Source: an optimization exercise on an open RTL-to-GDS flow (aim: small area and a short achievable clock period). Production flows keep margins and buffers that such runs may drop. RTL that was checked went through simulation tests only; none was proved equivalent to the original. Some runs may be left out. An edit can pass the tests and still lose a function that they never use. Only the layout flow was run in runs 4 to 8; the RTL was not checked for function there. Power figures rest on the tool's default switching activity, not on a simulated workload.

### Congestion heat map, run 1

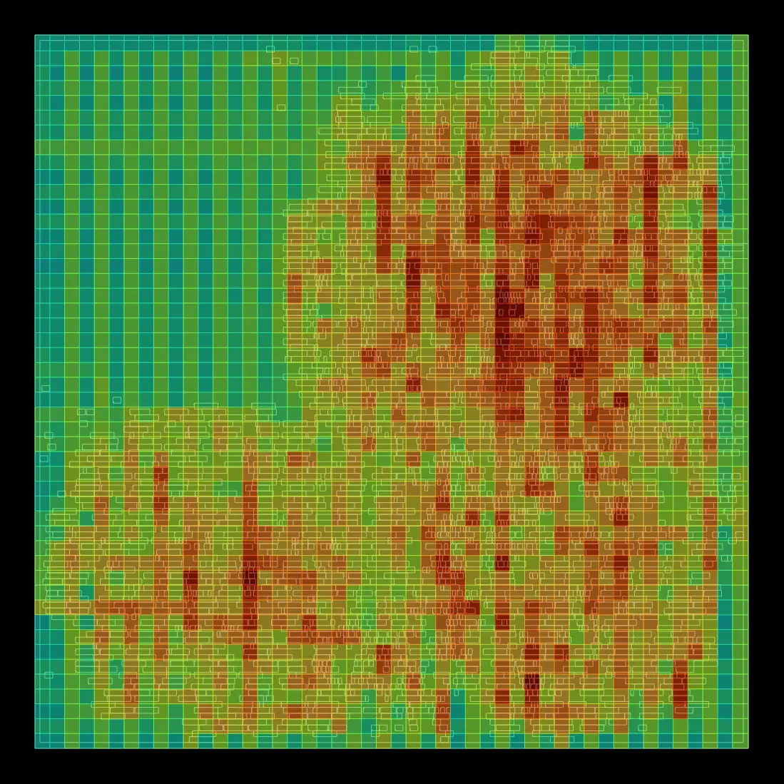
### Cell density map, run 1

The die is cut into 33 by 33 equal tiles; dark purple is low, yellow is high, 0 to 100% covered.
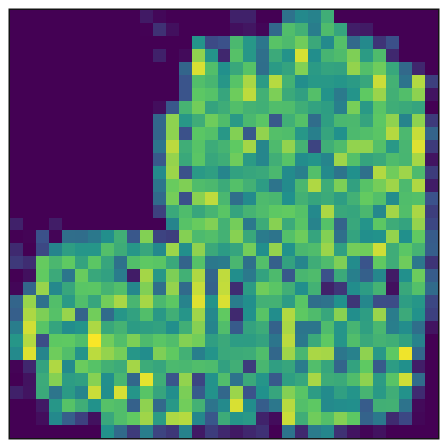
### Flops by top-level scope, run 1

The bar under the picture is 100 um long.
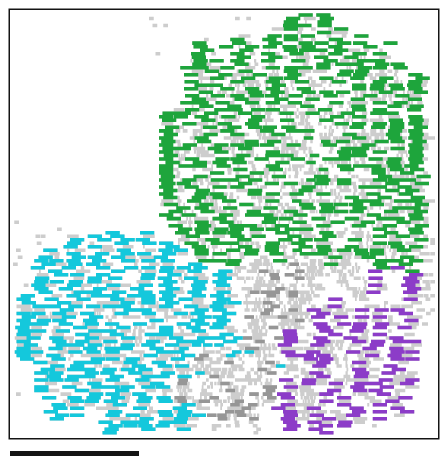
### Layout detail, run 1

The bar under the picture is 10 um long. Window x 151 to 181, y 151 to 181 um. Cells in gray, sequential cells in the stronger gray; small squares are vias.
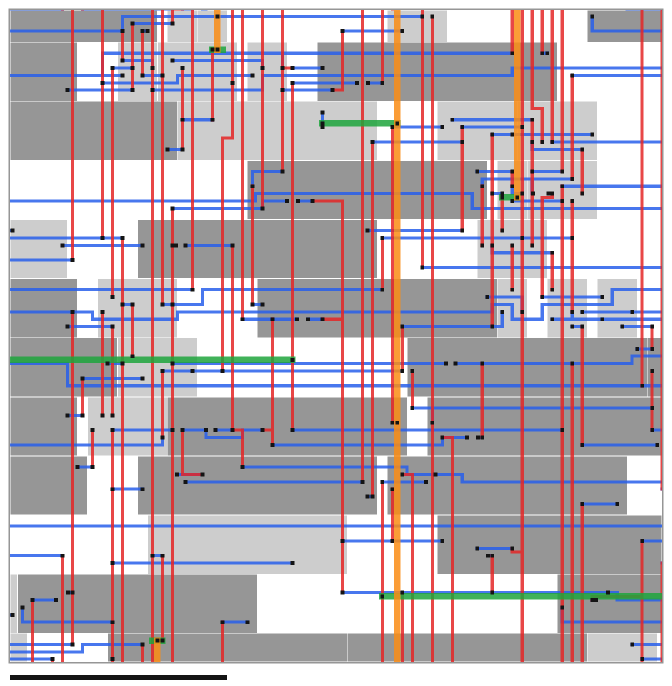
## flow/design.v

```verilog
`timescale 1 ps / 1ps
module LUT2 #(parameter [3:0] INIT = 4'h0) (input I0, input I1, output O);
  assign O = INIT[{I1, I0}];
endmodule
module LUT3 #(parameter [7:0] INIT = 8'h00) (input I0, input I1, input I2, output O);
  assign O = INIT[{I2, I1, I0}];
endmodule
module LUT4 #(parameter [15:0] INIT = 16'h0000) (input I0, input I1, input I2, input I3, output O);
  assign O = INIT[{I3, I2, I1, I0}];
endmodule
module INV (input I, output O);
  assign O = ~I;
endmodule
module MUXCY (input DI, input CI, input S, output O);
  assign O = S ? CI : DI;
endmodule
module XORCY (input LI, input CI, output O);
  assign O = LI ^ CI;
endmodule
module MUXF5 (input I0, input I1, input S, output O);
  assign O = S ? I1 : I0;
endmodule
module FD (input D, input C, output reg Q);
  always @(posedge C) Q <= D;
endmodule
module FDE (input D, input CE, input C, output reg Q);
  always @(posedge C) if (CE) Q <= D;
endmodule
module FDR (input D, input R, input C, output reg Q);
  always @(posedge C) Q <= R ? 1'b0 : D;
endmodule
module FDS (input D, input S, input C, output reg Q);
  always @(posedge C) Q <= S ? 1'b1 : D;
endmodule
module FDRE (input D, input CE, input R, input C, output reg Q);
  always @(posedge C)
    if (R) Q <= 1'b0;
    else if (CE) Q <= D;
endmodule
module FDRSE (input D, input CE, input R, input S, input C, output reg Q);
  always @(posedge C)
    if (R) Q <= 1'b0;
    else if (S) Q <= 1'b1;
    else if (CE) Q <= D;
endmodule
module RAM16X1D #(parameter [15:0] INIT = 16'h0000) (
  input D, input WE, input WCLK,
  input A0, input A1, input A2, input A3,
  input DPRA0, input DPRA1, input DPRA2, input DPRA3,
  output SPO, output DPO);
  reg mem [0:15];
  always @(posedge WCLK) if (WE) mem[{A3, A2, A1, A0}] <= D;
  assign SPO = mem[{A3, A2, A1, A0}];
  assign DPO = mem[{DPRA3, DPRA2, DPRA1, DPRA0}];
endmodule
module RAM32X1S #(parameter [31:0] INIT = 32'h00000000) (
  input D, input WE, input WCLK,
  input A0, input A1, input A2, input A3, input A4,
  output O);
  reg mem [0:31];
  always @(posedge WCLK) if (WE) mem[{A4, A3, A2, A1, A0}] <= D;
  assign O = mem[{A4, A3, A2, A1, A0}];
endmodule
module RAM64X1S #(parameter [63:0] INIT = 64'h0000000000000000) (
  input D, input WE, input WCLK,
  input A0, input A1, input A2, input A3, input A4, input A5,
  output O);
  reg mem [0:63];
  always @(posedge WCLK) if (WE) mem[{A5, A4, A3, A2, A1, A0}] <= D;
  assign O = mem[{A5, A4, A3, A2, A1, A0}];
endmodule
`timescale 1 ps / 1ps
module kcpsm3(
output  [9:0] address,
input  [17:0] instruction,
output  [7:0] port_id,
output        write_strobe,
output  [7:0] out_port,
output        read_strobe,
input   [7:0] in_port,
input	        interrupt,
output        interrupt_ack,
input	        reset,
input	        clk) ;
wire 		t_state ;
wire 		not_t_state ;
wire 		internal_reset ;
wire 		reset_delay ;
wire 		move_group ;
wire 		condition_met ;
wire 		normal_count ;
wire 		call_type ;
wire 		push_or_pop_type ;
wire 		valid_to_move ;
wire 		flag_type ;
wire 		flag_write ;
wire 		flag_enable ;
wire 		zero_flag ;
wire 		sel_shadow_zero ;
wire 		low_zero ;
wire 		high_zero ;
wire 		low_zero_carry ;
wire 		high_zero_carry ;
wire 		zero_carry ;
wire 		zero_fast_route ;
wire 		low_parity ;
wire 		high_parity ;
wire 		parity_carry ;
wire 		parity ;
wire 		carry_flag ;
wire 		sel_parity ;
wire 		sel_arith_carry ;
wire 		sel_shift_carry ;
wire 		sel_shadow_carry ;
wire 	[3:0]	sel_carry ;
wire 		carry_fast_route ;
wire 		active_interrupt ;
wire 		int_pulse ;
wire 		clean_int ;
wire 		shadow_carry ;
wire 		shadow_zero ;
wire 		int_enable ;
wire 		int_update_enable ;
wire 		int_enable_value ;
wire 		interrupt_ack_internal ;
wire 	[9:0]	pc ;
wire 	[9:0]	pc_vector ;
wire 	[8:0]	pc_vector_carry ;
wire 	[9:0]	inc_pc_vector ;
wire 	[9:0]	pc_value ;
wire 	[8:0]	pc_value_carry ;
wire 	[9:0]	inc_pc_value ;
wire 		pc_enable ;
wire 	[7:0]	sx ;
wire 	[7:0]	sy ;
wire 		register_type ;
wire 		register_write ;
wire 		register_enable ;
wire 	[7:0]	second_operand ;
wire 	[7:0]	memory_data ;
wire 	[7:0]	store_data ;
wire 		memory_type ;
wire 		memory_write ;
wire 		memory_enable ;
wire 	[9:0]	stack_pop_data ;
wire 	[9:0]	stack_ram_data ;
wire 	[4:0]	stack_address ;
wire 	[4:0]	half_stack_address ;
wire 	[3:0]	stack_address_carry ;
wire 	[4:0]	next_stack_address ;
wire 		stack_write_enable ;
wire 		not_active_interrupt ;
wire 	[7:0]	logical_result ;
wire 	[7:0]	logical_value ;
wire 		sel_logical ;
wire 	[7:0]	shift_result ;
wire 	[7:0]	shift_value ;
wire 		sel_shift ;
wire 		high_shift_in ;
wire 		low_shift_in ;
wire 		shift_in ;
wire 		shift_carry ;
wire 		shift_carry_value ;
wire 	[7:0]	arith_result ;
wire 	[7:0]	arith_value ;
wire 	[7:0]	half_arith ;
wire 	[7:0]	arith_internal_carry ;
wire 		sel_arith_carry_in ;
wire 		arith_carry_in ;
wire 		invert_arith_carry ;
wire 		arith_carry_out ;
wire 		sel_arith ;
wire 		arith_carry ;
wire 		input_fetch_type ;
wire 		sel_group ;
wire 	[7:0]	alu_group ;
wire 	[7:0]	input_group ;
wire 	[7:0]	alu_result ;
wire 		io_initial_decode ;
wire 		write_active ;
wire 		read_active ;
LUT2 	#(
.INIT	(4'h1)) 
t_state_lut(
.I0	(t_state),
.I1	(internal_reset),
.O	(not_t_state)) ;
FD 	toggle_flop (
.D	(not_t_state),
.Q	(t_state),
.C	(clk));
FDS 	reset_flop1 (
.D	(1'b0),
.Q	(reset_delay),
.S	(reset),
.C	(clk));
FDS 	reset_flop2 (
.D	(reset_delay),
.Q	(internal_reset),
.S	(reset),
.C	(clk));
FDR 	int_capture_flop (
.D	(interrupt),
.Q	(clean_int),
.R	(internal_reset),
.C	(clk));
LUT4 	#(
.INIT	(16'h0080))	
int_pulse_lut(
.I0	(t_state),
.I1	(clean_int),
.I2	(int_enable),
.I3	(active_interrupt),
.O	(int_pulse )) ;
FDR 	int_flop (
.D	(int_pulse),
.Q	(active_interrupt),
.R	(internal_reset),
.C	(clk));
FD 	ack_flop (
.D	(active_interrupt),
.Q	(interrupt_ack_internal),
.C	(clk));
assign interrupt_ack = interrupt_ack_internal ;
FDE 	shadow_carry_flop (
.D	(carry_flag),
.Q	(shadow_carry),
.CE	(active_interrupt),
.C	(clk));
FDE 	shadow_zero_flop (
.D	(zero_flag),
.Q	(shadow_zero),
.CE	(active_interrupt),
.C	(clk));
LUT4 	#(
.INIT	(16'hEAAA))	
int_update_lut(
.I0	(active_interrupt),
.I1	(instruction[15]),
 .I2	(instruction[16]),
 .I3	(instruction[17]),
 .O	(int_update_enable)) ;
LUT3 	#(
.INIT	(8'h04))		
int_value_lut (
.I0	(active_interrupt),
.I1	(instruction[0]),
.I2	(interrupt_ack_internal),
.O	(int_enable_value )) ;
FDRE 	int_enable_flop (
.D	(int_enable_value),
.Q	(int_enable),
.CE	(int_update_enable),
.R	(internal_reset),
.C	(clk));
LUT4 	#(
.INIT	(16'h7400))	
move_group_lut (
.I0	(instruction[14]),
.I1	(instruction[15]),
.I2	(instruction[16]),
.I3	(instruction[17]),
.O	(move_group)) ;
LUT4 	#(
.INIT	(16'h5A3C))	
condition_met_lut (
.I0	(carry_flag),
.I1	(zero_flag),
.I2	(instruction[10]),
.I3	(instruction[11]),
.O	(condition_met)) ;
LUT3 	#(
.INIT	(8'h2F))		
normal_count_lut (
.I0	(instruction[12]),
.I1	(condition_met),
.I2	(move_group),
.O	(normal_count )) ;
LUT4 	#(
.INIT	(16'h1000))	
call_type_lut (
.I0	(instruction[14]),
.I1	(instruction[15]),
.I2	(instruction[16]),
.I3	(instruction[17]),
.O	(call_type )) ;
LUT4 	#(
.INIT	(16'h5400))	
push_pop_lut (
.I0	(instruction[14]),
.I1	(instruction[15]),
.I2	(instruction[16]),
.I3	(instruction[17]),
.O	(push_or_pop_type)) ;
LUT2 	#(
.INIT	(4'hD))		
valid_move_lut (
.I0	(instruction[12]),
.I1	(condition_met),
.O	(valid_to_move )) ;
LUT4 	#(
.INIT	(16'h41FC))	
flag_type_lut (
.I0	(instruction[14]),
.I1	(instruction[15]),
.I2	(instruction[16]),
.I3	(instruction[17]),
.O	(flag_type )) ;
FD 	flag_write_flop (
.D	(flag_type),
.Q	(flag_write),
.C	(clk));
LUT2 	#(
.INIT	(4'h8))		
flag_enable_lut (
.I0	(t_state),
.I1	(flag_write),
.O	(flag_enable)) ;
LUT4 	#(
.INIT	(16'h0001))	
low_zero_lut (
.I0	(alu_result[0]),
.I1	(alu_result[1]),
.I2	(alu_result[2]),
.I3	(alu_result[3]),
.O	(low_zero )) ;
LUT4 	#(
.INIT	(16'h0001))	
high_zero_lut (
.I0	(alu_result[4]),
.I1	(alu_result[5]),
.I2	(alu_result[6]),
.I3	(alu_result[7]),
.O	(high_zero)) ;
MUXCY 	low_zero_muxcy (
.DI	(1'b0),
.CI	(1'b1),
.S	(low_zero),
.O	(low_zero_carry));
MUXCY 	high_zero_cymux (
.DI	(1'b0),
.CI	(low_zero_carry),
.S	(high_zero),
.O	(high_zero_carry));
LUT3 	#(
.INIT	(8'h3F))		
sel_shadow_zero_lut (
.I0	(shadow_zero),
.I1	(instruction[16]),
.I2	(instruction[17]),
.O	(sel_shadow_zero )) ;
MUXCY zero_cymux (
.DI	(shadow_zero),
.CI	(high_zero_carry),
.S	(sel_shadow_zero),
.O	(zero_carry ));
XORCY zero_xor(
.LI	(1'b0),
.CI	(zero_carry),
.O	(zero_fast_route));
FDRE zero_flag_flop (
.D	(zero_fast_route),
.Q	(zero_flag),
.CE	(flag_enable),
.R	(internal_reset),
.C	(clk));
LUT4 	#(
.INIT	(16'h6996))	
low_parity_lut (
.I0	(logical_result[0]),
.I1	(logical_result[1]),
.I2	(logical_result[2]),
.I3	(logical_result[3]),
.O	(low_parity )) ;
LUT4 	#(
.INIT	(16'h6996))	
high_parity_lut (
.I0	(logical_result[4]),
.I1	(logical_result[5]),
.I2	(logical_result[6]),
.I3	(logical_result[7]),
.O	(high_parity )) ;
MUXCY parity_muxcy (
.DI	(1'b0),
.CI	(1'b1),
.S	(low_parity),
.O	(parity_carry) );
XORCY parity_xor (
.LI	(high_parity),
.CI	(parity_carry),
.O	(parity));
LUT4 	#(
.INIT	(16'hF3FF))	
sel_parity_lut (
.I0	(parity),
.I1	(instruction[13]),
.I2	(instruction[15]),
.I3	(instruction[16]),
.O	(sel_parity )) ;
LUT3 #(
.INIT	(8'hF3))		
sel_arith_carry_lut (
.I0	(arith_carry),
.I1	(instruction[16]),
.I2	(instruction[17]),
.O	(sel_arith_carry )) ;
LUT2 	#(
.INIT	(4'hC))		
sel_shift_carry_lut (
.I0	(shift_carry),
.I1	(instruction[15]),
.O	(sel_shift_carry )) ;
LUT2 	#(
.INIT	(4'h3))		
sel_shadow_carry_lut (
.I0	(shadow_carry),
.I1	(instruction[17]),
.O	(sel_shadow_carry )) ;
MUXCY sel_shadow_muxcy (
.DI	(shadow_carry),
.CI	(1'b0),
.S	(sel_shadow_carry),
.O	(sel_carry[0]) );
MUXCY sel_shift_muxcy (
.DI	(shift_carry),
.CI	(sel_carry[0]),
.S	(sel_shift_carry),
.O	(sel_carry[1]) );
MUXCY sel_arith_muxcy (
.DI	(arith_carry),
.CI	(sel_carry[1]),
.S	(sel_arith_carry),
.O	(sel_carry[2]) );
MUXCY sel_parity_muxcy (
.DI	(parity),
.CI	(sel_carry[2]),
.S	(sel_parity),
.O	(sel_carry[3]) );
XORCY carry_xor(
.LI	(1'b0),
.CI	(sel_carry[3]),
.O	(carry_fast_route));
FDRE carry_flag_flop (
.D	(carry_fast_route),
.Q	(carry_flag),
.CE	(flag_enable),
.R	(internal_reset),
.C	(clk));
INV invert_enable( 
.I	(t_state),
.O	(pc_enable));
genvar i ;
generate
for (i = 0 ; i <= 9 ; i = i+1)
begin : pc_loop
FDRSE register_bit (
.D	(inc_pc_value[i]),
.Q	(pc[i]),
.R	(internal_reset),
.S	(active_interrupt),
.CE	(pc_enable),
.C	(clk));
LUT3 	#(
.INIT	(8'hE4))		
vector_select_mux (
.I0	(instruction[15]),
.I1	(instruction[i]),
.I2	(stack_pop_data[i]),
.O	(pc_vector[i])) ;
LUT3 	#(
.INIT	(8'hE4))		
value_select_mux(
.I0	(normal_count),
.I1	(inc_pc_vector[i]),
.I2	(pc[i]),
.O	(pc_value[i])) ;
if (i == 0) begin : pc_lsb_carry
MUXCY pc_vector_muxcy (
.DI	(1'b0),
.CI	(instruction[13]),
.S	(pc_vector[i]),
.O	(pc_vector_carry[i]));
XORCY pc_vector_xor (
.LI	(pc_vector[i]),
.CI	(instruction[13]),
.O	(inc_pc_vector[i]));
MUXCY pc_value_muxcy (
.DI	(1'b0),
.CI	(normal_count),
.S	(pc_value[i]),
.O	(pc_value_carry[i]));
XORCY pc_value_xor (
.LI	(pc_value[i]),
.CI	(normal_count),
.O	(inc_pc_value[i]));
end
if (i > 0 && i < 9) begin : pc_mid_carry
MUXCY pc_vector_muxcy (
.DI	(1'b0),
.CI	(pc_vector_carry[i-1]),
.S	(pc_vector[i]),
.O	(pc_vector_carry[i]));
XORCY pc_vector_xor (
.LI	(pc_vector[i]),
.CI	(pc_vector_carry[i-1]),
.O	(inc_pc_vector[i]));
MUXCY pc_value_muxcy (
.DI	(1'b0),
.CI	(pc_value_carry[i-1]),
.S	(pc_value[i]),
.O	(pc_value_carry[i]));
XORCY pc_value_xor (
.LI	(pc_value[i]),
.CI	(pc_value_carry[i-1]),
.O	(inc_pc_value[i]));
end
if (i == 9) begin : pc_msb_carry
XORCY pc_vector_xor (
.LI	(pc_vector[i]),
.CI	(pc_vector_carry[i-1]),
.O	(inc_pc_vector[i]));
XORCY pc_value_xor (
.LI	(pc_value[i]),
.CI	(pc_value_carry[i-1]),
.O	(inc_pc_value[i]));
end
end
endgenerate
assign address = pc ;
LUT4 	#(
.INIT	(16'h0145))	
register_type_lut (
.I0	(active_interrupt),
.I1	(instruction[15]),
.I2	(instruction[16]),
.I3	(instruction[17]),
.O	(register_type )) ;
FD register_write_flop (
.D	(register_type),
.Q	(register_write),
.C	(clk));
LUT2 	#(
.INIT	(4'h8))  	
register_enable_lut (
.I0	(t_state),
.I1	(register_write),
.O	(register_enable)) ;
generate
for (i = 0; i <= 7; i = i+1)
begin : reg_loop
RAM16X1D #(
.INIT	(16'h0000))	
reg_loop_register_bit(
.D	(alu_result[i]),
.WE	(register_enable),
.WCLK	(clk),
.A0	(instruction[8]),
.A1	(instruction[9]),
.A2	(instruction[10]),
.A3	(instruction[11]),
.DPRA0	(instruction[4]),
.DPRA1	(instruction[5]),
.DPRA2	(instruction[6]),
.DPRA3	(instruction[7]),
.SPO	(sx[i]),
.DPO	(sy[i])) ;
LUT3 	#(
.INIT	(8'hE4))		
operand_select_mux(
.I0	(instruction[12]),
.I1	(instruction[i]),
.I2	(sy[i]),
.O	(second_operand[i])) ;
end
endgenerate
assign out_port = sx;
assign port_id = second_operand;
LUT4 	#(
.INIT	(16'h0400))	
memory_type_lut (
.I0	(active_interrupt),
.I1	(instruction[15]),
.I2	(instruction[16]),
.I3	(instruction[17]),
.O	(memory_type )) ;
FD memory_write_flop (
.D	(memory_type),
.Q	(memory_write),
.C	(clk));
LUT4 	#(
.INIT	(16'h8000))	
memory_enable_lut (
.I0	(t_state),
.I1	(instruction[13]),
.I2	(instruction[14]),
.I3	(memory_write),
.O	(memory_enable )) ;
generate
for (i = 0; i <= 7; i = i + 1)
begin : store_loop
RAM64X1S #(
.INIT	(64'h0000000000000000))	
memory_bit (
.D	(sx[i]),
.WE	(memory_enable),
.WCLK	(clk),
.A0	(second_operand[0]),
.A1	(second_operand[1]),
.A2	(second_operand[2]),
.A3	(second_operand[3]),
.A4	(second_operand[4]),
.A5	(second_operand[5]),
.O	(memory_data[i])) ;
FD store_flop (
.D	(memory_data[i]),
.Q	(store_data[i]),
.C	(clk));
end
endgenerate
LUT4 	#(
.INIT	(16'hFFE2))	
sel_logical_lut (
.I0	(instruction[14]),
.I1	(instruction[15]),
.I2	(instruction[16]),
.I3	(instruction[17]),
.O	(sel_logical)) ;
generate
for (i = 0; i <= 7; i = i + 1)
begin : logical_loop
LUT4 	#(
.INIT	(16'h6E8A))	
logical_lut (
.I0	(second_operand[i]),
.I1	(sx[i]),
.I2	(instruction[13]),
.I3	(instruction[14]),
.O	(logical_value[i])) ;
FDR logical_flop (
.D	(logical_value[i]),
.Q	(logical_result[i]),
.R	(sel_logical),
.C	(clk));
end
endgenerate
INV sel_shift_inv( 		 
.I	(instruction[17]),
.O	(sel_shift));
LUT3 	#(
.INIT	(8'hE4))		
high_shift_in_lut (
.I0	(instruction[1]),
.I1	(sx[0]),
.I2	(instruction[0]),
.O	(high_shift_in )) ;
LUT3 	#(
.INIT	(8'hE4))		
low_shift_in_lut (
.I0	(instruction[1]),
.I1	(carry_flag),
.I2	(sx[7]),
.O	(low_shift_in)) ;
MUXF5 shift_in_muxf5 (
.I1	(high_shift_in),
.I0	(low_shift_in),
.S	(instruction[2]),
.O	(shift_in ));
LUT3 	#(
.INIT	(8'hE4))		
shift_carry_lut (
.I0	(instruction[3]),
.I1	(sx[7]),
.I2	(sx[0]),
.O	(shift_carry_value )) ;
FD pipeline_bit (
.D	(shift_carry_value),
.Q	(shift_carry),
.C	(clk));
generate
for (i = 0 ; i <= 7 ; i = i + 1)
begin : shift_loop
if (i == 0) begin : lsb_shift
LUT3 	#(
.INIT	(8'hE4))		
shift_mux_lut (
.I0	(instruction[3]),
.I1	(shift_in),
.I2	(sx[i+1]),
.O	(shift_value[i])) ;
end
if (i > 0 && i < 7) begin : mid_shift
LUT3 	#(
.INIT	(8'hE4))		
shift_mux_lut (
.I0	(instruction[3]),
.I1	(sx[i-1]),
.I2	(sx[i+1]),
.O	(shift_value[i])) ;
end
if (i == 7) begin : msb_shift
LUT3 	#(
.INIT	(8'hE4))		
shift_mux_lut (
.I0	(instruction[3]),
.I1	(sx[i-1]),
.I2	(shift_in),
.O	(shift_value[i]) ) ;
end
FDR shift_flop (
.D	(shift_value[i]),
.Q	(shift_result[i]),
.R	(sel_shift),
.C	(clk));
end
endgenerate
LUT3 	#(
.INIT	(8'h1F))		
sel_arith_lut (
.I0	(instruction[14]),
.I1	(instruction[15]),
.I2	(instruction[16]),
.O	(sel_arith)) ;
generate
for (i = 0 ; i <= 7 ; i = i + 1)
begin : arith_loop
if (i == 0) begin : lsb_arith
LUT3 	#(
.INIT	(8'h6C))		
arith_carry_in_lut (
.I0	(instruction[13]),
.I1	(instruction[14]),
.I2	(carry_flag),
.O	(sel_arith_carry_in )) ;
MUXCY arith_carry_in_muxcy (
.DI	(1'b0),
.CI	(1'b1),
.S	(sel_arith_carry_in),
.O	(arith_carry_in));
MUXCY arith_muxcy (
.DI	(sx[i]),
.CI	(arith_carry_in),
.S	(half_arith[i]),
.O	(arith_internal_carry[i]));
XORCY arith_xor (
.LI	(half_arith[i]),
.CI	(arith_carry_in),
.O	(arith_value[i]));
end
if (i > 0 && i < 7) begin : mid_arith
MUXCY arith_muxcy (
.DI	(sx[i]),
.CI	(arith_internal_carry[i-1]),
.S	(half_arith[i]),
.O	(arith_internal_carry[i]));
XORCY arith_xor (
.LI	(half_arith[i]),
.CI	(arith_internal_carry[i-1]),
.O	(arith_value[i]));
end
if (i == 7) begin : msb_arith
MUXCY arith_muxcy (
.DI	(sx[i]),
.CI	(arith_internal_carry[i-1]),
.S	(half_arith[i]),
.O	(arith_internal_carry[i]));
XORCY arith_xor (
.LI	(half_arith[i]),
.CI	(arith_internal_carry[i-1]),
.O	(arith_value[i]));
LUT2 	#(
.INIT	(4'h2))		
arith_carry_out_lut (
.I0	(instruction[14]),
.I1	(internal_reset),
.O	(invert_arith_carry )) ;
XORCY arith_carry_out_xor (
.LI	(invert_arith_carry),
.CI	(arith_internal_carry[i]),
.O	(arith_carry_out));
FDR arith_carry_flop (
.D	(arith_carry_out),
.Q	(arith_carry),
.R	(sel_arith),
.C	(clk));
end
LUT3 	#(
.INIT	(8'h96))		
arith_lut (
.I0	(sx[i]),
.I1	(second_operand[i]),
.I2	(instruction[14]),
.O	(half_arith[i])) ;
FDR arith_flop (
.D	(arith_value[i]),
.Q	(arith_result[i]),
.R	(sel_arith),
.C	(clk));
end
endgenerate
LUT4 	#(
.INIT	(16'h0002))	
input_fetch_type_lut (
.I0	(instruction[14]),
.I1	(instruction[15]),
.I2	(instruction[16]),
.I3	(instruction[17]),
.O	(input_fetch_type )) ;
FD sel_group_flop (
.D	(input_fetch_type),
.Q	(sel_group),
.C	(clk));
generate
for (i = 0 ; i <= 7 ; i = i + 1)
begin : alu_mux_loop
LUT3 	#(
.INIT	(8'hFE))		
or_lut (
.I0	(logical_result[i]),
.I1	(arith_result[i]),
.I2	(shift_result[i]),
.O	(alu_group[i])) ;
LUT3 	#(
.INIT	(8'hE4))		
mux_lut (
.I0	(instruction[13]),
.I1	(in_port[i]),
.I2	(store_data[i]),
.O	(input_group[i])) ;
MUXF5 	shift_in_muxf5 (
.I1	(input_group[i]),
.I0	(alu_group[i]),
.S	(sel_group),
.O	(alu_result[i]) );
end
endgenerate
LUT4 	#(
.INIT	(16'h0010))	
io_decode_lut (
.I0	(active_interrupt),
.I1	(instruction[13]),
.I2	(instruction[14]),
.I3	(instruction[16]),
.O	(io_initial_decode )) ;
LUT4 	#(
.INIT	(16'h4000))	
write_active_lut (
.I0	(t_state),
.I1	(instruction[15]),
.I2	(instruction[17]),
.I3	(io_initial_decode),
.O	(write_active )) ;
FDR write_strobe_flop (
.D	(write_active),
.Q	(write_strobe),
.R	(internal_reset),
.C	(clk));
LUT4 	#(
.INIT	(16'h0100))	
read_active_lut (
.I0	(t_state),
.I1	(instruction[15]),
.I2	(instruction[17]),
.I3	(io_initial_decode),
.O	(read_active )) ;
FDR read_strobe_flop (
.D	(read_active),
.Q	(read_strobe),
.R	(internal_reset),
.C	(clk));
INV stack_ram_inv (                
.I	(t_state),
.O	(stack_write_enable));
generate
for (i = 0 ; i <= 9 ; i = i + 1)
begin : stack_ram_loop
RAM32X1S #(
.INIT	(32'h00000000))	
stack_bit (
.D	(pc[i]),
.WE	(stack_write_enable),
.WCLK	(clk),
.A0	(stack_address[0]),
.A1	(stack_address[1]),
.A2	(stack_address[2]),
.A3	(stack_address[3]),
.A4	(stack_address[4]),
.O	(stack_ram_data[i])) ;
FD 	stack_flop (
.D	(stack_ram_data[i]),
.Q	(stack_pop_data[i]),
.C	(clk));
end
endgenerate
INV stack_count_inv(               
.I	(active_interrupt),
.O	(not_active_interrupt));
generate
for (i = 0 ; i <= 4 ; i = i + 1)
begin : stack_count_loop
FDRE stack_count_loop_register_bit (
.D	(next_stack_address[i]),
.Q	(stack_address[i]),
.R	(internal_reset),
.CE	(not_active_interrupt),
.C	(clk));
if (i == 0) begin : lsb_stack_count
LUT4 	#(
.INIT	(16'h6555))	
count_lut (
.I0	(stack_address[i]),
.I1	(t_state),
.I2	(valid_to_move),
.I3	(push_or_pop_type),
.O	(half_stack_address[i]) ) ;
MUXCY count_muxcy (
.DI	(stack_address[i]),
.CI	(1'b0),
.S	(half_stack_address[i]),
.O	(stack_address_carry[i]));
XORCY count_xor (
.LI	(half_stack_address[i]),
.CI	(1'b0),
.O	(next_stack_address[i]));
end
if (i > 0 && i < 4) begin : mid_stack_count
LUT4 	#(
.INIT	(16'hA999))	
count_lut (
.I0	(stack_address[i]),
.I1	(t_state),
.I2	(valid_to_move),
.I3	(call_type),
.O	(half_stack_address[i]) ) ;
MUXCY count_muxcy (
.DI	(stack_address[i]),
.CI	(stack_address_carry[i-1]),
.S	(half_stack_address[i]),
.O	(stack_address_carry[i]));
XORCY count_xor (
.LI	(half_stack_address[i]),
.CI	(stack_address_carry[i-1]),
.O	(next_stack_address[i]));
end
if (i == 4) begin : msb_stack_count
LUT4 	#(
.INIT	(16'hA999))	
count_lut (
.I0	(stack_address[i]),
.I1	(t_state),
.I2	(valid_to_move),
.I3	(call_type),
.O	(half_stack_address[i]) ) ;
XORCY count_xor (
.LI	(half_stack_address[i]),
.CI	(stack_address_carry[i-1]),
.O	(next_stack_address[i]));
end
end
endgenerate
endmodule
```

## flow/run.sh

```bash
#!/bin/bash
# synth_recipe.tcl (not shown) runs the flow's synth.tcl, then flattens the netlist and writes it again
# the make line also repeats each setting of config.mk as NAME=value (left out here)
make -C /OpenROAD-flow-scripts/flow DESIGN_CONFIG=/design/flow/config.mk WORK_HOME=/design/flow/orfs CLKGATE_MAP_FILE= SYNTH_SCRIPT=/design/flow/synth_recipe.tcl finish
```

## flow/config.mk

```make
export PLATFORM = sky130hd
export DESIGN_NAME = kcpsm3
export DESIGN_NICKNAME = kcpsm3
export VERILOG_FILES = /design/flow/design.v
export SDC_FILE = /design/flow/constraint.sdc
export NUM_CORES = 4
export LEC_CHECK = 0
export CAP_MARGIN = 20
export CORE_MARGIN = 2
export CORE_UTILIZATION = 40
export SLEW_MARGIN = 20
```

## flow/constraint.sdc

```tcl
create_clock -name core_clock -period 7.0 [get_ports {clk}]
set_input_delay 1.4000 -clock core_clock [delete_from_list [all_inputs] [get_ports {clk}]]
set_output_delay 1.4000 -clock core_clock [all_outputs]
set_load 0.01 [all_outputs]
```

==> out/qor.yml, run 1 <==
die:
  io_pins: 58
  rows: 120
  die_y_um: 332
  die_x_um: 332
  die_area_um2: 110000
timing:
  hold_violations: 0
  finalClockSkew_ns: 0.0335
  worstMarginPinSlew_ns: 1.22
  slew_headroom: 0.183
  period_share: 0.867
  setup_tns_ns: 0
  worst_slack_ns: 0.930
  drv_slew: 0
  period_needed_ns: 6.07
  rsz0062_at_grt: "false"
  clock.fmax_mhz: 165
  finalSetupViolations: 0
setup_path:
  start_kind: "primary input"
  required_ns: 5.60
  slowest_delay_ns: 1.04
  end_kind: "output pin"
  r2r-start: "reg_loop[0].reg_loop_register_bit.mem[11]"
  worstPathCellList: "clkdlybuf4s50_1 -> buf_4 -> mux4_2 -> mux2i_1 -> o21ai_0 -> clkdlybuf4s50_1"
  worstPathMaxFanout: 17
  worstPathArrival_ns: 4.67
  critPathKind: "in2out"
  path_common_cell: "clkdlybuf4s50_1"
  critPathLaunch: "instruction[4]"
  worst_path_max_delay_cell: "clkdlybuf4s50_1"
global_route:
  grt_max_degree: 66
  grt_pass1_wl_mm: 176
  antenna_found_initial: 3
  first_global_vias: 24900
  gr-total-overflow: 0
  grt_usage: 0.216
clock_tree:
  cts_root_buffer: "clkbuf_16"
  clock-sinks: 1036
  cts_tree: "done"
  cts_resized: 0
  cts.htree.levels: 3
  post_cts_buffers: 0
  clock_latency_ns: 0.70
  numCtsBuffers: 106
  cts_hold_buf: 0
  cts_max_path_buffers: 3
  clkTransAtPathRegs_ns: 0.06
detailed_routing:
  dr_wl_met2_mm: 55.2
  post_drt_via_cell_ratio: 6.00
  wl_met1_mm: 50.4
  first_pass_iters: 6
  top_layer_used: "met4"
  met3WireLength_mm: 10.4
  wire_per_inst_um: 28.6
  drc: 0
  wl_mm: 121
  drtAntennaViolNets: 0
  drtIter0Drc: 3309
hold_path:
  worstHoldPathType: "reg2reg"
  hp-start: "reset_flop1.Q"
layout:
  fillers: 9049
  postLayoutCellArea_um2: 48800
  syn_to_final_growth_pct: 13.7
  drive_above_1_share: 0.183
  final_cells: 4217
  nets: 2788
pwr:
  p_leak_nw: 16.0
  p_per_area_nw_per_um2: 290
  worst_ir_drop_vdd_mv: 0.221
  finalPower_mw: 14.2
logic_synthesis:
  synth_top_area_share: 0.673
  yosysMostFrequentCell: "edfxtp_1"
  syn_inst: 2627
  synth_edf_count: 962
  synth_area_um2: 42900
  yosysWarnings: 9
  yosysSeqAreaShare: 0.707
  syn-num-nets: 2691
  synth.distinct_cells: 87
  yosys-top-cells-area: "edfxtp_1, mux4_2, dfxtp_1, mux2i_1, nor2_1"
  async_flop_share: 0
  ys_ff_latch: 1036
  ys.flop_type: "edfxtp_1"
  synth_area_leader_cell: "edfxtp_1"
  synth_common_cells: "edfxtp_1, nor2_1, nand2_1, mux4_2, mux2i_1"
  avgSynthCellArea_um2: 16.3
placement:
  dpl-instance-area_um2: 45300
  dp_cells: 4018
  dpl_worst_slack_ns: 0.528
  gp_congestion: 0.935
  io_buffers: 57
  dp_hpwl_mm: 76.8
status:
  outcome: "no timing/DRC/antenna violations"
About 'Congestion heat map':
GR peak layer: met2
met1 Use GR: 0.308
fin util: 0.458

About 'Cell density map':
fullest tile: 99%
nearly empty tiles: 24%
emptiest ninth of the die: top left
mean over tiles: 43%
tiles over 75% full: 15%
initial core utilization: 0.402
core footprint: 107000 um2

About 'Flops by top-level scope':
[store_loop] green | flops: 520
[reg_loop] purple | flops: 128 | where: bottom right
[stack_ram_loop] cyan | flops: 330

About 'Layout detail':
[metal 1] blue
[metal 4] orange
[metal 3] green
[metal 2] red
cells with their middle in the window: 32
netlist names of flops here include: store_loop.memory_bit.mem (13)
most frequent: edfxtp_1 (13), mux2i_1 (6), nand2_1 (3)
sequential cells in the window: 13

-- run 1: registers in the layout, indices dropped and copies added, names as in the netlist, 5 cells and up --
name and count:
arith_loop.arith_flop.Q 8, logical_loop.logical_flop.Q 8, pc_loop.register_bit.Q 10, reg_loop.reg_loop_register_bit.mem 128, shift_loop.shift_flop.Q 8, stack_count_loop.stack_count_loop_register_bit.Q 5, stack_ram_loop.stack_bit.mem 320, stack_ram_loop.stack_flop.Q 10
store_loop.memory_bit.mem 512, store_loop.store_flop.Q 8
-- run 1: cells in the final DEF (no fill, tap or decap), types with 27 or more instances in the layout --
master           instances
mux4_2                 149
dfxtp_1                 72
nor2_1                 180
a211oi_1                27
clkdlybuf4s50_1         53
ha_1                    35
mux2i_1                130
o21ai_0                 41
nand2_1                179
clkbuf_16              110
a22oi_1                 58
nand3_1                 38
edfxtp_1               962
mux2_2                  55
buf_4                  115
a21oi_1                 83
nor3_1                  30
-- run 1: final timing paths --
| check | to | slack, ns | cells past startpoint |
|---|---|---|---|
| max | port_id[7] | 0.93 | 6 |
| min | reset_flop2.Q | 0.41 | 1 |
| max reg2reg | arith_loop[7].arith_flop.Q | 2.63 | 14 |
| min reg2reg | reset_flop2.Q | 0.41 | 1 |
-- run 1: cell type report --
class	instances	area [um2]	area share
Clock buffer	143	2950	0.0603
Antenna cell	1	2.50	0.0000512
Timing Repair Buffer	177	1530	0.0313
Multi-Input combinational cell	1373	11500	0.236
Sequential cell	1036	30400	0.622
Clock inverter	54	569	0.0117
Inverter	30	123	0.00251
Tap cell	1403	1760	0.0359
-- run 1: metal layers --
layer	up-vias	global-route usage
met4	0	0.0783
li1	10700	-
met3	242	0.0389
met1	13100	0.308
met2	1313	0.334
met5	-	0
-- run 1: where the power goes --
part / total, mW / switching [mW] / internal, mW
logic: 1.46 / 0.980 / 0.484
clock network: 5.68 / 2.39 / 3.29
registers: 7.01 / 0.0673 / 6.94
-- run 1: kinds of logic (layout without fill, tap and decap cells) --
family          Yosys count  count (layout)  synth area share
fa+ha+maj                35              35            0.0102
simple gates            563             563            0.0602
other cells               0               1                 0
flops                  1036            1036             0.707
compound gates          419             419            0.0699
buf+inv                 218             404            0.0250
xor+xnor                 19              19           0.00387
mux                     337             337             0.124
-- run 1: critical path, delay by kind of cell --
kind / cells / cell delay (ns)
compound gates: 1 / 0.75
buf+inv: 3 / 2.13
mux: 2 / 0.39
--- run 2 (changed files replaced; the others as in run 1) ---
==> flow/design.v <==
`timescale 1 ps / 1ps
module kcpsm3(
  output [9:0]  address,
  input  [17:0] instruction,
  output [7:0]  port_id,
  output        write_strobe,
  output [7:0]  out_port,
  output        read_strobe,
  input  [7:0]  in_port,
  input         interrupt,
  output        interrupt_ack,
  input         reset,
  input         clk);
  wire [17:0] ins = instruction;
  wire [3:0]  top4 = ins[17:14];
  wire [2:0]  top3 = ins[17:15];
  reg reset_delay, internal_reset, t_state;
  always @(posedge clk) begin
    reset_delay    <= reset;
    internal_reset <= reset | reset_delay;
    t_state        <= ~t_state & ~internal_reset;
  end
  reg carry_flag, zero_flag;
  reg clean_int, active_interrupt, int_ack, int_enable, shadow_carry, shadow_zero;
  wire int_update = active_interrupt | (ins[17] & ins[16] & ins[15]);
  always @(posedge clk) begin
    clean_int        <= interrupt & ~internal_reset;
    active_interrupt <= ~internal_reset & t_state & clean_int & int_enable & ~active_interrupt;
    int_ack          <= active_interrupt;
    if (active_interrupt) begin
      shadow_carry <= carry_flag;
      shadow_zero  <= zero_flag;
    end
    if (internal_reset)
      int_enable <= 1'b0;
    else if (int_update)
      int_enable <= ~active_interrupt & ins[0] & ~int_ack;
  end
  assign interrupt_ack = int_ack;
  wire condition_met = ins[11] ? (ins[10] ? ~carry_flag : carry_flag)
                               : (ins[10] ? ~zero_flag  : zero_flag);
  wire move_group = (top4 == 4'b1100) | (top4 == 4'b1101) | (top4 == 4'b1110) | (top4 == 4'b1010);
  wire taken      = move_group & (~ins[12] | condition_met);
  wire call_op    = (top4 == 4'b1100);
  wire ret_op     = (top4 == 4'b1010) | (top4 == 4'b1110);
  reg  [9:0] pc;
  reg  [9:0] tos;
  wire [9:0] tos_inc = tos + 10'd1;
  wire [9:0] pc_inc  = pc + 10'd1;
  wire [9:0] vector  = ins[15] ? (ins[13] ? tos_inc : tos) : ins[9:0];
  always @(posedge clk)
    if (internal_reset)       pc <= 10'd0;
    else if (active_interrupt) pc <= 10'h3FF;
    else if (~t_state)        pc <= taken ? vector : pc_inc;
  assign address = pc;
  wire push = ~internal_reset & ~t_state & (active_interrupt | (call_op & taken));
  wire pop  = ~internal_reset & ~t_state & ~active_interrupt & ret_op & taken;
  reg  [4:0] sp;
  reg  [9:0] stack_mem [0:28];
  wire [9:0] stack_rd = (sp < 5'd29) ? stack_mem[sp] : 10'd0;
  always @(posedge clk) begin
    if (internal_reset) sp <= 5'd30;
    else if (push)      sp <= sp + 5'd1;
    else if (pop)       sp <= sp - 5'd1;
    if (push)     tos <= pc;
    else if (pop) tos <= stack_rd;
  end
  genvar g;
  generate
    for (g = 0; g < 29; g = g + 1) begin : stk
      always @(posedge clk)
        if (push && sp == ((g + 31) % 32)) stack_mem[g] <= tos;
    end
  endgenerate
  reg  [7:0] regs [0:15];
  wire [7:0] sx  = regs[ins[11:8]];
  wire [7:0] sy  = regs[ins[7:4]];
  reg  [7:0] sx_q, op2_q;
  always @(posedge clk) begin
    sx_q  <= sx;
    op2_q <= ins[12] ? sy : ins[7:0];
  end
  assign out_port = sx_q;
  assign port_id  = op2_q;
  wire [7:0] a = sx_q;
  wire [7:0] b = op2_q;
  reg [7:0] logical;
  always @(*)
    case (ins[14:13])
      2'b00: logical = b;
      2'b01: logical = a & b;
      2'b10: logical = a | b;
      default: logical = a ^ b;
    endcase
  wire       cin = ins[14] ^ (ins[13] & carry_flag);
  wire [8:0] sum = {1'b0, a} + {1'b0, b ^ {8{ins[14]}}} + {8'd0, cin};
  wire       arith_carry = sum[8] ^ ins[14];
  wire shift_in = ins[2] ? (ins[1] ? ins[0] : a[0]) : (ins[1] ? a[7] : carry_flag);
  wire [7:0] shifted = ins[3] ? {shift_in, a[7:1]} : {a[6:0], shift_in};
  wire shift_carry = ins[3] ? a[0] : a[7];
  reg  [7:0] scratch [0:63];
  wire [7:0] fetched = scratch[b[5:0]];
  wire sel_input = (top4 == 4'b0001);
  wire sel_arith = ins[16] & (ins[15] | ins[14]);
  wire [7:0] result = ins[17]   ? shifted :
                      sel_input ? (ins[13] ? fetched : in_port) :
                      sel_arith ? sum[7:0] : logical;
  wire reg_type  = (top3 == 3'b000) | (top3 == 3'b001) | (top3 == 3'b011) | (top3 == 3'b100);
  wire reg_en    = t_state & ~int_ack & reg_type;
  wire mem_en    = t_state & ~int_ack & (top3 == 3'b101) & ins[14] & ins[13];
  wire flag_type = (top4 == 4'b0010) | (top4 == 4'b0011) | (top4 == 4'b0100) | (top4 == 4'b0101) |
                   (top4 == 4'b0110) | (top4 == 4'b0111) | (top4 == 4'b1000) | (top4 == 4'b1110);
  wire flag_en   = t_state & flag_type;
  wire parity    = ^(a & b);
  wire new_carry = ins[17] ? (ins[15] ? shadow_carry : shift_carry)
                 : ins[16] ? ((~ins[15] & ~ins[14]) ? parity : arith_carry) : 1'b0;
  wire new_zero  = (ins[17] & ins[16]) ? shadow_zero : (result == 8'd0);
  always @(posedge clk) begin
    if (reg_en) regs[ins[11:8]] <= result;
    if (mem_en) scratch[b[5:0]] <= a;
    if (internal_reset) begin
      carry_flag <= 1'b0;
      zero_flag  <= 1'b0;
    end else if (flag_en) begin
      carry_flag <= new_carry;
      zero_flag  <= new_zero;
    end
  end
  wire io_decode = ~t_state & ~active_interrupt & ~ins[16] & ins[14] & ~ins[13];
  reg  ws, rs;
  always @(posedge clk) begin
    ws <= ~internal_reset & io_decode & ins[17] & ins[15];
    rs <= ~internal_reset & io_decode & ~ins[17] & ~ins[15];
  end
  assign write_strobe = ws;
  assign read_strobe  = rs;
endmodule
==> flow/config.mk <==
export PLATFORM = sky130hd
export DESIGN_NAME = kcpsm3
export DESIGN_NICKNAME = kcpsm3
export VERILOG_FILES = /design/flow/design.v
export SDC_FILE = /design/flow/constraint.sdc
export NUM_CORES = 4
export LEC_CHECK = 0
export ABC_CLOCK_PERIOD_IN_PS = 2600
export CAP_MARGIN = 20
export CORE_MARGIN = 2
export CORE_UTILIZATION = 55
export SETUP_SLACK_MARGIN = 4.4
export SLEW_MARGIN = 20
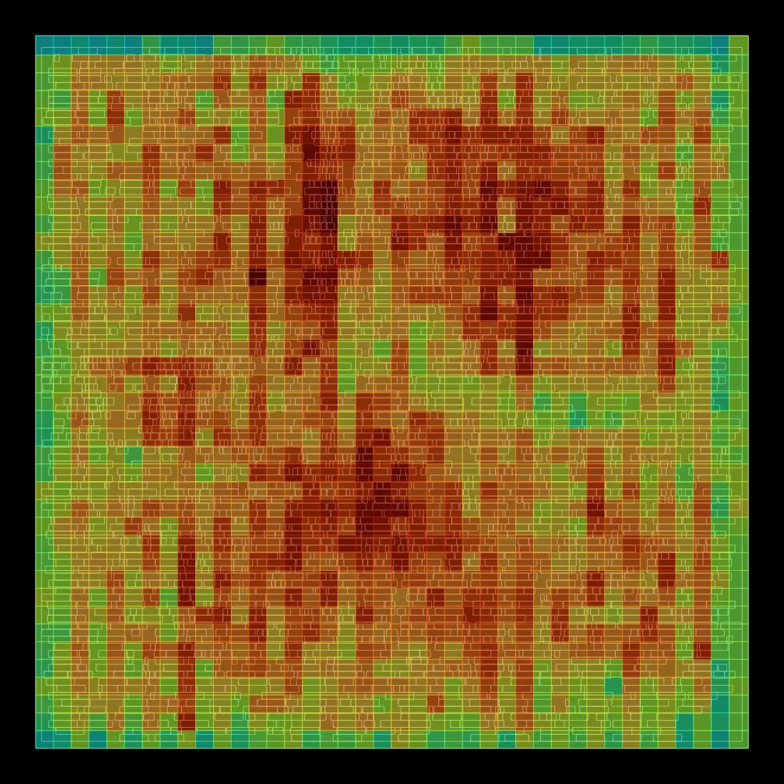
*Congestion heat map, run 2*
DR WL/cell: 34.9 um
fin util: 0.742
GRT Util Overall: 0.358
met1 Use GR: 0.505
GRT met3 Usage: 0.0823

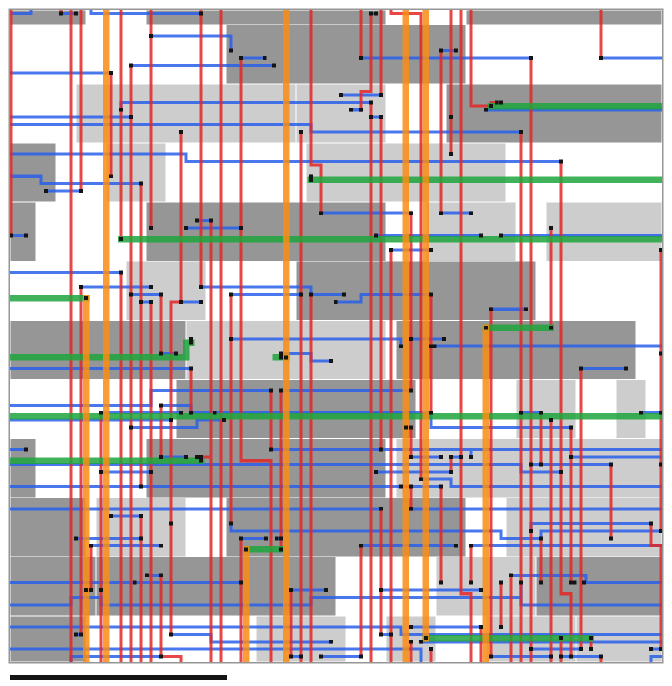
*Layout detail, run 2*
The bar under the picture is 10 um long. Window x 123 to 153, y 123 to 153 um. Cells in gray, sequential cells in the stronger gray; small squares are vias.
[metal 4] orange
[metal 1] blue
[metal 2] red
[metal 3] green
netlist names of flops here include: scratch (10), stack_mem (1)
cells with their middle in the window: 30
sequential cells in the window: 11
most frequent: edfxtp_1 (11), mux2_2 (4), clkbuf_16 (3)

==> run 2 against run 1 <==
Cell count down 5.0%. Wire length is 16% higher. Die area fell by 30%. Critical path depth increased by 5. Sequential power decreased by 6.3%. Clock-buffer cell count down 22. Power decreased by 2.1%. Synthesized cell count fell by 5.0%. Largest power group unchanged.
==> out/qor.yml, run 2 <==
pwr:
  seqPwrFrac: 0.474  # -0.021
  p_clk_frac: 0.400  # about the same
  internal-power_mw: 10.5  # -2.3%
  netSwitchingPower_mw: 3.40  # -1.2%
  pg_seq_mw: 6.57  # -6.3%
  swShare: 0.245  # +0.00221
  powerComb_mw: 1.75  # +20%
  worst_ir_drop_vdd_mv: 0.243  # +9.9%
  p_per_area_nw_per_um2: 255  # -12%
  maxPowerGroup: "sequential cells"
  powerClk_mw: 5.54  # -2%
  pwr-share-comb: 0.126  # +0.023
  finalPower_mw: 13.9  # -2.1%
detailed_routing:
  drtAntennaViolNets: 0  # unchanged
  wl_mm: 140  # +16%
  drtIter0Drc: 4225  # +28%
  first_pass_iters: 7  # +1
  drc: 0  # unchanged
setup_path:
  critPathKind: "reg2reg"
  worstPathArrival_ns: 4.46  # -0.21 ns
  r2r-end: "zero_flag"
  worst-path-buf-inv: 3  # unchanged
  worst_path_max_delay_cell: "a222oi_1"
  worst-r2r-cell-count: 11  # -3
  worstPathCellList: "buf_12 -> buf_16 -> nor2b_2 -> buf_6 -> a221oi_2 -> o21ai_1 -> a222oi_1 -> a31oi_4 -> or4b_1 -> or4_1 -> o41ai_2"
  start_kind: "register"
  cp_top_family: "compound AO/OA/AOI/OAI gates"
  slowest_delay_ns: 0.96  # -0.08 ns
clock_tree:
  numCtsBuffers: 101  # -4.7%
  cts_root_buffer: "clkbuf_16"
  cts.htree.levels: 3  # unchanged
  clkTransAtPathRegs_ns: 0.06  # about the same
  cts_tree: "done"
placement:
  dpl-instance-area_um2: 43900  # -3.2%
  dpl_worst_slack_ns: 1.25  # +0.724 ns
  io_buffers: 57  # unchanged
  dp_cells: 3435  # -15%
die:
  io_pins: 58  # unchanged
  die_y_um: 277  # -17%
  die_area_um2: 76500  # -30%
global_route:
  gr-total-overflow: 0  # unchanged
  first_global_vias: 26900  # +7.7%
  antenna_found_initial: 3  # unchanged
  grt_pass1_wl_mm: 195  # +11%
logic_synthesis:
  yosysMostFrequentCell: "edfxtp_1"
  yosysSeqAreaShare: 0.713  # +0.00576
  synth_area_um2: 40900  # -4.9%
  syn-num-nets: 2558  # -4.9%
  ys_ff_latch: 984  # -5.0%
  synth_area_leader_cell: "edfxtp_1"
  synth_top_area_share: 0.692  # +0.0197
  synth_common_cells: "edfxtp_1, nor2_1, mux4_2, nand2_1, clkbuf_1"
  syn_inst: 2495  # -5.0%
  synth_edf_count: 942  # -2.1%
layout:
  postLayoutCellArea_um2: 54300  # +11%
  syn_to_final_growth_pct: 32.9
  largest_reg_flops: 512  # unchanged
  drive_above_1_share: 0.404  # +0.221
timing:
  finalClockSkew_ns: 0.0262  # -0.00730 ns
  slew_headroom: 0.263  # +0.0803
  setup_tns_ns: 0  # unchanged
  worstMarginPinSlew_ns: 1.11  # -0.111 ns
  finalSetupViolations: 0  # unchanged
  period_needed_ns: 3.88  # -2.19 ns
  period_share: 0.554  # -0.313
  hold_violations: 0  # unchanged
  worst_slack_ns: 3.12  # +2.19 ns
hold_path:
  hp-start: "reset_delay"
status:
  outcome: "no timing/DRC/antenna violations"
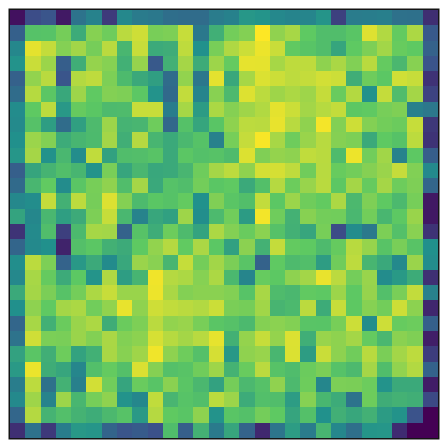
*Cell density map, run 2*
The die is cut into 28 by 28 equal tiles; dark purple is low, yellow is high, 0 to 100% covered.
mean over tiles: 69%
tiles over 75% full: 50%
fullest tile: 100%
nearly empty tiles: 0.40%
core footprint: 73200 um2
initial core utilization: 0.558

## run 2: cell types whose count changed in the layout (fill, tap and decap cells not counted), moves of 27 or more
cell / delta
buf_12: +97
dfxtp_4: +27
mux2i_1: -86
nor3_4: +29
buf_6: +98
dfxtp_1: -64
nor2_4: +91
clkdlybuf4s50_1: -37
nor2_1: -110
nand2_1: -93
mux4_2: -28
buf_4: +99
## run 2: worst register-to-register path, cell delays in order (launching register included)
cell and delay [ns]:
dfxtp_4 0.41, buf_12 0.16, buf_16 0.18, nor2b_2 0.20, buf_6 0.13, a221oi_2 0.27
o21ai_1 0.10, a222oi_1 0.96, a31oi_4 0.21, or4b_1 0.52, or4_1 0.43, o41ai_2 0.21
## run 2: routing by layer
layer,global-route usage,vias up,wire length [um]
li1,-,11100,-
met1,0.505,14400,53200
met2,0.558,1974,64800
met3,0.0823,358,15900
met4,0.117,2,6110
met5,0,-,13
## run 2: how the worst max path moves through the flow
stage | startpoint | end | slack, ns | cells past startpoint
after global placement | instruction[14] | zero_flag | 1.36 | 12
after floorplan | instruction[13] | zero_flag | 2.37 | 16
after CTS | op2_q[0] | zero_flag | 3.23 | 11
after global routing | op2_q[0] | zero_flag | 3.16 | 11
final | op2_q[0] | zero_flag | 3.12 | 11
after detailed placement | instruction[14] | zero_flag | 1.25 | 10
## run 2: area by class of cell
class | instances | area [um2]
well taps | 959 | 1200
clock buffers | 121 | 2620
diodes | 2 | 5.00
flip-flops and latches | 984 | 29200
clock inverters | 69 | 810
fillers | 4264 | 18900
inverters | 45 | 183
multi-input cells | 1322 | 13600
repair buffers | 506 | 6610
## run 2: kinds of logic (layout without fill, tap and decap cells)
family | after synthesis | in the layout | synth area share
DFF | 984 | 984 | 0.713
AOI/OAI and AO/OA | 497 | 500 | 0.0893
and+or+nand+nor | 487 | 499 | 0.0557
muxes | 254 | 254 | 0.102
buffers and inverters | 204 | 741 | 0.0216
xor gates and xnor gates | 35 | 35 | 0.00750
adders and majority gates | 34 | 34 | 0.0108
other | 0 | 2 | 0
## run 2: timing repair
item | 4_1_cts | 5_1_grt
setup buffers | 251 | 82
hold buffers | 0 | 0
endpoints found under the setup margin | 1139 | 980
gates cloned | 42 | 6
resized for setup | 572 | 123
pin swaps | 132 | 141
### Gate-type map, run 2

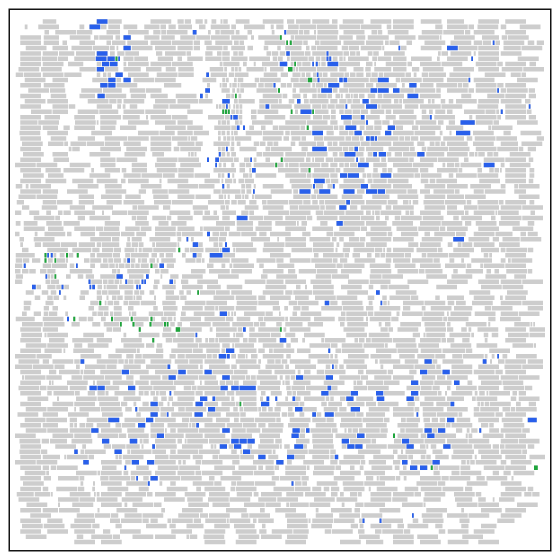

==> inputs of run 3 (changes only) <==
--- a/flow/config.mk
+++ b/flow/config.mk
@@ -6,8 +6,6 @@
 export NUM_CORES = 4
 export LEC_CHECK = 0
-export ABC_CLOCK_PERIOD_IN_PS = 2600
 export CAP_MARGIN = 20
 export CORE_MARGIN = 2
-export CORE_UTILIZATION = 55
-export SETUP_SLACK_MARGIN = 4.4
+export CORE_UTILIZATION = 40
 export SLEW_MARGIN = 20
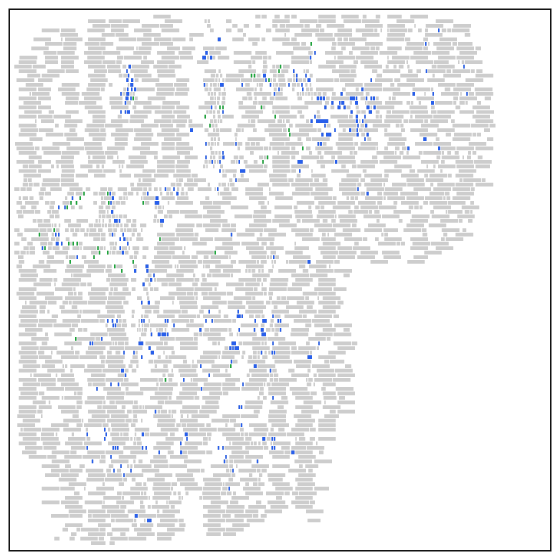
*Gate-type map, run 3*
[inverters] green | cells: 45 | most used: inv_1
[NOR gates] blue | cells: 257 | most used: nor2_1

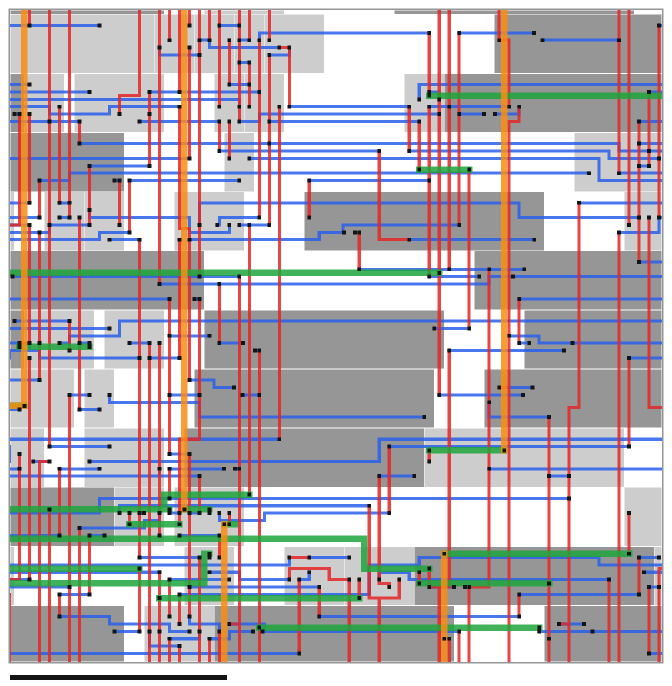
*Layout detail, run 3*
The bar under the picture is 10 um long. Window x 147 to 177, y 147 to 177 um. Cells in gray, sequential cells in the stronger gray; small squares are vias.
[metal 4] orange
[metal 3] green
[metal 2] red
[metal 1] blue
most frequent: edfxtp_1 (12), a21oi_1 (4), a221oi_1 (4)
netlist names of flops here include: scratch (12)
sequential cells in the window: 12
cells with their middle in the window: 39

==> run 3 against run 2 <==
Sequential share of layout area increased by 8.7 points. Hold slack got worse by 0.019 ns. Worst setup slack got worse by 0.91 ns. Flip-flop and latch count unchanged. Utilization decreased by 28 points. Clock power decreased by 2%. Clock-buffer cell count decreased by 4. Via count decreased by 12%. Sequential power increased by 0.6%. Combinational power decreased by 39%. Die area increased by 37%. Register-to-register slack got worse by 0.66 ns. Critical path type is now in2reg. Largest power group unchanged. Highest routed layer is now met4.
==> out/qor.yml, run 3 <==
detailed_routing:
  wl_mm: 117  # -16%
  wire_per_inst_um: 29.0  # -17%
  drtIter0Drc: 3308  # -22%
  drtAntennaViolNets: 0  # unchanged
  vias: 24600
  first_pass_iters: 6  # -1
  post_drt_via_cell_ratio: 6.09
  drc: 0  # unchanged
timing:
  finalClockSkew_ns: 0.0430  # +0.0168 ns
  period_needed_ns: 4.79  # +0.907 ns
  finalSetupViolations: 0  # unchanged
  setup_tns_ns: 0  # unchanged
  slew_headroom: 0.230  # -0.0335
  clock.fmax_mhz: 209
  period_share: 0.684  # +0.130
  hold_violations: 0  # unchanged
  worstMarginPinSlew_ns: 1.15  # +0.0460 ns
  rsz0062_at_grt: "false"
  drv_slew: 0
layout:
  final_common_cell: "edfxtp_1"
  nets: 2654
  drive_above_1_share: 0.182  # -0.222
  diodes: 0  # -2
  postLayoutCellArea_um2: 46600  # -14%
  fillers: 8719  # +100%
  most-common-layout-cells: "edfxtp_1, nor2_1, mux4_2, nand2_1, clkbuf_16"
  syn_to_final_growth_pct: 14.1
  largest_reg_flops: 512  # unchanged
clock_tree:
  cts.htree.levels: 3  # unchanged
  cts_resized: 0  # -100%
  clock_latency_ns: 0.69
  numCtsBuffers: 98  # -3.0%
  cts_root_buffer: "clkbuf_16"
  clkTransAtPathRegs_ns: 0.06  # about the same
  cts_hold_buf: 0  # unchanged
  cts_tree: "done"
  post_cts_buffers: 0  # -100%
  clock-sinks: 984
  cts_max_path_buffers: 3
setup_path:
  slowest_delay_ns: 0.78  # -0.18 ns
  r2r_slack_ns: 2.46
  worst_path_max_delay_cell: "clkdlybuf4s50_1"
  worstPathCellList: "clkdlybuf4s50_1 -> xnor2_1 -> fa_1 -> fa_1 -> xnor2_1 -> nor2_1 -> a211oi_1 -> o31a_1 -> a31oi_1 -> buf_4 -> or4b_1 -> or4_1 -> o41ai_2"
  worst-path-buf-inv: 2  # -1
  required_ns: 7.56
  r2r-start: "sp[4]"
  start_kind: "primary input"
  worstPathArrival_ns: 5.34  # +0.88 ns
  critPathLaunch: "instruction[14]"
  worstPathMaxFanout: 17
  cp_top_family: "buffers and inverters"
  critPathKind: "in2reg"
  end_kind: "register"
pwr:
  finalPower_mw: 13.1  # -5.4%
  worst_ir_drop_vdd_mv: 0.214  # -12%
  p_leak_nw: 14.9
  p_per_area_nw_per_um2: 282  # +10%
die:
  rows: 117
  io_pins: 58  # unchanged
  core_area_um2: 102000  # +39%
  die_y_um: 324  # +17%
  die_area_um2: 105000  # +37%
  die_x_um: 324
placement:
  dp_hpwl_mm: 74.4
  io_buffers: 57  # unchanged
  gp_congestion: 0.897
  dpl-instance-area_um2: 43200  # -1.5%
global_route:
  gr-total-overflow: 0  # unchanged
  first_global_vias: 24200  # -10%
  antenna_found_initial: 1  # -2
  grt_pass1_wl_mm: 169  # -13%
  grt_max_degree: 66
  grt_usage: 0.222  # -0.136
logic_synthesis:
  avgSynthCellArea_um2: 16.4
  ys.flop_type: "edfxtp_1"
  synth_area_um2: 40900  # unchanged
  synth_common_cells: "edfxtp_1, nor2_1, mux4_2, nand2_1, clkbuf_1"
  yosysMostFrequentCell: "edfxtp_1"
  synth_edf_count: 942  # unchanged
  yosysWarnings: 2
  synth_top_area_share: 0.692  # unchanged
  synth.distinct_cells: 80
  syn_inst: 2495  # unchanged
  ys_ff_latch: 984  # unchanged
  syn-num-nets: 2558  # unchanged
  async_flop_share: 0
  yosysSeqAreaShare: 0.713  # unchanged
  synth_area_leader_cell: "edfxtp_1"
  yosys-top-cells-area: "edfxtp_1, mux4_2, dfxtp_1, mux2_2, nor2_1"
hold_path:
  worstHoldPathType: "reg2reg"
  hp-start: "reset_delay"
job:
  maxCapViolations: 0
status:
  outcome: "no timing/DRC/antenna violations"
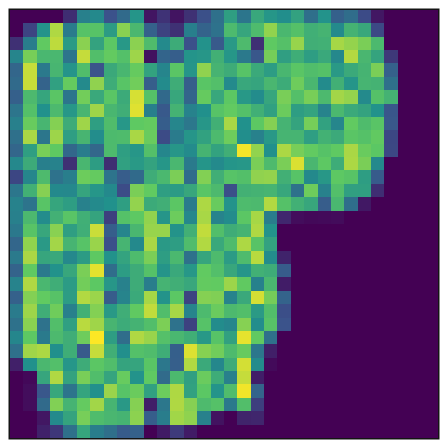
*Cell density map, run 3*
The die is cut into 32 by 32 equal tiles; dark purple is low, yellow is high, 0 to 100% covered.
mean over tiles: 43%
nearly empty tiles: 26%
tiles over 75% full: 16%
fullest tile: 100%
emptiest ninth of the die: bottom right
initial core utilization: 0.402
fin util: 0.459

==> run 3: final cells by class <==
class                           count  area, um2  share of cell area
Clock inverter                     67        818              0.0176
Inverter                           45        169             0.00362
Tap cell                         1368       1710              0.0367
Sequential cell                   984      29200               0.625
Timing Repair Buffer              155       1300              0.0279
Clock buffer                      117       2530              0.0544
Multi-Input combinational cell   1307      10900               0.234
==> run 3: kinds of logic (layout without fill, tap and decap cells) <==
family | count (synthesis) | in the layout | synth area share
AO/OA/AOI/OAI | 497 | 497 | 0.0893
XOR/XNOR | 35 | 35 | 0.00750
adder cells (fa/ha/maj) | 34 | 34 | 0.0108
buffers and inverters | 204 | 384 | 0.0216
flip-flops | 984 | 984 | 0.713
multiplexers | 254 | 254 | 0.102
AND/OR/NAND/NOR | 487 | 487 | 0.0557
==> run 3: layer usage <==
metal	up-vias	GRT usage	wire length [um]	part of all wire
met4	0	0.0784	3970	0.034
met1	12700	0.308	47500	0.40
met3	235	0.0440	11000	0.094
li1	10300	-	-	-
met2	1421	0.349	54900	0.47
met5	-	0	0	0
==> run 3: worst paths after layout <==
kind,endpoint,cells past startpoint
hold / removal,internal_reset,1
setup / recovery,zero_flag,13
setup reg to reg,tos[3],9
hold reg to reg,internal_reset,1
==> run 3: power by group <==
| group | switching [mW] | internal [mW] |
|---|---|---|
| sequential | 0.0829 | 6.53 |
| clock | 2.30 | 3.13 |
| combinational | 0.701 | 0.373 |
| total | 3.09 | 10.0 |
==> run 3: through the flow <==
| step | cells | util | setup slack, ns | hold WS, ns |
|---|---|---|---|---|
| after detailed placement | 3856 | 0.425 | 1.52 | 0.402 |
| after floorplan | 2495 | - | 1.36 | 0.392 |
| after CTS | 4040 | 0.458 | 2.23 | 0.413 |
| final | 4043 | 0.459 | 2.21 | 0.401 |
| after global placement | 3855 | 0.425 | 1.40 | 0.400 |
| after global routing | 4043 | 0.459 | 1.97 | 0.413 |
### Cells by drive strength, run 3

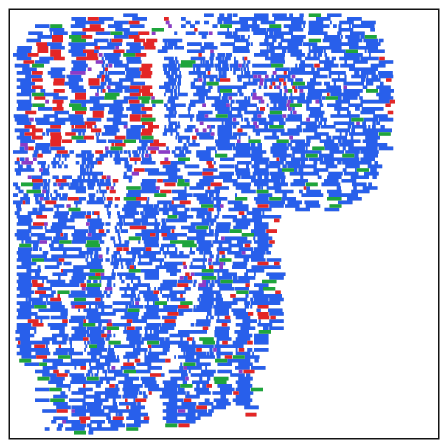

==> run 4: a larger rewrite; changed files in full <==
==> flow/design.v <==
`timescale 1 ps / 1ps
module kcpsm3(
  output [9:0]  address,
  input  [17:0] instruction,
  output [7:0]  port_id,
  output        write_strobe,
  output [7:0]  out_port,
  output        read_strobe,
  input  [7:0]  in_port,
  input         interrupt,
  output        interrupt_ack,
  input         reset,
  input         clk);
  wire [17:0] ins = instruction;
  wire [3:0]  top4 = ins[17:14];
  wire [2:0]  top3 = ins[17:15];
  reg reset_delay, internal_reset, t_state;
  always @(posedge clk) begin
    reset_delay    <= reset;
    internal_reset <= reset | reset_delay;
    t_state        <= ~t_state & ~internal_reset;
  end
  reg carry_flag, zero_flag;
  reg clean_int, active_interrupt, int_ack, int_enable, shadow_carry, shadow_zero;
  wire int_update = active_interrupt | (ins[17] & ins[16] & ins[15]);
  always @(posedge clk) begin
    clean_int        <= interrupt & ~internal_reset;
    active_interrupt <= ~internal_reset & t_state & clean_int & int_enable & ~active_interrupt;
    int_ack          <= active_interrupt;
    if (active_interrupt) begin
      shadow_carry <= carry_flag;
      shadow_zero  <= zero_flag;
    end
    if (internal_reset)
      int_enable <= 1'b0;
    else if (int_update)
      int_enable <= ~active_interrupt & ins[0] & ~int_ack;
  end
  assign interrupt_ack = int_ack;
  wire condition_met = ins[11] ? (ins[10] ? ~carry_flag : carry_flag)
                               : (ins[10] ? ~zero_flag  : zero_flag);
  wire move_group = (top4 == 4'b1100) | (top4 == 4'b1101) | (top4 == 4'b1110) | (top4 == 4'b1010);
  wire taken      = move_group & (~ins[12] | condition_met);
  wire call_op    = (top4 == 4'b1100);
  wire ret_op     = (top4 == 4'b1010) | (top4 == 4'b1110);
  reg  [9:0] pc;
  reg  [9:0] tos;
  wire [9:0] pc_inc = pc + 10'd1;
  wire [9:0] vector = ins[15] ? tos : ins[9:0];
  always @(posedge clk)
    if (internal_reset)        pc <= 10'd0;
    else if (active_interrupt) pc <= 10'h3FF;
    else if (~t_state)         pc <= taken ? vector : pc_inc;
  assign address = pc;
  wire push = ~internal_reset & ~t_state & (active_interrupt | (call_op & taken));
  wire pop  = ~internal_reset & ~t_state & ~active_interrupt & ret_op & taken;
  reg  [4:0] sp;
  reg  [9:0] stack_mem [0:28];
  wire [31:0] sp_sel = 32'd1 << sp;
  reg  [9:0] stack_rd;
  integer k;
  always @(*) begin
    stack_rd = 10'd0;
    for (k = 0; k < 29; k = k + 1)
      stack_rd = stack_rd | ({10{sp_sel[k]}} & stack_mem[k]);
  end
  always @(posedge clk) begin
    if (internal_reset) sp <= 5'd30;
    else if (push)      sp <= sp + 5'd1;
    else if (pop)       sp <= sp - 5'd1;
    if (push)     tos <= active_interrupt ? pc : pc_inc;
    else if (pop) tos <= stack_rd;
  end
  genvar g;
  generate
    for (g = 0; g < 29; g = g + 1) begin : stk
      always @(posedge clk)
        if (push && sp_sel[(g + 31) % 32]) stack_mem[g] <= tos;
    end
  endgenerate
  reg  [7:0] regs [0:15];
  wire [15:0] x_sel = 16'd1 << ins[11:8];
  wire [15:0] y_sel = 16'd1 << ins[7:4];
  reg  [7:0] sx, sy;
  always @(*) begin
    sx = 8'd0;
    sy = 8'd0;
    for (k = 0; k < 16; k = k + 1) begin
      sx = sx | ({8{x_sel[k]}} & regs[k]);
      sy = sy | ({8{y_sel[k]}} & regs[k]);
    end
  end
  reg  [7:0] sx_q, op2_q;
  reg  [17:13] iq;       
  reg  cin_q;            
  always @(posedge clk) begin
    sx_q  <= sx;
    op2_q <= ins[12] ? sy : ins[7:0];
    iq    <= ins[17:13];
    cin_q <= ins[14] ^ (ins[13] & carry_flag);
  end
  assign out_port = sx_q;
  assign port_id  = op2_q;
  wire [7:0] a = sx_q;
  wire [7:0] b = op2_q;
  wire [3:0] qtop4 = iq[17:14];
  wire [2:0] qtop3 = iq[17:15];
  reg [7:0] logical;
  always @(*)
    case (iq[14:13])
      2'b00: logical = b;
      2'b01: logical = a & b;
      2'b10: logical = a | b;
      default: logical = a ^ b;
    endcase
  wire [8:0] sum = {1'b0, a} + {1'b0, b ^ {8{iq[14]}}} + {8'd0, cin_q};
  wire       arith_carry = sum[8] ^ iq[14];
  wire shift_in = b[2] ? (b[1] ? b[0] : a[0]) : (b[1] ? a[7] : carry_flag);
  wire [7:0] shifted = b[3] ? {shift_in, a[7:1]} : {a[6:0], shift_in};
  wire shift_carry = b[3] ? a[0] : a[7];
  reg  [7:0] scratch [0:63];
  wire [7:0] s_lo = 8'd1 << b[2:0];
  wire [7:0] s_hi = 8'd1 << b[5:3];
  reg  [63:0] s_sel;
  reg  [7:0] fetched;
  always @(*) begin
    fetched = 8'd0;
    for (k = 0; k < 64; k = k + 1) begin
      s_sel[k] = s_hi[k / 8] & s_lo[k % 8];
      fetched = fetched | ({8{s_sel[k]}} & scratch[k]);
    end
  end
  wire sel_input = (qtop4 == 4'b0001);
  wire sel_arith = iq[16] & (iq[15] | iq[14]);
  wire [7:0] result = iq[17]    ? shifted :
                      sel_input ? (iq[13] ? fetched : in_port) :
                      sel_arith ? sum[7:0] : logical;
  wire reg_type  = (qtop3 == 3'b000) | (qtop3 == 3'b001) | (qtop3 == 3'b011) | (qtop3 == 3'b100);
  wire reg_en    = t_state & ~int_ack & reg_type;
  wire mem_en    = t_state & ~int_ack & (qtop3 == 3'b101) & iq[14] & iq[13];
  wire flag_type = (qtop4 == 4'b0010) | (qtop4 == 4'b0011) | (qtop4 == 4'b0100) | (qtop4 == 4'b0101) |
                   (qtop4 == 4'b0110) | (qtop4 == 4'b0111) | (qtop4 == 4'b1000) | (qtop4 == 4'b1110);
  wire flag_en   = t_state & flag_type;
  wire parity    = ^(a & b);
  wire new_carry = iq[17] ? (iq[15] ? shadow_carry : shift_carry)
                 : iq[16] ? ((~iq[15] & ~iq[14]) ? parity : arith_carry) : 1'b0;
  wire new_zero  = (iq[17] & iq[16]) ? shadow_zero : (result == 8'd0);
  always @(posedge clk) begin
    for (k = 0; k < 16; k = k + 1)
      if (reg_en & x_sel[k]) regs[k] <= result;
    for (k = 0; k < 64; k = k + 1)
      if (mem_en & s_sel[k]) scratch[k] <= a;
    if (internal_reset) begin
      carry_flag <= 1'b0;
      zero_flag  <= 1'b0;
    end else if (flag_en) begin
      carry_flag <= new_carry;
      zero_flag  <= new_zero;
    end
  end
  wire io_decode = ~t_state & ~active_interrupt & ~ins[16] & ins[14] & ~ins[13];
  reg  ws, rs;
  always @(posedge clk) begin
    ws <= ~internal_reset & io_decode & ins[17] & ins[15];
    rs <= ~internal_reset & io_decode & ~ins[17] & ~ins[15];
  end
  assign write_strobe = ws;
  assign read_strobe  = rs;
endmodule
==> flow/config.mk <==
export PLATFORM = sky130hd
export DESIGN_NAME = kcpsm3
export DESIGN_NICKNAME = kcpsm3
export VERILOG_FILES = /design/flow/design.v
export SDC_FILE = /design/flow/constraint.sdc
export NUM_CORES = 4
export LEC_CHECK = 0
export ABC_CLOCK_PERIOD_IN_PS = 2600
export CAP_MARGIN = 20
export CORE_MARGIN = 2
export CORE_UTILIZATION = 55
export SETUP_SLACK_MARGIN = 4.4
export SLEW_MARGIN = 20
export TNS_END_PERCENT = 5
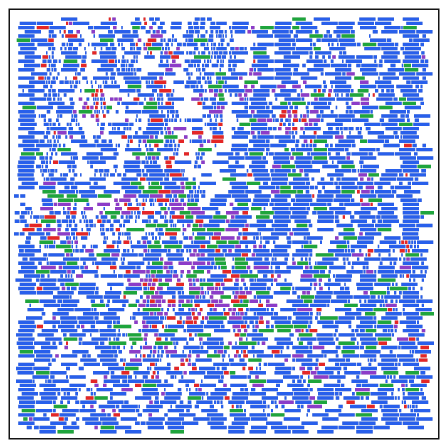
*Cells by drive strength, run 4*
[_3 and _4 cells] purple | cells: 337
[_0 and _1 cells] blue | cells: 2425
[_6 and larger] green | cells: 219
[_2 cells] red | cells: 190
design area: 50300 um2
Final WS setup: 3.47 ns
bufs w/o clock: 359

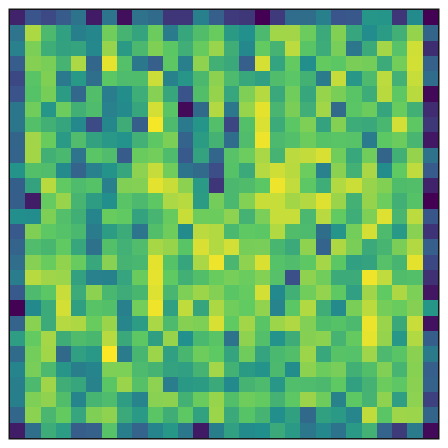
*Cell density map, run 4*
The die is cut into 28 by 28 equal tiles; dark purple is low, yellow is high, 0 to 100% covered.
fullest tile: 100%
mean over tiles: 64%
densest ninth of the die: middle
initial core utilization: 0.558
fin util: 0.687

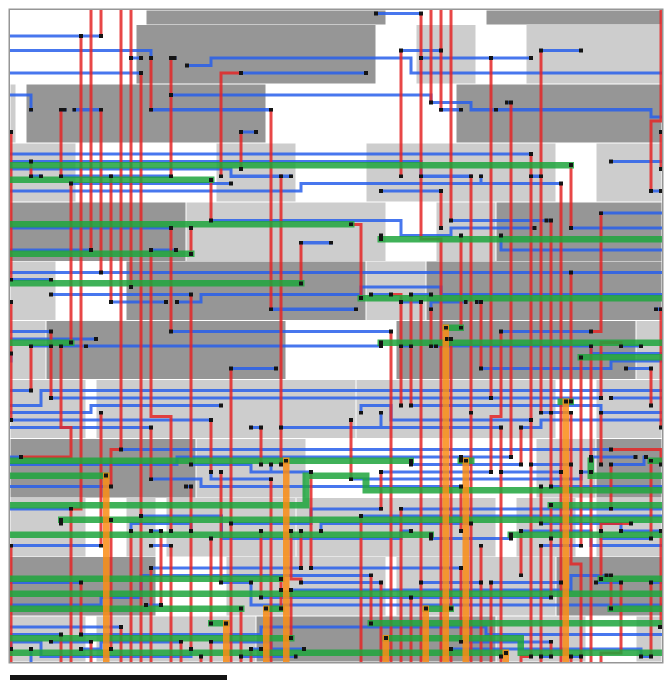
*Layout detail, run 4*
The bar under the picture is 10 um long. Window x 123 to 153, y 123 to 153 um. Cells in gray, sequential cells in the stronger gray; small squares are vias.
[metal 3] green
[metal 1] blue
[metal 2] red
[metal 4] orange
cells with their middle in the window: 37
sequential cells in the window: 12
netlist names of flops here include: scratch (12)
most frequent: edfxtp_1 (12), buf_4 (5), buf_12 (4)

==> run 4 against run 3 <==
Combinational power increased by 43%. Critical endpoint is now regs[0][5]. Non-clock buffer count up 204. Critical path depth shrank 1. Largest power group unchanged. Clock skew shrank 0.013 ns. Still clean. Highest routed layer is now met5. Clock power increased by 0.9%. Register-to-register slack improved by 1.0 ns. First-iteration DRC count is 100% higher. Area after synthesis about the same. Hold slack gained 0.028 ns. Worst setup slack gained 1.3 ns.
==> out/qor.yml, run 4 <==
status:
  outcome: "no timing/DRC/antenna violations"
die:
  die_y_um: 277  # -15%
  io_pins: 58  # unchanged
  core_area_um2: 73200  # -28%
  rows: 99  # -15%
  die_x_um: 277  # -15%
  die_area_um2: 76500  # -27%
hold_path:
  hp-start: "reset_delay"
  holdPathEnd: "internal_reset"
  worstHoldPathType: "reg2reg"
  whs_path_depth: 1  # unchanged
clock_tree:
  cts_tree: "done"
  cts_hold_buf: 0  # unchanged
  cts.htree.levels: 3  # unchanged
  cts_max_path_buffers: 3  # unchanged
  clock_latency_ns: 0.68  # about the same
  clkTransAtPathRegs_ns: 0.06  # about the same
  cts_root_buffer: "clkbuf_16"
  numCtsBuffers: 101  # +3.1%
  clock-sinks: 990  # +0.61%
pwr:
  p_leak_nw: 17.1  # +15%
  finalPower_mw: 13.6  # +3.9%
  worst_ir_drop_vdd_mv: 0.249  # +16%
  p_per_area_nw_per_um2: 271  # -3.7%
global_route:
  grt_usage: 0.425  # +0.204
  antenna_found_initial: 11  # +10
  grt_max_degree: 65  # -1.5%
  gr-total-overflow: 0  # unchanged
  grt_pass1_wl_mm: 227  # +34%
  first_global_vias: 28800  # +19%
setup_path:
  r2r-end: "regs[0][5]"
  worst-r2r-cell-count: 12  # +3
  r2r_slack_ns: 3.47  # +1.01 ns
  worstPathMaxFanout: 16  # -1
  critPathKind: "reg2reg"
  start_kind: "register"
  r2r-start: "op2_q[4]"
  worstPathArrival_ns: 3.96  # -1.38 ns
  end_kind: "register"
  required_ns: 7.42  # -0.14 ns
detailed_routing:
  drtIter0Drc: 6657  # +100%
  drtAntennaViolNets: 0  # unchanged
  drc: 0  # unchanged
  post_drt_via_cell_ratio: 7.53  # +24%
  first_pass_iters: 7  # +1
  vias: 31200  # +26%
  wire_per_inst_um: 40.2  # +38%
  wl_mm: 166  # +42%
timing:
  period_needed_ns: 3.53  # -1.25 ns
  rsz0062_at_grt: "true"
  hold_violations: 0  # unchanged
  setup_tns_ns: 0  # unchanged
  slew_headroom: 0.129  # -0.101
  finalSetupViolations: 0  # unchanged
  finalClockSkew_ns: 0.0302  # -0.0128 ns
  period_share: 0.505  # -0.179
  clock.fmax_mhz: 283  # +35%
  drv_slew: 0  # unchanged
  worstMarginPinSlew_ns: 1.30  # +0.145 ns
layout:
  final_common_cell: "edfxtp_1"
  drive_above_1_share: 0.235  # +0.0528
  nets: 3142  # +18%
  fillers: 4927  # -43%
  syn_to_final_growth_pct: 23.2
  largest_reg_flops: 512  # unchanged
  most-common-layout-cells: "edfxtp_1, buf_4, a22oi_1, nand3_1, nor2_1"
logic_synthesis:
  yosysSeqAreaShare: 0.716  # +0.00292
  synth_area_leader_cell: "edfxtp_1"
  async_flop_share: 0  # unchanged
  synth_edf_count: 942  # unchanged
  synth_common_cells: "edfxtp_1, nor2_1, a22oi_1, nand3_1, clkbuf_1"
  yosys-top-cells-area: "edfxtp_1, a22oi_1, dfxtp_1, nand3_1, nor2_1"
  avgSynthCellArea_um2: 14.6  # -11%
  syn-num-nets: 2851  # +11%
  synth.distinct_cells: 88  # +10%
  syn_inst: 2792  # +12%
  synth_top_area_share: 0.692  # about the same
  yosysMostFrequentCell: "edfxtp_1"
  yosysWarnings: 4  # +2
  ys.flop_type: "edfxtp_1"
  ys_ff_latch: 990  # +0.61%
  synth_area_um2: 40900  # about the same
job:
  maxCapViolations: 0  # unchanged
placement:
  io_buffers: 57  # unchanged
  dp_hpwl_mm: 102  # +37%
  gp_congestion: 1.05  # +17%
## run 4: cell families after synthesis
family	synth area share
buf+inv	0.0231
flops	0.716
simple gates	0.110
xor+xnor	0.00815
compound gates	0.109
fa+ha+maj	0.00974
mux	0.0247
## run 4: worst max path at each step
stage	start	endpoint	slack [ns]	cells after the start
2_1_floorplan	instruction[11]	sp[4]	3.41	14
4_1_cts	op2_q[5]	zero_flag	3.71	10
5_1_grt	instruction[11]	sp[4]	3.50	16
3_3_place_gp	instruction[12]	sp[3]	1.74	11
3_5_place_dp	instruction[12]	sp[3]	1.85	11
6_report	op2_q[4]	regs[0][5]	3.47	12
## run 4: stage by stage
stage	hold WS (ns)	area (um2)	setup slack, ns	util	instances
after CTS	0.431	49700	3.71	0.679	4096
after global placement	0.397	43300	1.74	0.592	3774
after floorplan	0.392	41000	3.41	-	2792
final	0.429	50300	3.47	0.687	4139
after global routing	0.441	50300	3.50	0.687	4132
after detailed placement	0.417	43400	1.85	0.593	3779
## run 4: layout make-up
type	instances	area (um2)	share of cell area
diodes	9	22.5	0.000448
clock buffers	131	2740	0.0545
clock inverters	60	604	0.0120
inverters	40	161	0.00321
multi-input cells	1591	12300	0.244
flip-flops and latches	990	29300	0.582
well taps	959	1200	0.0238
repair buffers	359	4030	0.0802
## run 4: critical path, cell delays in order, from the launching register on
cell	delay, ns
dfxtp_4	0.38
buf_8	0.16
buf_12	0.13
and2_4	0.15
buf_12	0.15
buf_16	0.13
nand3_1	0.10
nand4_1	0.18
nor4_4	0.59
nand4_1	0.54
o21ai_4	0.41
clkinvlp_4	0.16
buf_12	0.16
## run 4: report_power, final
group          leakage, nW  internal [mW]  switching (mW)  total, mW
logic                 6.56          0.553           0.979       1.53
registers             8.88           6.58          0.0421       6.63
clock network         1.63           3.11            2.37       5.48
total                 17.1           10.2            3.39       13.6
## run 4: what timing repair did
action,4_1_cts,5_1_grt
gates cloned,27,2
setup buffers,99,32
resized for setup,318,39
pin swaps,53,26
endpoints found under the setup margin,1007,955
## run 4: layer usage
metal / wire length, um / track usage / share of wire / up-vias
li1: - / - / - / 11900
met1: 60100 / 0.593 / 0.36 / 15300
met4: 8280 / 0.151 / 0.050 / 18
met3: 29500 / 0.187 / 0.18 / 639
met2: 67800 / 0.590 / 0.41 / 3222
met5: 572 / 0.0394 / 0.0034 / -
### Gate-type map, run 4

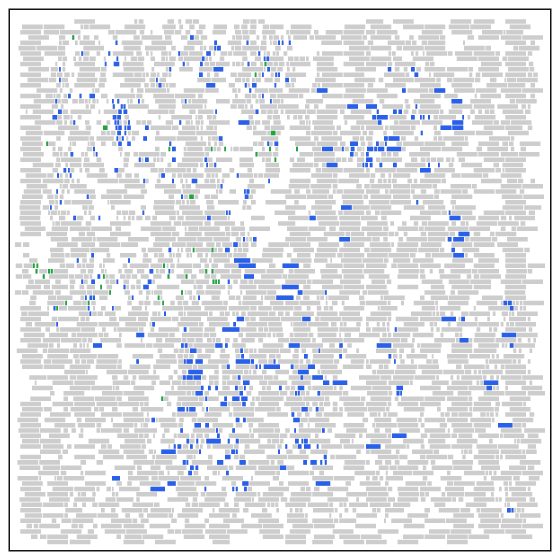

==> inputs of run 5 (changes only) <==
--- a/flow/design.v
+++ b/flow/design.v
@@ -145,5 +145,9 @@
   wire new_carry = iq[17] ? (iq[15] ? shadow_carry : shift_carry)
                  : iq[16] ? ((~iq[15] & ~iq[14]) ? parity : arith_carry) : 1'b0;
-  wire new_zero  = (iq[17] & iq[16]) ? shadow_zero : (result == 8'd0);
+  wire [7:0] bb = b ^ {8{iq[14]}};
+  wire [7:0] zero_carry = {a[6:0] | bb[6:0], cin_q};
+  wire arith_zero = &(~(a ^ bb ^ zero_carry));
+  wire new_zero  = iq[17] ? (iq[16] ? shadow_zero : (shifted == 8'd0))
+                          : (sel_arith ? arith_zero : (logical == 8'd0));
   always @(posedge clk) begin
     for (k = 0; k < 16; k = k + 1)
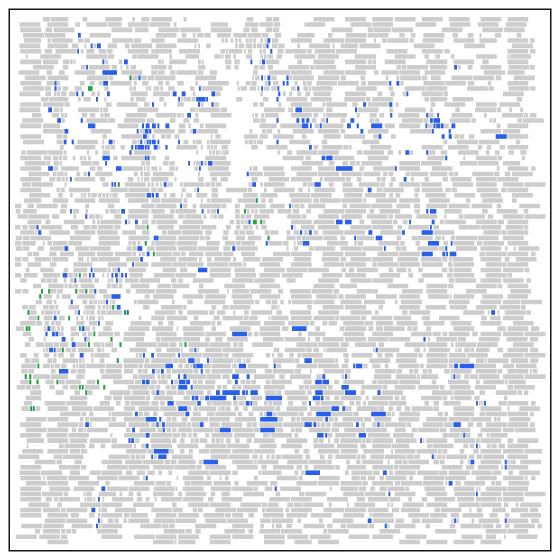
*Gate-type map, run 5*
[inverters] green | cells: 45 | most used: inv_1
[NOR gates] blue | cells: 347 | most used: nor2_1 | where: spread over the die

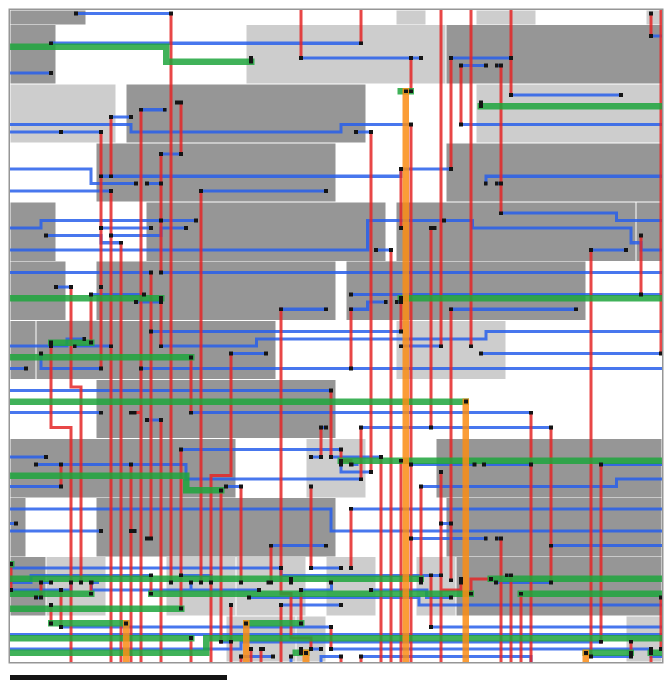
*Layout detail, run 5*
The bar under the picture is 10 um long. Window x 123 to 153, y 123 to 153 um. Cells in gray, sequential cells in the stronger gray; small squares are vias.
[metal 1] blue
[metal 3] green
[metal 2] red
[metal 4] orange
netlist names of flops here include: scratch (13), stack_mem (2)
most frequent: edfxtp_1 (15), a22oi_1 (3), clkbuf_16 (3)
sequential cells in the window: 15
cells with their middle in the window: 28

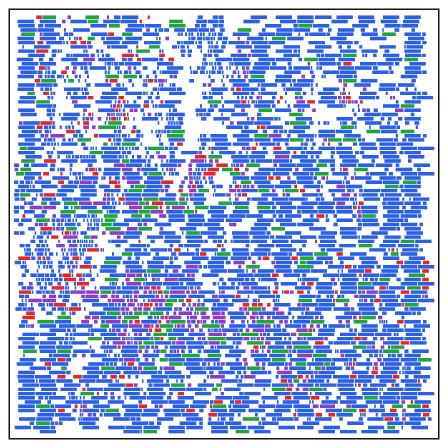
*Cells by drive strength, run 5*
[_6 and larger] green | cells: 198
[_3 and _4 cells] purple | cells: 363
[_2 cells] red | cells: 215
[_0 and _1 cells] blue | cells: 2351
bufs w/o clock: 364
Final WS setup: 3.65 ns
design area: 49700 um2
Area Growth Syn to Fin: 22.7%

==> run 5 against run 4 <==
Still clean on timing, DRC and antenna. Fmax rose by 5.6%. Die area fell by 0.89%. Global-route usage fell by 0.72 points. Synthesized cell count fell by 2.0%. Wire length fell by 3.1%. Critical path depth fell by 2. Non-clock buffer count rose by 5. Area after synthesis fell by 0.90%. Worst setup slack improved by 0.19 ns. Hold slack barely moved. Utilization fell by 0.65 points. Critical path type unchanged. Critical endpoint is now regs[12][7]. Largest cell class unchanged. Largest power group unchanged.
==> out/qor.yml, run 5 <==
status:
  outcome: "no timing/DRC/antenna violations"
placement:
  dp_hpwl_mm: 99.4  # -2.3%
  dpl_worst_slack_ns: 2.00  # +0.148 ns
  gp_congestion: 1.03  # -2.3%
  io_buffers: 57  # unchanged
  dpl-instance-area_um2: 43000  # -0.85%
  dp_cells: 3740  # -1.0%
logic_synthesis:
  ys_ff_latch: 990  # unchanged
  async_flop_share: 0  # unchanged
  yosys-top-cells-area: "edfxtp_1, a22oi_1, dfxtp_1, a32oi_1, nor2_1"
  synth_top_area_share: 0.699  # +0.00631
  synth.mux.area_fraction: 0.0229  # -0.00178
  synth_edf_count: 942  # unchanged
  synth_compound_area_frac: 0.122  # +0.0136
  yosys.area_share.adder: 0.0120  # +0.00225
  synth.distinct_cells: 79  # -10%
  avgSynthCellArea_um2: 14.8  # +1.1%
  yosysMostFrequentCell: "edfxtp_1"
  yosysWarnings: 4  # unchanged
  synth_area_leader_cell: "edfxtp_1"
  synthXorXnorAreaFrac: 0.0104  # +0.00224
  syn-num-nets: 2803  # -1.7%
  synth_area_um2: 40500  # -0.90%
  synth_common_cells: "edfxtp_1, a22oi_1, nor2_1, nand2_1, clkbuf_1"
  ys.flop_type: "edfxtp_1"
  synth_top_family_by_area: "compound AO/OA/AOI/OAI gates"
  synthSimpleGateAreaFrac: 0.0889  # -0.0210
  yosysSeqAreaShare: 0.722  # +0.00653
  syn_inst: 2737  # -2.0%
job:
  maxCapViolations: 0  # unchanged
pwr:
  seqPwrFrac: 0.490  # +0.004
  pwr-share-comb: 0.106  # -0.006
  internal-power_mw: 10.2  # -0.18%
  p_clk_frac: 0.404  # +0.002
  finalPower_mw: 13.5  # -0.68%
  worst_ir_drop_vdd_mv: 0.238  # -4.2%
  swShare: 0.245  # -0.00378
  p_per_area_nw_per_um2: 273  # +0.60%
  p_leak_nw: 16.6  # -2.7%
  netSwitchingPower_mw: 3.32  # -2.2%
clock_tree:
  cts_tree: "done"
  clock-sinks: 990  # unchanged
  cts_max_path_buffers: 3  # unchanged
  cts.htree.levels: 3  # unchanged
  numCtsBuffers: 100  # -0.99%
  cts_root_buffer: "clkbuf_16"
  cts_hold_buf: 0  # unchanged
  clkTransAtPathRegs_ns: 0.07  # about the same
  clock_latency_ns: 0.69  # about the same
timing:
  rsz0062_at_grt: "true"
  finalSetupViolations: 0  # unchanged
  drv_slew: 0  # unchanged
  period_needed_ns: 3.35  # -0.187 ns
  period_share: 0.478  # -0.0267
  hold_violations: 0  # unchanged
  setup_tns_ns: 0  # unchanged
  whs_ns: 0.429  # +0.0000390 ns
  worstMarginPinSlew_ns: 1.19  # -0.106 ns
  clock.fmax_mhz: 299  # +5.6%
  finalClockSkew_ns: 0.0431  # +0.0129 ns
  slew_headroom: 0.202  # +0.0732
global_route:
  antenna_found_initial: 5  # -6
  gr-total-overflow: 0  # unchanged
  grt_pass1_wl_mm: 218  # -4.1%
  grt_usage: 0.418  # -0.00717
  first_global_vias: 27800  # -3.5%
  grt_max_degree: 68  # +4.6%
layout:
  final_cells: 4088  # -1.2%
  drive_above_1_share: 0.248  # +0.0129
  final_common_cell: "edfxtp_1"
  most-common-layout-cells: "edfxtp_1, buf_4, a22oi_1, nor2_1, nand2_1"
  fillers: 4970  # +0.87%
  largest_reg_flops: 512  # unchanged
  nets: 3109  # -1.1%
  post-route-util: 0.681  # -0.00646
setup_path:
  r2r-end: "regs[12][7]"
  required_ns: 7.36  # -0.06 ns
  r2r_slack_ns: 3.65  # +0.19 ns
  worstPathArrival_ns: 3.71  # -0.25 ns
  worstPathMaxFanout: 8  # -8
  critPathKind: "reg2reg"
  r2r-start: "op2_q[2]"
  worst-r2r-cell-count: 10  # -2
  end_kind: "register"
  start_kind: "register"
hold_path:
  hp-start: "reset_delay"
  holdPathEnd: "internal_reset"
  whs_path_depth: 1  # unchanged
  worstHoldPathType: "reg2reg"
detailed_routing:
  vias: 30100  # -3.5%
  wire_per_inst_um: 39.4  # -1.9%
  drtIter0Drc: 6083  # -8.6%
  dr_wl_met2_mm: 66.8  # -1.5%
  drtAntennaViolNets: 0  # unchanged
  first_pass_iters: 7  # unchanged
  met3WireLength_mm: 27.2  # -7.8%
  top_layer_used: "met5"
  wl_mm: 161  # -3.1%
  wl_met1_mm: 57.8  # -3.8%
  post_drt_via_cell_ratio: 7.36  # -2.3%
  drc: 0  # unchanged
die:
  io_pins: 58  # unchanged
  die_y_um: 275  # -0.45%
  die_x_um: 275  # -0.45%
  start_util: 0.555  # -0.00316
  core_area_um2: 73000  # -0.34%
  rows: 99  # unchanged
  die_area_um2: 75800  # -0.89%
## run 5: cell count changes in the layout (fill, tap and decap cells not counted), sizes merged, moves of 12 or more
cell,previous run,this run
nand3,170,66
a32oi,50,100
nand2,94,142
a22oi,171,215
and3,64,29
nor2,178,202
nor4,36,19
nor3,107,91
buf,289,303
nand4,70,58
## run 5: power groups by stage
stage / registers (mW) / logic (mW) / clock network, mW
after floorplan: 6.79 / 0.506 / 0
after global placement: 6.82 / 0.909 / 0
after detailed placement: 6.82 / 0.918 / 0
after CTS: 6.63 / 1.27 / 5.45
after global routing: 6.63 / 1.45 / 5.69
final: 6.63 / 1.43 / 5.48
## run 5: layout make-up
class,instances,area [um2],share of cell area
multi-input cells,1542,12000,0.241
diodes,2,5.00,0.000101
inverters,45,175,0.00353
well taps,959,1200,0.0242
flip-flops and latches,990,29300,0.590
repair buffers,364,3700,0.0745
clock buffers,118,2670,0.0538
clock inverters,68,642,0.0129
## run 5: worst max-delay path: stages, from the launching register on
cell and delay (ns):
dfxtp_4 0.44, buf_12 0.14, buf_4 0.12, nor4b_4 0.06
buf_8 0.15, and2_4 0.17, a32oi_4 0.25, nand4_1 0.47
nor4_4 0.73, a21o_4 0.28, o311ai_4 0.19
## run 5: how the worst max path moves through the flow
stage | depth (start not counted) | end | slack (ns) | startpoint
2_1_floorplan | 14 | sp[4] | 3.14 | instruction[11]
3_3_place_gp | 8 | stack_mem[20][0] | 2.04 | instruction[10]
3_5_place_dp | 8 | stack_mem[21][3] | 2.00 | instruction[10]
4_1_cts | 15 | sp[4] | 3.73 | instruction[11]
5_1_grt | 15 | sp[4] | 3.59 | instruction[11]
6_report | 10 | regs[12][7] | 3.65 | op2_q[2]
## run 5: per-layer routing
layer | track usage | vias up
met3 | 0.178 | 596
met5 | 0 | -
met4 | 0.162 | 10
met1 | 0.576 | 14900
met2 | 0.590 | 2917
li1 | - | 11700
## run 5: what timing repair did
item                                    4_1_cts  5_1_grt
pin swaps                                    50       42
resized for setup                           255      142
setup buffers                                88       53
cloned                                       15        4
endpoints found under the setup margin     1046     1124
## run 5: cell families (layout without fill, tap and decap cells)
kind of cell / after synthesis / in the layout
and+or+nand+nor: 721 / 722
AOI/OAI and AO/OA: 657 / 661
muxes: 74 / 74
other: 0 / 2
DFF: 990 / 990
adders and majority gates: 37 / 37
xor gates and xnor gates: 48 / 48
buffers and inverters: 210 / 595
### Cell density map, run 5

The die is cut into 28 by 28 equal tiles; dark purple is low, yellow is high, 0 to 100% covered.
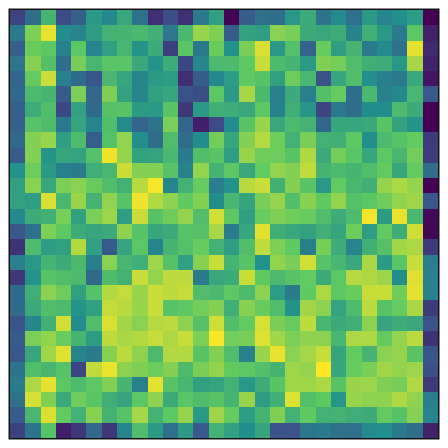

==> inputs of run 6 (changes only) <==
==> flow/flow/run.sh (new file) <==
#!/bin/bash
# Own layout flow: the standard flow (standard.sh, unchanged synthesis), with the
# port buffers made of a faster buffer cell and gate sizing not limited to cells of the
# same footprint. Everything else, including the constraints, is the standard flow's.
set -euo pipefail
bash standard.sh \
  MATCH_CELL_FOOTPRINT=0 \
  "BUFFER_PORTS_ARGS=-buffer_cell sky130_fd_sc_hd__buf_4" \
  finish > standard_flow.log 2>&1
==> flow/standard.sh (new file) <==
#!/bin/bash
# synth_recipe.tcl (not shown) runs the flow's synth.tcl, then flattens the netlist and writes it again
# the make line also repeats each setting of config.mk as NAME=value (left out here)
make -C /OpenROAD-flow-scripts/flow DESIGN_CONFIG=/design/flow/config.mk WORK_HOME=/design/flow/orfs CLKGATE_MAP_FILE= SYNTH_SCRIPT=/design/flow/synth_recipe.tcl "${@:-finish}"
removed: flow/run.sh
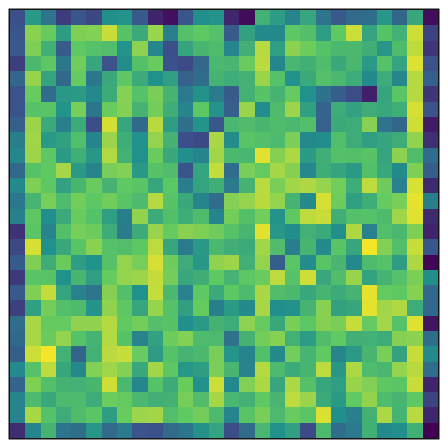
*Cell density map, run 6*
The die is cut into 28 by 28 equal tiles; dark purple is low, yellow is high, 0 to 100% covered.
nearly empty tiles: 0.30%
fullest tile: 99%
tiles over 75% full: 30%
fin util: 0.668
core footprint: 73000 um2
initial core utilization: 0.555

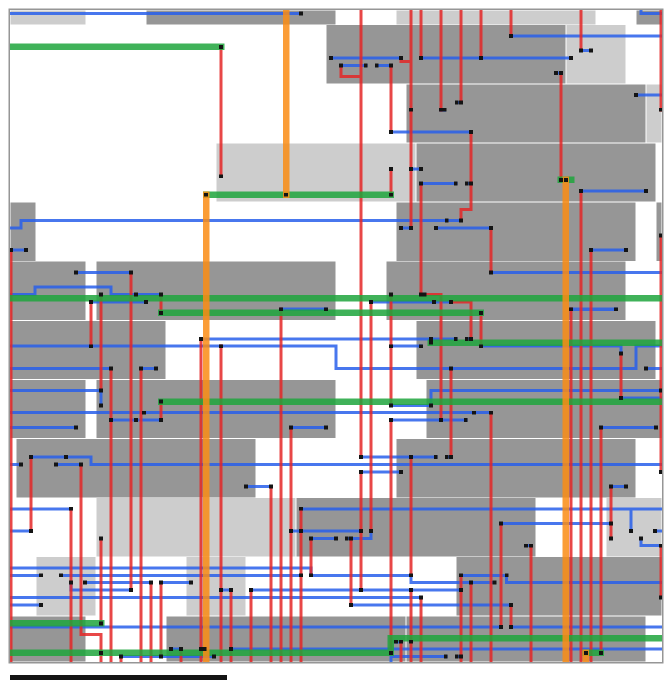
*Layout detail, run 6*
The bar under the picture is 10 um long. Window x 123 to 153, y 123 to 153 um. Cells in gray, sequential cells in the stronger gray; small squares are vias.
[metal 3] green
[metal 4] orange
[metal 1] blue
[metal 2] red
cells with their middle in the window: 22
netlist names of flops here include: scratch (15), stack_mem (1)
sequential cells in the window: 16
most frequent: edfxtp_1 (16)

==> run 6 against run 5 <==
Largest cell class unchanged. Synthesized cell count unchanged. Via count down 1.2%. Still clean. Global-route usage down 1.2 points. Highest routed layer unchanged. Sequential share of layout area up 1.1 points. Largest power group unchanged. Area after synthesis unchanged. Hold slack worse by 0.0085 ns. Clock-buffer cell count up 6. Power down 0.81%. Register-to-register slack worse by 0.16 ns. Critical path type unchanged. Utilization down 1.3 points. Design area down 1.8%.
==> out/qor.yml, run 6 <==
detailed_routing:
  drtAntennaViolNets: 0  # unchanged
  wl_mm: 156  # -3.5%
  drtIter0Drc: 5810  # -4.5%
  post_drt_via_cell_ratio: 7.34  # -0.25%
  wire_per_inst_um: 38.4  # -2.5%
  drc: 0  # unchanged
  first_pass_iters: 9  # +2
  vias: 29700  # -1.2%
logic_synthesis:
  async_flop_share: 0  # unchanged
  synth_common_cells: "edfxtp_1, a22oi_1, nor2_1, nand2_1, clkbuf_1"
  synth_area_leader_cell: "edfxtp_1"
  synth_top_area_share: 0.699  # unchanged
  syn_inst: 2737  # unchanged
  syn-num-nets: 2803  # unchanged
  ys_ff_latch: 990  # unchanged
  yosysWarnings: 4  # unchanged
  synth_area_um2: 40500  # unchanged
  synth.distinct_cells: 79  # unchanged
  yosysMostFrequentCell: "edfxtp_1"
  synth_edf_count: 942  # unchanged
  avgSynthCellArea_um2: 14.8  # unchanged
  yosysSeqAreaShare: 0.722  # unchanged
  ys.flop_type: "edfxtp_1"
  yosys-top-cells-area: "edfxtp_1, a22oi_1, dfxtp_1, a32oi_1, nor2_1"
setup_path:
  worstPathMaxFanout: 17  # +9
  start_kind: "register"
  r2r_slack_ns: 3.49  # -0.16 ns
  worstPathArrival_ns: 3.89  # +0.18 ns
  slowest_delay_ns: 0.52  # -0.21 ns
  worstPathCellList: "and2_4 -> buf_4 -> and2_2 -> a22oi_1 -> nand4_1 -> nor4_4 -> a41oi_4 -> a221o_2"
  cp_top_family: "simple AND/OR/NAND/NOR gates"
  end_kind: "register"
  worst_path_max_delay_cell: "nor4_4"
  required_ns: 7.38  # +0.02 ns
  critPathKind: "reg2reg"
  worst-path-buf-inv: 1  # -2
layout:
  drive_above_1_share: 0.251  # +0.00241
  postLayoutCellArea_um2: 48800  # -1.8%
  nets: 3069  # -1.3%
  largest_reg_flops: 512  # unchanged
  most-common-layout-cells: "edfxtp_1, buf_4, a22oi_1, nor2_1, nand2_1"
  syn_to_final_growth_pct: 20.4
global_route:
  grt_pass1_wl_mm: 212  # -2.6%
  antenna_found_initial: 8  # +3
  grt_usage: 0.406  # -0.0121
  gr-total-overflow: 0  # unchanged
  grt_max_degree: 73  # +7.4%
  first_global_vias: 27400  # -1.2%
clock_tree:
  clock-sinks: 990  # unchanged
  cts_root_buffer: "clkbuf_16"
  cts.htree.levels: 3  # unchanged
  cts_max_path_buffers: 3  # unchanged
  cts_tree: "done"
  clkTransAtPathRegs_ns: 0.06  # about the same
  numCtsBuffers: 101  # +1.0%
  cts_hold_buf: 0  # unchanged
  clock_latency_ns: 0.68  # about the same
timing:
  hold_violations: 0  # unchanged
  rsz0062_at_grt: "true"
  period_needed_ns: 3.51  # +0.160 ns
  worstMarginPinSlew_ns: 1.25  # +0.0579 ns
  finalClockSkew_ns: 0.0250  # -0.0181 ns
  setup_tns_ns: 0  # unchanged
  finalSetupViolations: 0  # unchanged
  clock.fmax_mhz: 285  # -4.6%
  drv_slew: 0  # unchanged
  slew_headroom: 0.165  # -0.0374
  period_share: 0.501  # +0.0228
pwr:
  p_clk_frac: 0.411  # +0.007
  swShare: 0.240  # -0.00507
  p_per_area_nw_per_um2: 276  # +1.0%
  p_leak_nw: 16.1  # -2.8%
  netSwitchingPower_mw: 3.22  # -2.9%
  internal-power_mw: 10.2  # -0.15%
  worst_ir_drop_vdd_mv: 0.274  # +15%
  seqPwrFrac: 0.494  # +0.004
  pwr-share-comb: 0.095  # -0.011
die:
  die_x_um: 275  # unchanged
  rows: 99  # unchanged
  die_y_um: 275  # unchanged
  die_area_um2: 75800  # unchanged
  io_pins: 58  # unchanged
placement:
  io_buffers: 57  # unchanged
  dp_hpwl_mm: 97.6  # -1.8%
  gp_congestion: 1.02  # -0.99%
  dpl-instance-area_um2: 42800  # -0.51%
status:
  outcome: "no timing/DRC/antenna violations"
hold_path:
  worstHoldPathType: "reg2reg"
job:
  maxCapViolations: 0  # unchanged
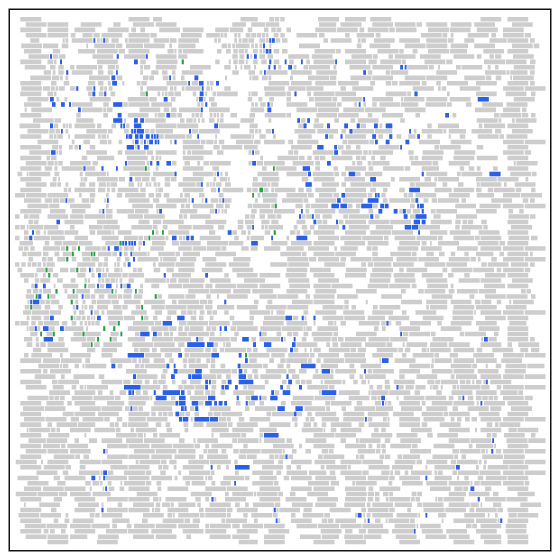
*Gate-type map, run 6*
[inverters] green | cells: 45 | most used: inv_1 | where: left middle
[NOR gates] blue | cells: 348 | most used: nor2_1
final non-filler cell total: 4049
commonest non-fill, non-tap cell in the layout: edfxtp_1
multi-input combinational area share: 0.243

run 6: area by class of cell:
cell class	count	area (um2)
clock inverter	61	663
tap	959	1200
clock buffer	124	2710
sequential	990	29300
fill	5111	24200
multi-input combinational	1544	11800
timing repair buffer	321	2880
antenna	5	12.5
inverter	45	171
run 6: logic make-up after synthesis:
| family | count (synthesis) | share of synthesized area |
|---|---|---|
| AO/OA/AOI/OAI | 657 | 0.122 |
| XOR/XNOR | 48 | 0.0104 |
| adder cells (fa/ha/maj) | 37 | 0.0120 |
| buffers and inverters | 210 | 0.0213 |
| flip-flops | 990 | 0.722 |
| multiplexers | 74 | 0.0229 |
| AND/OR/NAND/NOR | 721 | 0.0889 |
run 6: per-layer routing:
layer / routed length (um) / global-route usage
met1: 57200 / 0.572
met2: 64800 / 0.568
met3: 25800 / 0.166
met4: 7530 / 0.148
met5: 310 / 0.0175
run 6: path summary, 6_finish.rpt:
path / depth (start not counted) / start / to
setup / recovery: 8 / op2_q[4] / regs[2][4]
hold / removal: 1 / reset_delay / internal_reset
setup reg to reg: 8 / op2_q[4] / regs[2][4]
hold reg to reg: 1 / reset_delay / internal_reset
run 6: power groups by stage:
stage | clock, mW | sequential, mW | combinational (mW)
3_5_place_dp | 0 | 6.82 | 0.895
3_3_place_gp | 0 | 6.82 | 0.883
4_1_cts | 5.53 | 6.65 | 1.15
5_1_grt | 5.76 | 6.64 | 1.30
2_1_floorplan | 0 | 6.79 | 0.506
6_report | 5.52 | 6.64 | 1.28
run 6: timing repair:
item / CTS / global route
setup endpoints to repair: 988 / 1122
setup buffers: 72 / 54
pin swaps: 44 / 21
gates resized for setup: 217 / 101
gates cloned: 10 / 1
run 6: per-stage QoR:
step / setup slack, ns / utilization / std cells / hold WS, ns / power, mW
6_report: 3.49 / 0.668 / 4049 / 0.420 / 13.4
5_1_grt: 3.58 / 0.668 / 4044 / 0.435 / 13.7
4_1_cts: 3.62 / 0.656 / 3989 / 0.425 / 13.3
3_5_place_dp: 2.19 / 0.587 / 3722 / 0.411 / 7.71
3_3_place_gp: 2.17 / 0.585 / 3716 / 0.401 / 7.70
2_1_floorplan: 3.16 / - / 2737 / 0.392 / 7.30
### Congestion heat map, run 6

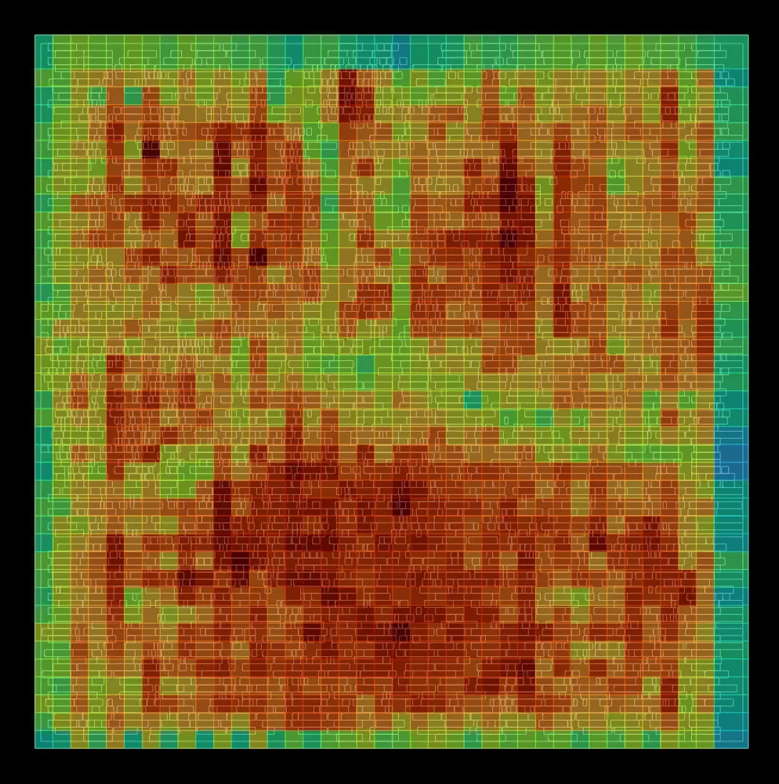

==> inputs of run 7 (changes only) <==
--- a/flow/design.v
+++ b/flow/design.v
@@ -56,4 +56,6 @@
   wire pop  = ~internal_reset & ~t_state & ~active_interrupt & ret_op & taken;
   reg  [4:0] sp;
+  wire [4:0] sp_up   = sp + 5'd1;
+  wire [4:0] sp_down = sp - 5'd1;
   reg  [9:0] stack_mem [0:28];
   wire [31:0] sp_sel = 32'd1 << sp;
@@ -67,6 +69,6 @@
   always @(posedge clk) begin
     if (internal_reset) sp <= 5'd30;
-    else if (push)      sp <= sp + 5'd1;
-    else if (pop)       sp <= sp - 5'd1;
+    else if (push)      sp <= sp_up;
+    else if (pop)       sp <= sp_down;
     if (push)     tos <= active_interrupt ? pc : pc_inc;
     else if (pop) tos <= stack_rd;
@@ -92,9 +94,24 @@
   end
   reg  [7:0] sx_q, op2_q;
+  wire [7:0] op2 = ins[12] ? sy : ins[7:0];
+  reg  [7:0] s_lo, s_hi;   
   reg  [17:13] iq;       
   reg  cin_q;            
+  wire a_cycle = ~internal_reset & ~t_state;
+  wire store_op = (top3 == 3'b101) & ins[14] & ins[13];
+  wire reg_op   = (top3 == 3'b000) | (top3 == 3'b001) | (top3 == 3'b011) | (top3 == 3'b100);
+  wire flag_op  = (top4 == 4'b0010) | (top4 == 4'b0011) | (top4 == 4'b0100) | (top4 == 4'b0101) |
+                  (top4 == 4'b0110) | (top4 == 4'b0111) | (top4 == 4'b1000) | (top4 == 4'b1110);
+  reg  reg_en, mem_en, flag_en;
+  always @(posedge clk) begin
+    reg_en  <= a_cycle & ~active_interrupt & reg_op;
+    mem_en  <= a_cycle & ~active_interrupt & store_op;
+    flag_en <= a_cycle & flag_op;
+  end
   always @(posedge clk) begin
     sx_q  <= sx;
-    op2_q <= ins[12] ? sy : ins[7:0];
+    op2_q <= op2;
+    s_lo  <= 8'd1 << op2[2:0];
+    s_hi  <= 8'd1 << op2[5:3];
     iq    <= ins[17:13];
     cin_q <= ins[14] ^ (ins[13] & carry_flag);
@@ -105,5 +122,4 @@
   wire [7:0] b = op2_q;
   wire [3:0] qtop4 = iq[17:14];
-  wire [2:0] qtop3 = iq[17:15];
   reg [7:0] logical;
   always @(*)
@@ -120,13 +136,16 @@
   wire shift_carry = b[3] ? a[0] : a[7];
   reg  [7:0] scratch [0:63];
-  wire [7:0] s_lo = 8'd1 << b[2:0];
-  wire [7:0] s_hi = 8'd1 << b[5:3];
   reg  [63:0] s_sel;
-  reg  [7:0] fetched;
+  reg  [7:0] fetched, row;
+  integer j;
   always @(*) begin
     fetched = 8'd0;
-    for (k = 0; k < 64; k = k + 1) begin
-      s_sel[k] = s_hi[k / 8] & s_lo[k % 8];
-      fetched = fetched | ({8{s_sel[k]}} & scratch[k]);
+    for (j = 0; j < 8; j = j + 1) begin
+      row = 8'd0;
+      for (k = 0; k < 8; k = k + 1) begin
+        s_sel[j * 8 + k] = s_hi[j] & s_lo[k];
+        row = row | ({8{s_lo[k]}} & scratch[j * 8 + k]);
+      end
+      fetched = fetched | ({8{s_hi[j]}} & row);
     end
   end
@@ -136,10 +155,4 @@
                       sel_input ? (iq[13] ? fetched : in_port) :
                       sel_arith ? sum[7:0] : logical;
-  wire reg_type  = (qtop3 == 3'b000) | (qtop3 == 3'b001) | (qtop3 == 3'b011) | (qtop3 == 3'b100);
-  wire reg_en    = t_state & ~int_ack & reg_type;
-  wire mem_en    = t_state & ~int_ack & (qtop3 == 3'b101) & iq[14] & iq[13];
-  wire flag_type = (qtop4 == 4'b0010) | (qtop4 == 4'b0011) | (qtop4 == 4'b0100) | (qtop4 == 4'b0101) |
-                   (qtop4 == 4'b0110) | (qtop4 == 4'b0111) | (qtop4 == 4'b1000) | (qtop4 == 4'b1110);
-  wire flag_en   = t_state & flag_type;
   wire parity    = ^(a & b);
   wire new_carry = iq[17] ? (iq[15] ? shadow_carry : shift_carry)
--- a/flow/config.mk
+++ b/flow/config.mk
@@ -10,5 +10,7 @@
 export CORE_MARGIN = 2
 export CORE_UTILIZATION = 55
-export SETUP_SLACK_MARGIN = 4.4
+export CTS_CLUSTER_DIAMETER = 60
+export CTS_CLUSTER_SIZE = 30
+export SETUP_SLACK_MARGIN = 4.0
 export SLEW_MARGIN = 20
-export TNS_END_PERCENT = 5
+export TNS_END_PERCENT = 100
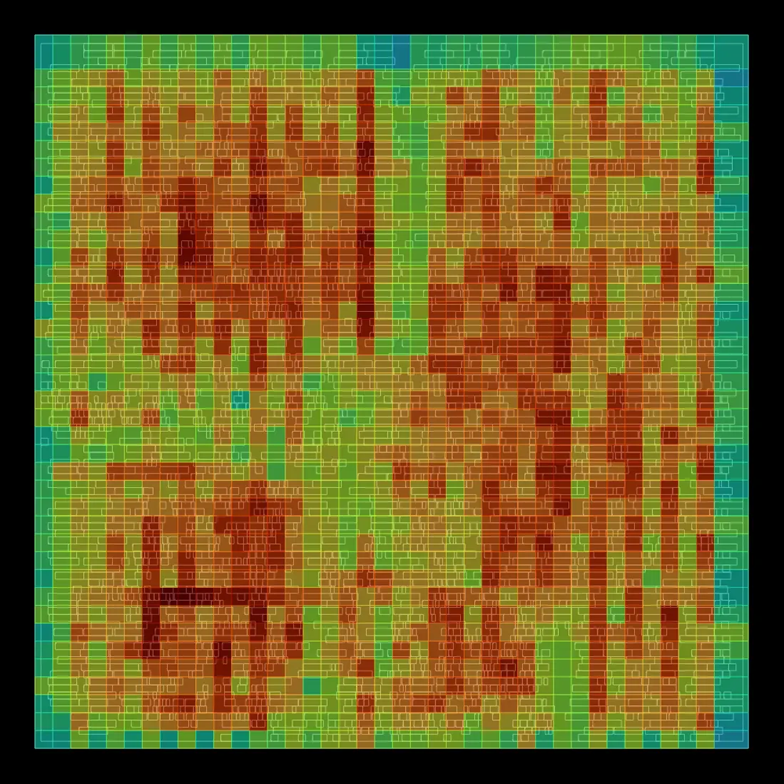
*Congestion heat map, run 7*
GRT met3 Usage: 0.0591
DR WL/cell: 34.6 um
met1 Use GR: 0.489
GRT Util Overall: 0.340
M2 GR Usage: 0.536

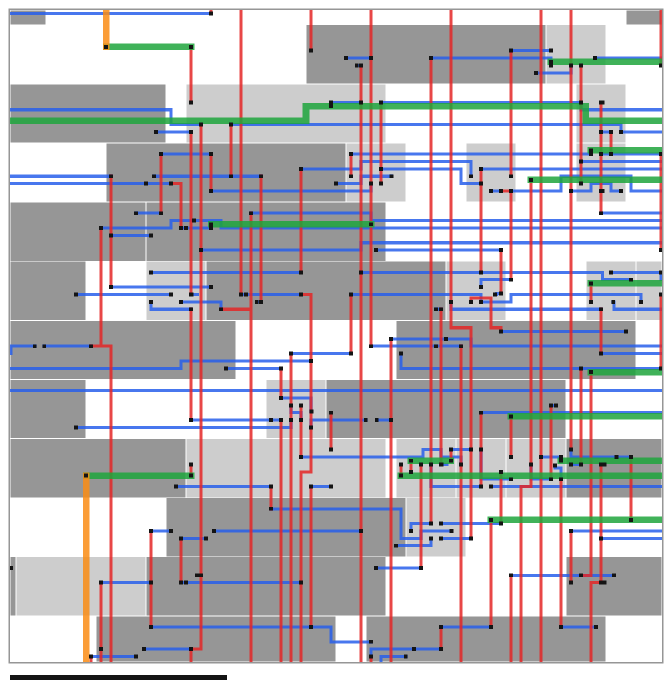
*Layout detail, run 7*
The bar under the picture is 10 um long. Window x 123 to 153, y 123 to 153 um. Cells in gray, sequential cells in the stronger gray; small squares are vias.
[metal 2] red
[metal 4] orange
[metal 3] green
[metal 1] blue
most frequent: edfxtp_1 (14), a22oi_1 (8), and3_1 (4)
sequential cells in the window: 14
netlist names of flops here include: scratch (14)
cells with their middle in the window: 31

==> run 7 against run 6 <==
Clock power decreased by 19%. Critical endpoint is now regs[11][2]. Global-route usage decreased by 6.6 points. Cell count decreased by 7.5%. Clock skew increased by 0.017 ns. Worst setup slack improved by 0.36 ns. Wire length decreased by 17%. Sequential share of layout area increased by 3.5 points. Via count decreased by 11%. Synthesized cell count decreased by 3.6%. Sequential power increased by 2%. Utilization decreased by 2.9 points.
==> out/qor.yml, run 7 <==
layout:
  most-common-layout-cells: "edfxtp_1, a22oi_1, buf_4, nor2_1, clkbuf_16"
  final_cells: 3745  # -7.5%
  postLayoutCellArea_um2: 46700  # -4.3%
  syn_to_final_growth_pct: 15.2
  drive_above_1_share: 0.176  # -0.0743
  largest_reg_flops: 512  # unchanged
  diodes: 0  # -5
  nets: 2798  # -8.8%
  final_common_cell: "edfxtp_1"
pwr:
  p_per_area_nw_per_um2: 269  # -2.4%
  internal-power_mw: 9.25  # -9.4%
  pwr-share-comb: 0.104  # +0.009
  netSwitchingPower_mw: 3.30  # +2.3%
  p_clk_frac: 0.358  # -0.053
  swShare: 0.263  # +0.0230
  p_leak_nw: 15.2  # -5.5%
  finalPower_mw: 12.5  # -6.6%
  worst_ir_drop_vdd_mv: 0.206  # -25%
  seqPwrFrac: 0.538  # +0.044
clock_tree:
  clock_latency_ns: 0.66  # -0.02 ns
  cts_hold_buf: 0  # unchanged
  cts_root_buffer: "clkbuf_16"
  clock-sinks: 1009  # +1.9%
  cts.htree.levels: 3  # unchanged
  clkTransAtPathRegs_ns: 0.09  # +0.03 ns
  numCtsBuffers: 66  # -35%
  cts_max_path_buffers: 3  # unchanged
  cts_tree: "done"
timing:
  drv_slew: 0  # unchanged
  clock.fmax_mhz: 318  # +11%
  slew_headroom: 0.150  # -0.0152
  finalSetupViolations: 0  # unchanged
  worstMarginPinSlew_ns: 1.26  # +0.0141 ns
  finalClockSkew_ns: 0.0424  # +0.0174 ns
  rsz0062_at_grt: "true"
  period_needed_ns: 3.15  # -0.361 ns
  setup_tns_ns: 0  # unchanged
  period_share: 0.449  # -0.0516
  whs_ns: 0.424  # +0.00389 ns
  hold_violations: 0  # unchanged
logic_synthesis:
  ys_ff_latch: 1009  # +1.9%
  synth_edf_count: 942  # unchanged
  synth_common_cells: "edfxtp_1, a22oi_1, clkbuf_1, nor2_1, nand4_1"
  synth.distinct_cells: 75  # -5.1%
  yosysMostFrequentCell: "edfxtp_1"
  ys.flop_type: "edfxtp_1"
  avgSynthCellArea_um2: 15.3  # +3.7%
  yosysWarnings: 4  # unchanged
  synth_area_leader_cell: "edfxtp_1"
  synth_area_um2: 40500  # about the same
  syn_inst: 2639  # -3.6%
  yosysSeqAreaShare: 0.732  # +0.00951
  async_flop_share: 0  # unchanged
  syn-num-nets: 2705  # -3.5%
  synth_top_area_share: 0.699  # about the same
  yosys-top-cells-area: "edfxtp_1, a22oi_1, dfxtp_1, clkbuf_1, mux2i_1"
setup_path:
  worstPathMaxFanout: 12  # -5
  start_kind: "register"
  r2r_slack_ns: 3.85  # +0.36 ns
  worstPathArrival_ns: 3.53  # -0.36 ns
  worst-r2r-cell-count: 8  # unchanged
  required_ns: 7.39  # about the same
  end_kind: "register"
  critPathKind: "reg2reg"
detailed_routing:
  post_drt_via_cell_ratio: 7.04  # -4.0%
  wl_mm: 130  # -17%
  first_pass_iters: 6  # -3
  drtAntennaViolNets: 0  # unchanged
  drc: 0  # unchanged
  vias: 26400  # -11%
  drtIter0Drc: 3829  # -34%
status:
  outcome: "no timing/DRC/antenna violations"
placement:
  dp_hpwl_mm: 75.2  # -23%
  gp_congestion: 0.985  # -3.0%
  io_buffers: 57  # unchanged
  dpl-instance-area_um2: 42100  # -1.8%
  dp_cells: 3528  # -5.2%
global_route:
  antenna_found_initial: 1  # -7
  first_global_vias: 24600  # -10%
  top_usage_layer: "met2"
  grt_pass1_wl_mm: 182  # -14%
  grt_max_degree: 72  # -1.4%
  gr-total-overflow: 0  # unchanged
die:
  rows: 99  # unchanged
  core_area_um2: 73000  # unchanged
  die_area_um2: 75800  # about the same
  die_x_um: 275  # about the same
  io_pins: 58  # unchanged
  die_y_um: 275  # about the same
hold_path:
  whs_path_depth: 1  # unchanged
  worstHoldPathType: "reg2reg"
job:
  maxCapViolations: 0  # unchanged
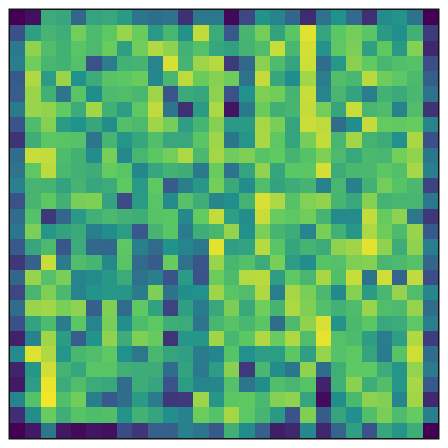
*Cell density map, run 7*
The die is cut into 28 by 28 equal tiles; dark purple is low, yellow is high, 0 to 100% covered.
mean over tiles: 60%
nearly empty tiles: 0.50%
tiles over 75% full: 25%
fullest tile: 98%
fin util: 0.640
initial core utilization: 0.555

[run 7: area by class of cell]
| type | instances | area, um2 |
|---|---|---|
| clock buffer | 70 | 1730 |
| sequential | 1009 | 29700 |
| fill | 5255 | 26300 |
| multi-input combinational | 1407 | 10600 |
| inverter | 45 | 176 |
| timing repair buffer | 203 | 2460 |
| tap | 959 | 1200 |
| clock inverter | 52 | 779 |
[run 7: power by group through the flow]
stage	Combinational, mW	Clock (mW)	Sequential [mW]
3_5_place_dp	0.940	0	6.92
3_3_place_gp	0.926	0	6.92
2_1_floorplan	0.536	0	6.91
6_report	1.30	4.49	6.75
5_1_grt	1.36	4.73	6.75
4_1_cts	1.22	4.51	6.75
[run 7: path summary, 6_finish.rpt]
kind | startpoint | end
max reg2reg | s_lo[1] | regs[11][2]
min reg2reg | reset_delay | internal_reset
max | s_lo[1] | regs[11][2]
min | reset_delay | internal_reset
[run 7: per-stage QoR]
step	setup slack, ns	util
2_1_floorplan	3.67	-
3_3_place_gp	2.63	0.576
3_5_place_dp	2.65	0.576
4_1_cts	3.85	0.633
5_1_grt	3.79	0.640
6_report	3.85	0.640
[run 7: kinds of logic after synthesis]
logic type / share of synthesized area
and+or+nand+nor: 0.0736
adders and majority gates: 0.0120
AOI/OAI and AO/OA: 0.125
muxes: 0.0265
DFF: 0.732
buffers and inverters: 0.0219
xor gates and xnor gates: 0.00930
[run 7: metal layers]
layer | wire [um] | part of all wire
met5 | 126 | 0.00097
met2 | 60100 | 0.46
met1 | 51000 | 0.39
met3 | 13900 | 0.11
met4 | 4470 | 0.035
[run 7: timing repair]
item	CTS	global route
pin swaps	18	29
gates resized for setup	143	55
gates cloned	21	3
setup buffers	56	15
setup endpoints to repair	524	230
[run 7: worst max-delay path: stages (launching register included)]
cell	delay (ns)
dfxtp_4	0.39
buf_12	0.16
a22oi_2	0.17
nand4_1	0.21
a222oi_1	0.94
nand3_1	0.32
o221ai_2	0.28
a31oi_4	0.20
buf_6	0.20
### Cells by drive strength, run 7

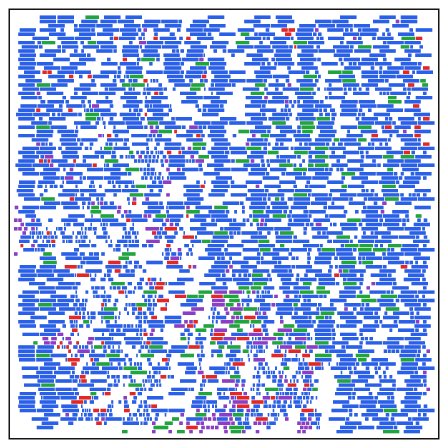

==> inputs of run 8 (changes only) <==
--- a/flow/config.mk
+++ b/flow/config.mk
@@ -12,5 +12,5 @@
 export CTS_CLUSTER_DIAMETER = 60
 export CTS_CLUSTER_SIZE = 30
-export SETUP_SLACK_MARGIN = 4.0
+export SETUP_SLACK_MARGIN = 4.4
 export SLEW_MARGIN = 20
-export TNS_END_PERCENT = 100
+export TNS_END_PERCENT = 20
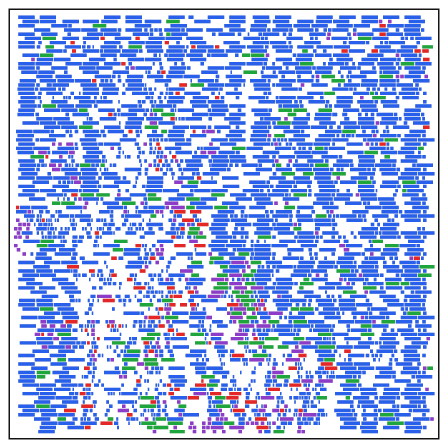
*Cells by drive strength, run 8*
[_3 and _4 cells] purple | cells: 237
[_2 cells] red | cells: 118
[_6 and larger] green | cells: 174
[_0 and _1 cells] blue | cells: 2283
Final WS setup: 3.87 ns
bufs w/o clock: 241
design area: 46900 um2
Area Growth Syn to Fin: 15.8%

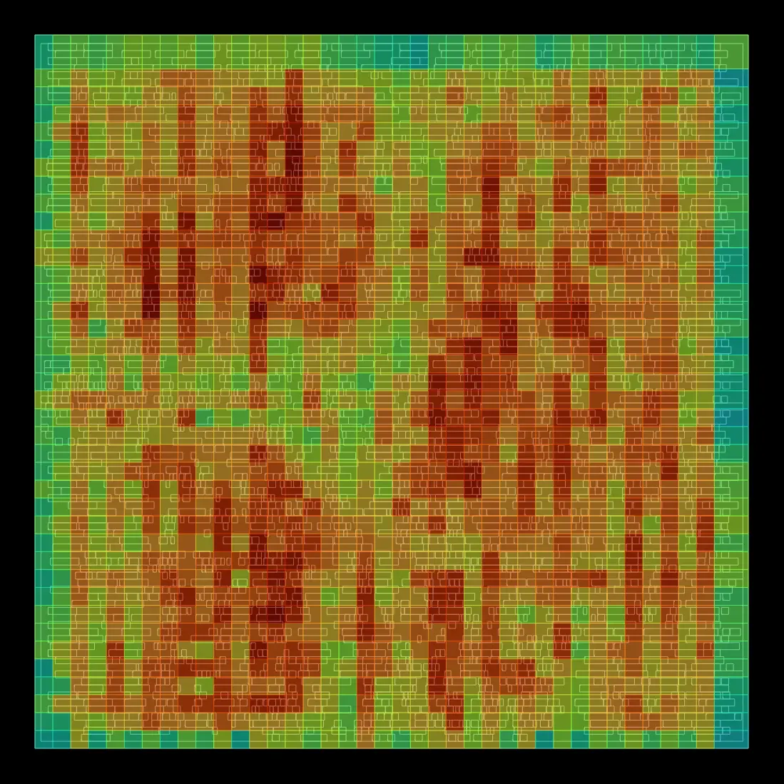
*Congestion heat map, run 8*
M2 GR Usage: 0.534
GRT Util Overall: 0.346
fin util: 0.643
met1 Use GR: 0.511
DR WL/cell: 35.8 um

==> run 8 against run 7 <==
Sequential share of layout area down 0.28 points. Still clean on timing, DRC and antenna. Area after synthesis did not move. Clock skew shrank 0.0054 ns. Hold slack improved by 0.0043 ns. Critical path type unchanged.
==> out/qor.yml, run 8 <==
setup_path:
  worst-r2r-cell-count: 8  # unchanged
  worstPathCellList: "buf_12 -> a22oi_2 -> nand4_1 -> a222oi_1 -> nand3_1 -> o221ai_4 -> buf_12 -> a31oi_4"
  slowest_delay_ns: 0.83  # -0.11 ns
  required_ns: 7.31  # -0.08 ns
  path_common_cell: "buf_12"
layout:
  largest_reg_flops: 512  # unchanged
  drive_above_1_share: 0.188  # +0.0119
  multi_input_area_um2: 10800  # +1.4%
  nets: 2829  # +1.1%
  most-common-layout-cells: "edfxtp_1, a22oi_1, buf_4, nor2_1, nand4_1"
  regArea_um2: 29700  # about the same
hold_path:
  holdPathEnd: "internal_reset"
  whs_path_depth: 1  # unchanged
clock_tree:
  cts_hold_buf: 0  # unchanged
  cts_tree: "done"
  cts_root_buffer: "clkbuf_16"
  cts.htree.levels: 2  # -1
  clock-sinks: 1009  # unchanged
placement:
  io_buffers: 57  # unchanged
  dp_hpwl_mm: 76.5  # +1.8%
  dp_cells: 3518  # -0.28%
  dpl-instance-area_um2: 42000  # -0.13%
  gp_congestion: 0.981  # -0.43%
  dpl_worst_slack_ns: 2.74  # +0.0922 ns
logic_synthesis:
  synth_area_um2: 40500  # unchanged
  avgSynthCellArea_um2: 15.3  # unchanged
  ys.flop_type: "edfxtp_1"
  yosys-top-cells-area: "edfxtp_1, a22oi_1, dfxtp_1, clkbuf_1, mux2i_1"
  syn-num-nets: 2705  # unchanged
  synth_top_area_share: 0.699  # unchanged
  yosysWarnings: 4  # unchanged
  ys_ff_latch: 1009  # unchanged
  synth.distinct_cells: 75  # unchanged
  yosysSeqAreaShare: 0.732  # unchanged
timing:
  clock.fmax_mhz: 320  # +0.61%
  hold_violations: 0  # unchanged
  drv_slew: 0  # unchanged
  finalClockSkew_ns: 0.0370  # -0.00544 ns
  period_needed_ns: 3.13  # -0.0190 ns
  worstMarginPinSlew_ns: 1.10  # -0.164 ns
  period_share: 0.447  # -0.00271
pwr:
  p_per_area_nw_per_um2: 257  # -4.3%
  finalPower_mw: 12.1  # -3.8%
detailed_routing:
  wl_mm: 135  # +4.2%
  post_drt_via_cell_ratio: 7.07  # +0.40%
die:
  die_y_um: 275  # unchanged
  rows: 99  # unchanged
  die_x_um: 275  # unchanged
  start_util: 0.555  # unchanged
  io_pins: 58  # unchanged
global_route:
  antenna_found_initial: 1  # unchanged
  gr-total-overflow: 0  # unchanged
status:
  outcome: "no timing/DRC/antenna violations"
job:
  maxCapViolations: 0  # unchanged
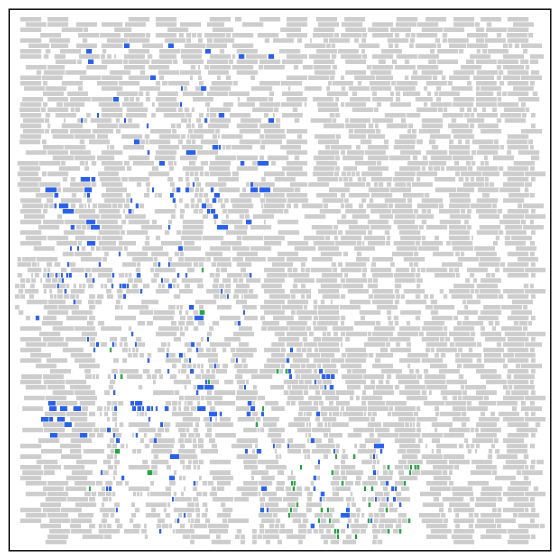
*Gate-type map, run 8*
[NOR gates] blue | cells: 214 | most used: nor2_1
[inverters] green | cells: 45 | most used: inv_1
final non-filler cell total: 3772
multi-input combinational area share: 0.230

[run 8: cell counts after synthesis]
Identical to the previous run, type by type.
[run 8: worst max-delay path by stage]
| stage | startpoint | to | slack (ns) | cells past startpoint |
|---|---|---|---|---|
| 6_report | s_lo[6] | regs[2][2] | 3.87 | 8 |
| 3_3_place_gp | instruction[11] | sp[3] | 2.77 | 12 |
| 3_5_place_dp | instruction[11] | stack_mem[22][2] | 2.74 | 7 |
| 4_1_cts | s_lo[3] | regs[2][2] | 3.99 | 8 |
| 5_1_grt | iq[14] | regs[10][6] | 3.89 | 11 |
| 2_1_floorplan | instruction[11] | sp[4] | 3.67 | 10 |
[run 8: routing by layer]
layer	routed length [um]	track usage	vias to the layer above
li1	-	-	10900
met1	52700	0.511	13500
met2	61500	0.534	1928
met3	15800	0.0566	262
met5	0	0	-
met4	4990	0.102	0
[run 8: kinds of logic (layout without fill, tap and decap cells)]
| group | after synthesis | count (layout) | synth area share |
|---|---|---|---|
| flip-flops | 1009 | 1009 | 0.732 |
| AO/OA/AOI/OAI | 682 | 685 | 0.125 |
| AND/OR/NAND/NOR | 559 | 559 | 0.0736 |
| buffers and inverters | 225 | 395 | 0.0219 |
| multiplexers | 84 | 84 | 0.0265 |
| XOR/XNOR | 43 | 43 | 0.00930 |
| adder cells (fa/ha/maj) | 37 | 37 | 0.0120 |
| other | 0 | 1 | 0 |
[run 8: repair_timing]
item / 4_1_cts / 5_1_grt
setup buffers: 78 / 41
setup endpoints to repair: 623 / 612
resized for setup: 142 / 85
gates cloned: 14 / 11
pin swaps: 34 / 22
[run 8: final cells by class]
cell class | count | area share
multi-input combinational | 1408 | 0.230
timing repair buffer | 241 | 0.0621
tap | 959 | 0.0256
clock inverter | 47 | 0.0134
sequential | 1009 | 0.634
antenna | 1 | 0.0000534
inverter | 45 | 0.00384
clock buffer | 62 | 0.0317
[run 8: critical path: cells and delay by family (launching register included)]
kind | cells | cell delay [ns]
buf+inv | 2 | 0.34
simple gates | 2 | 0.57
flops | 1 | 0.39
compound gates | 4 | 1.45
[run 8: where the power goes]
group	internal, mW	switching [mW]	total [mW]	leakage, nW
clock	1.74	2.22	3.96	0.991
sequential	6.68	0.0981	6.78	9.01
combinational	0.497	0.826	1.32	5.35

## separate check: timing with driven ports
Ports are ideal in the flow. The routed layouts listed here were re-timed in OpenROAD. Step 1 sets driving cells, clkbuf_16 on the clock port and buf_2 on the other inputs (assumed; they add their load-dependent delay and slew). Step 2, shift: input delay + t, output delay - t, t = (earliest + latest rising clock arrival at the registers) / 2. This alone moves slack from input paths to output paths. a / b / c = no drivers / after step 1 / after step 2; a / b = the first two.
run | shift t [ns] | setup slack, ns
run 1 | 0.752 | 0.930 / 0.904 / 0.474
run 2 | 0.742 | 3.122 / 3.122 / 2.402
run 3 | 0.736 | 2.215 / 2.253 / 1.518
run 4 | 0.736 | 3.466 / 3.466 / 2.933
run 5 | 0.737 | 3.653 / 3.653 / 2.973
run 6 | 0.730 | 3.494 / 3.494 / 2.891
run 7 | 0.706 | 3.855 / 3.855 / 3.167
run 8 | 0.718 | 3.874 / 3.860 / 3.143
After both steps every run listed still meets setup and hold.
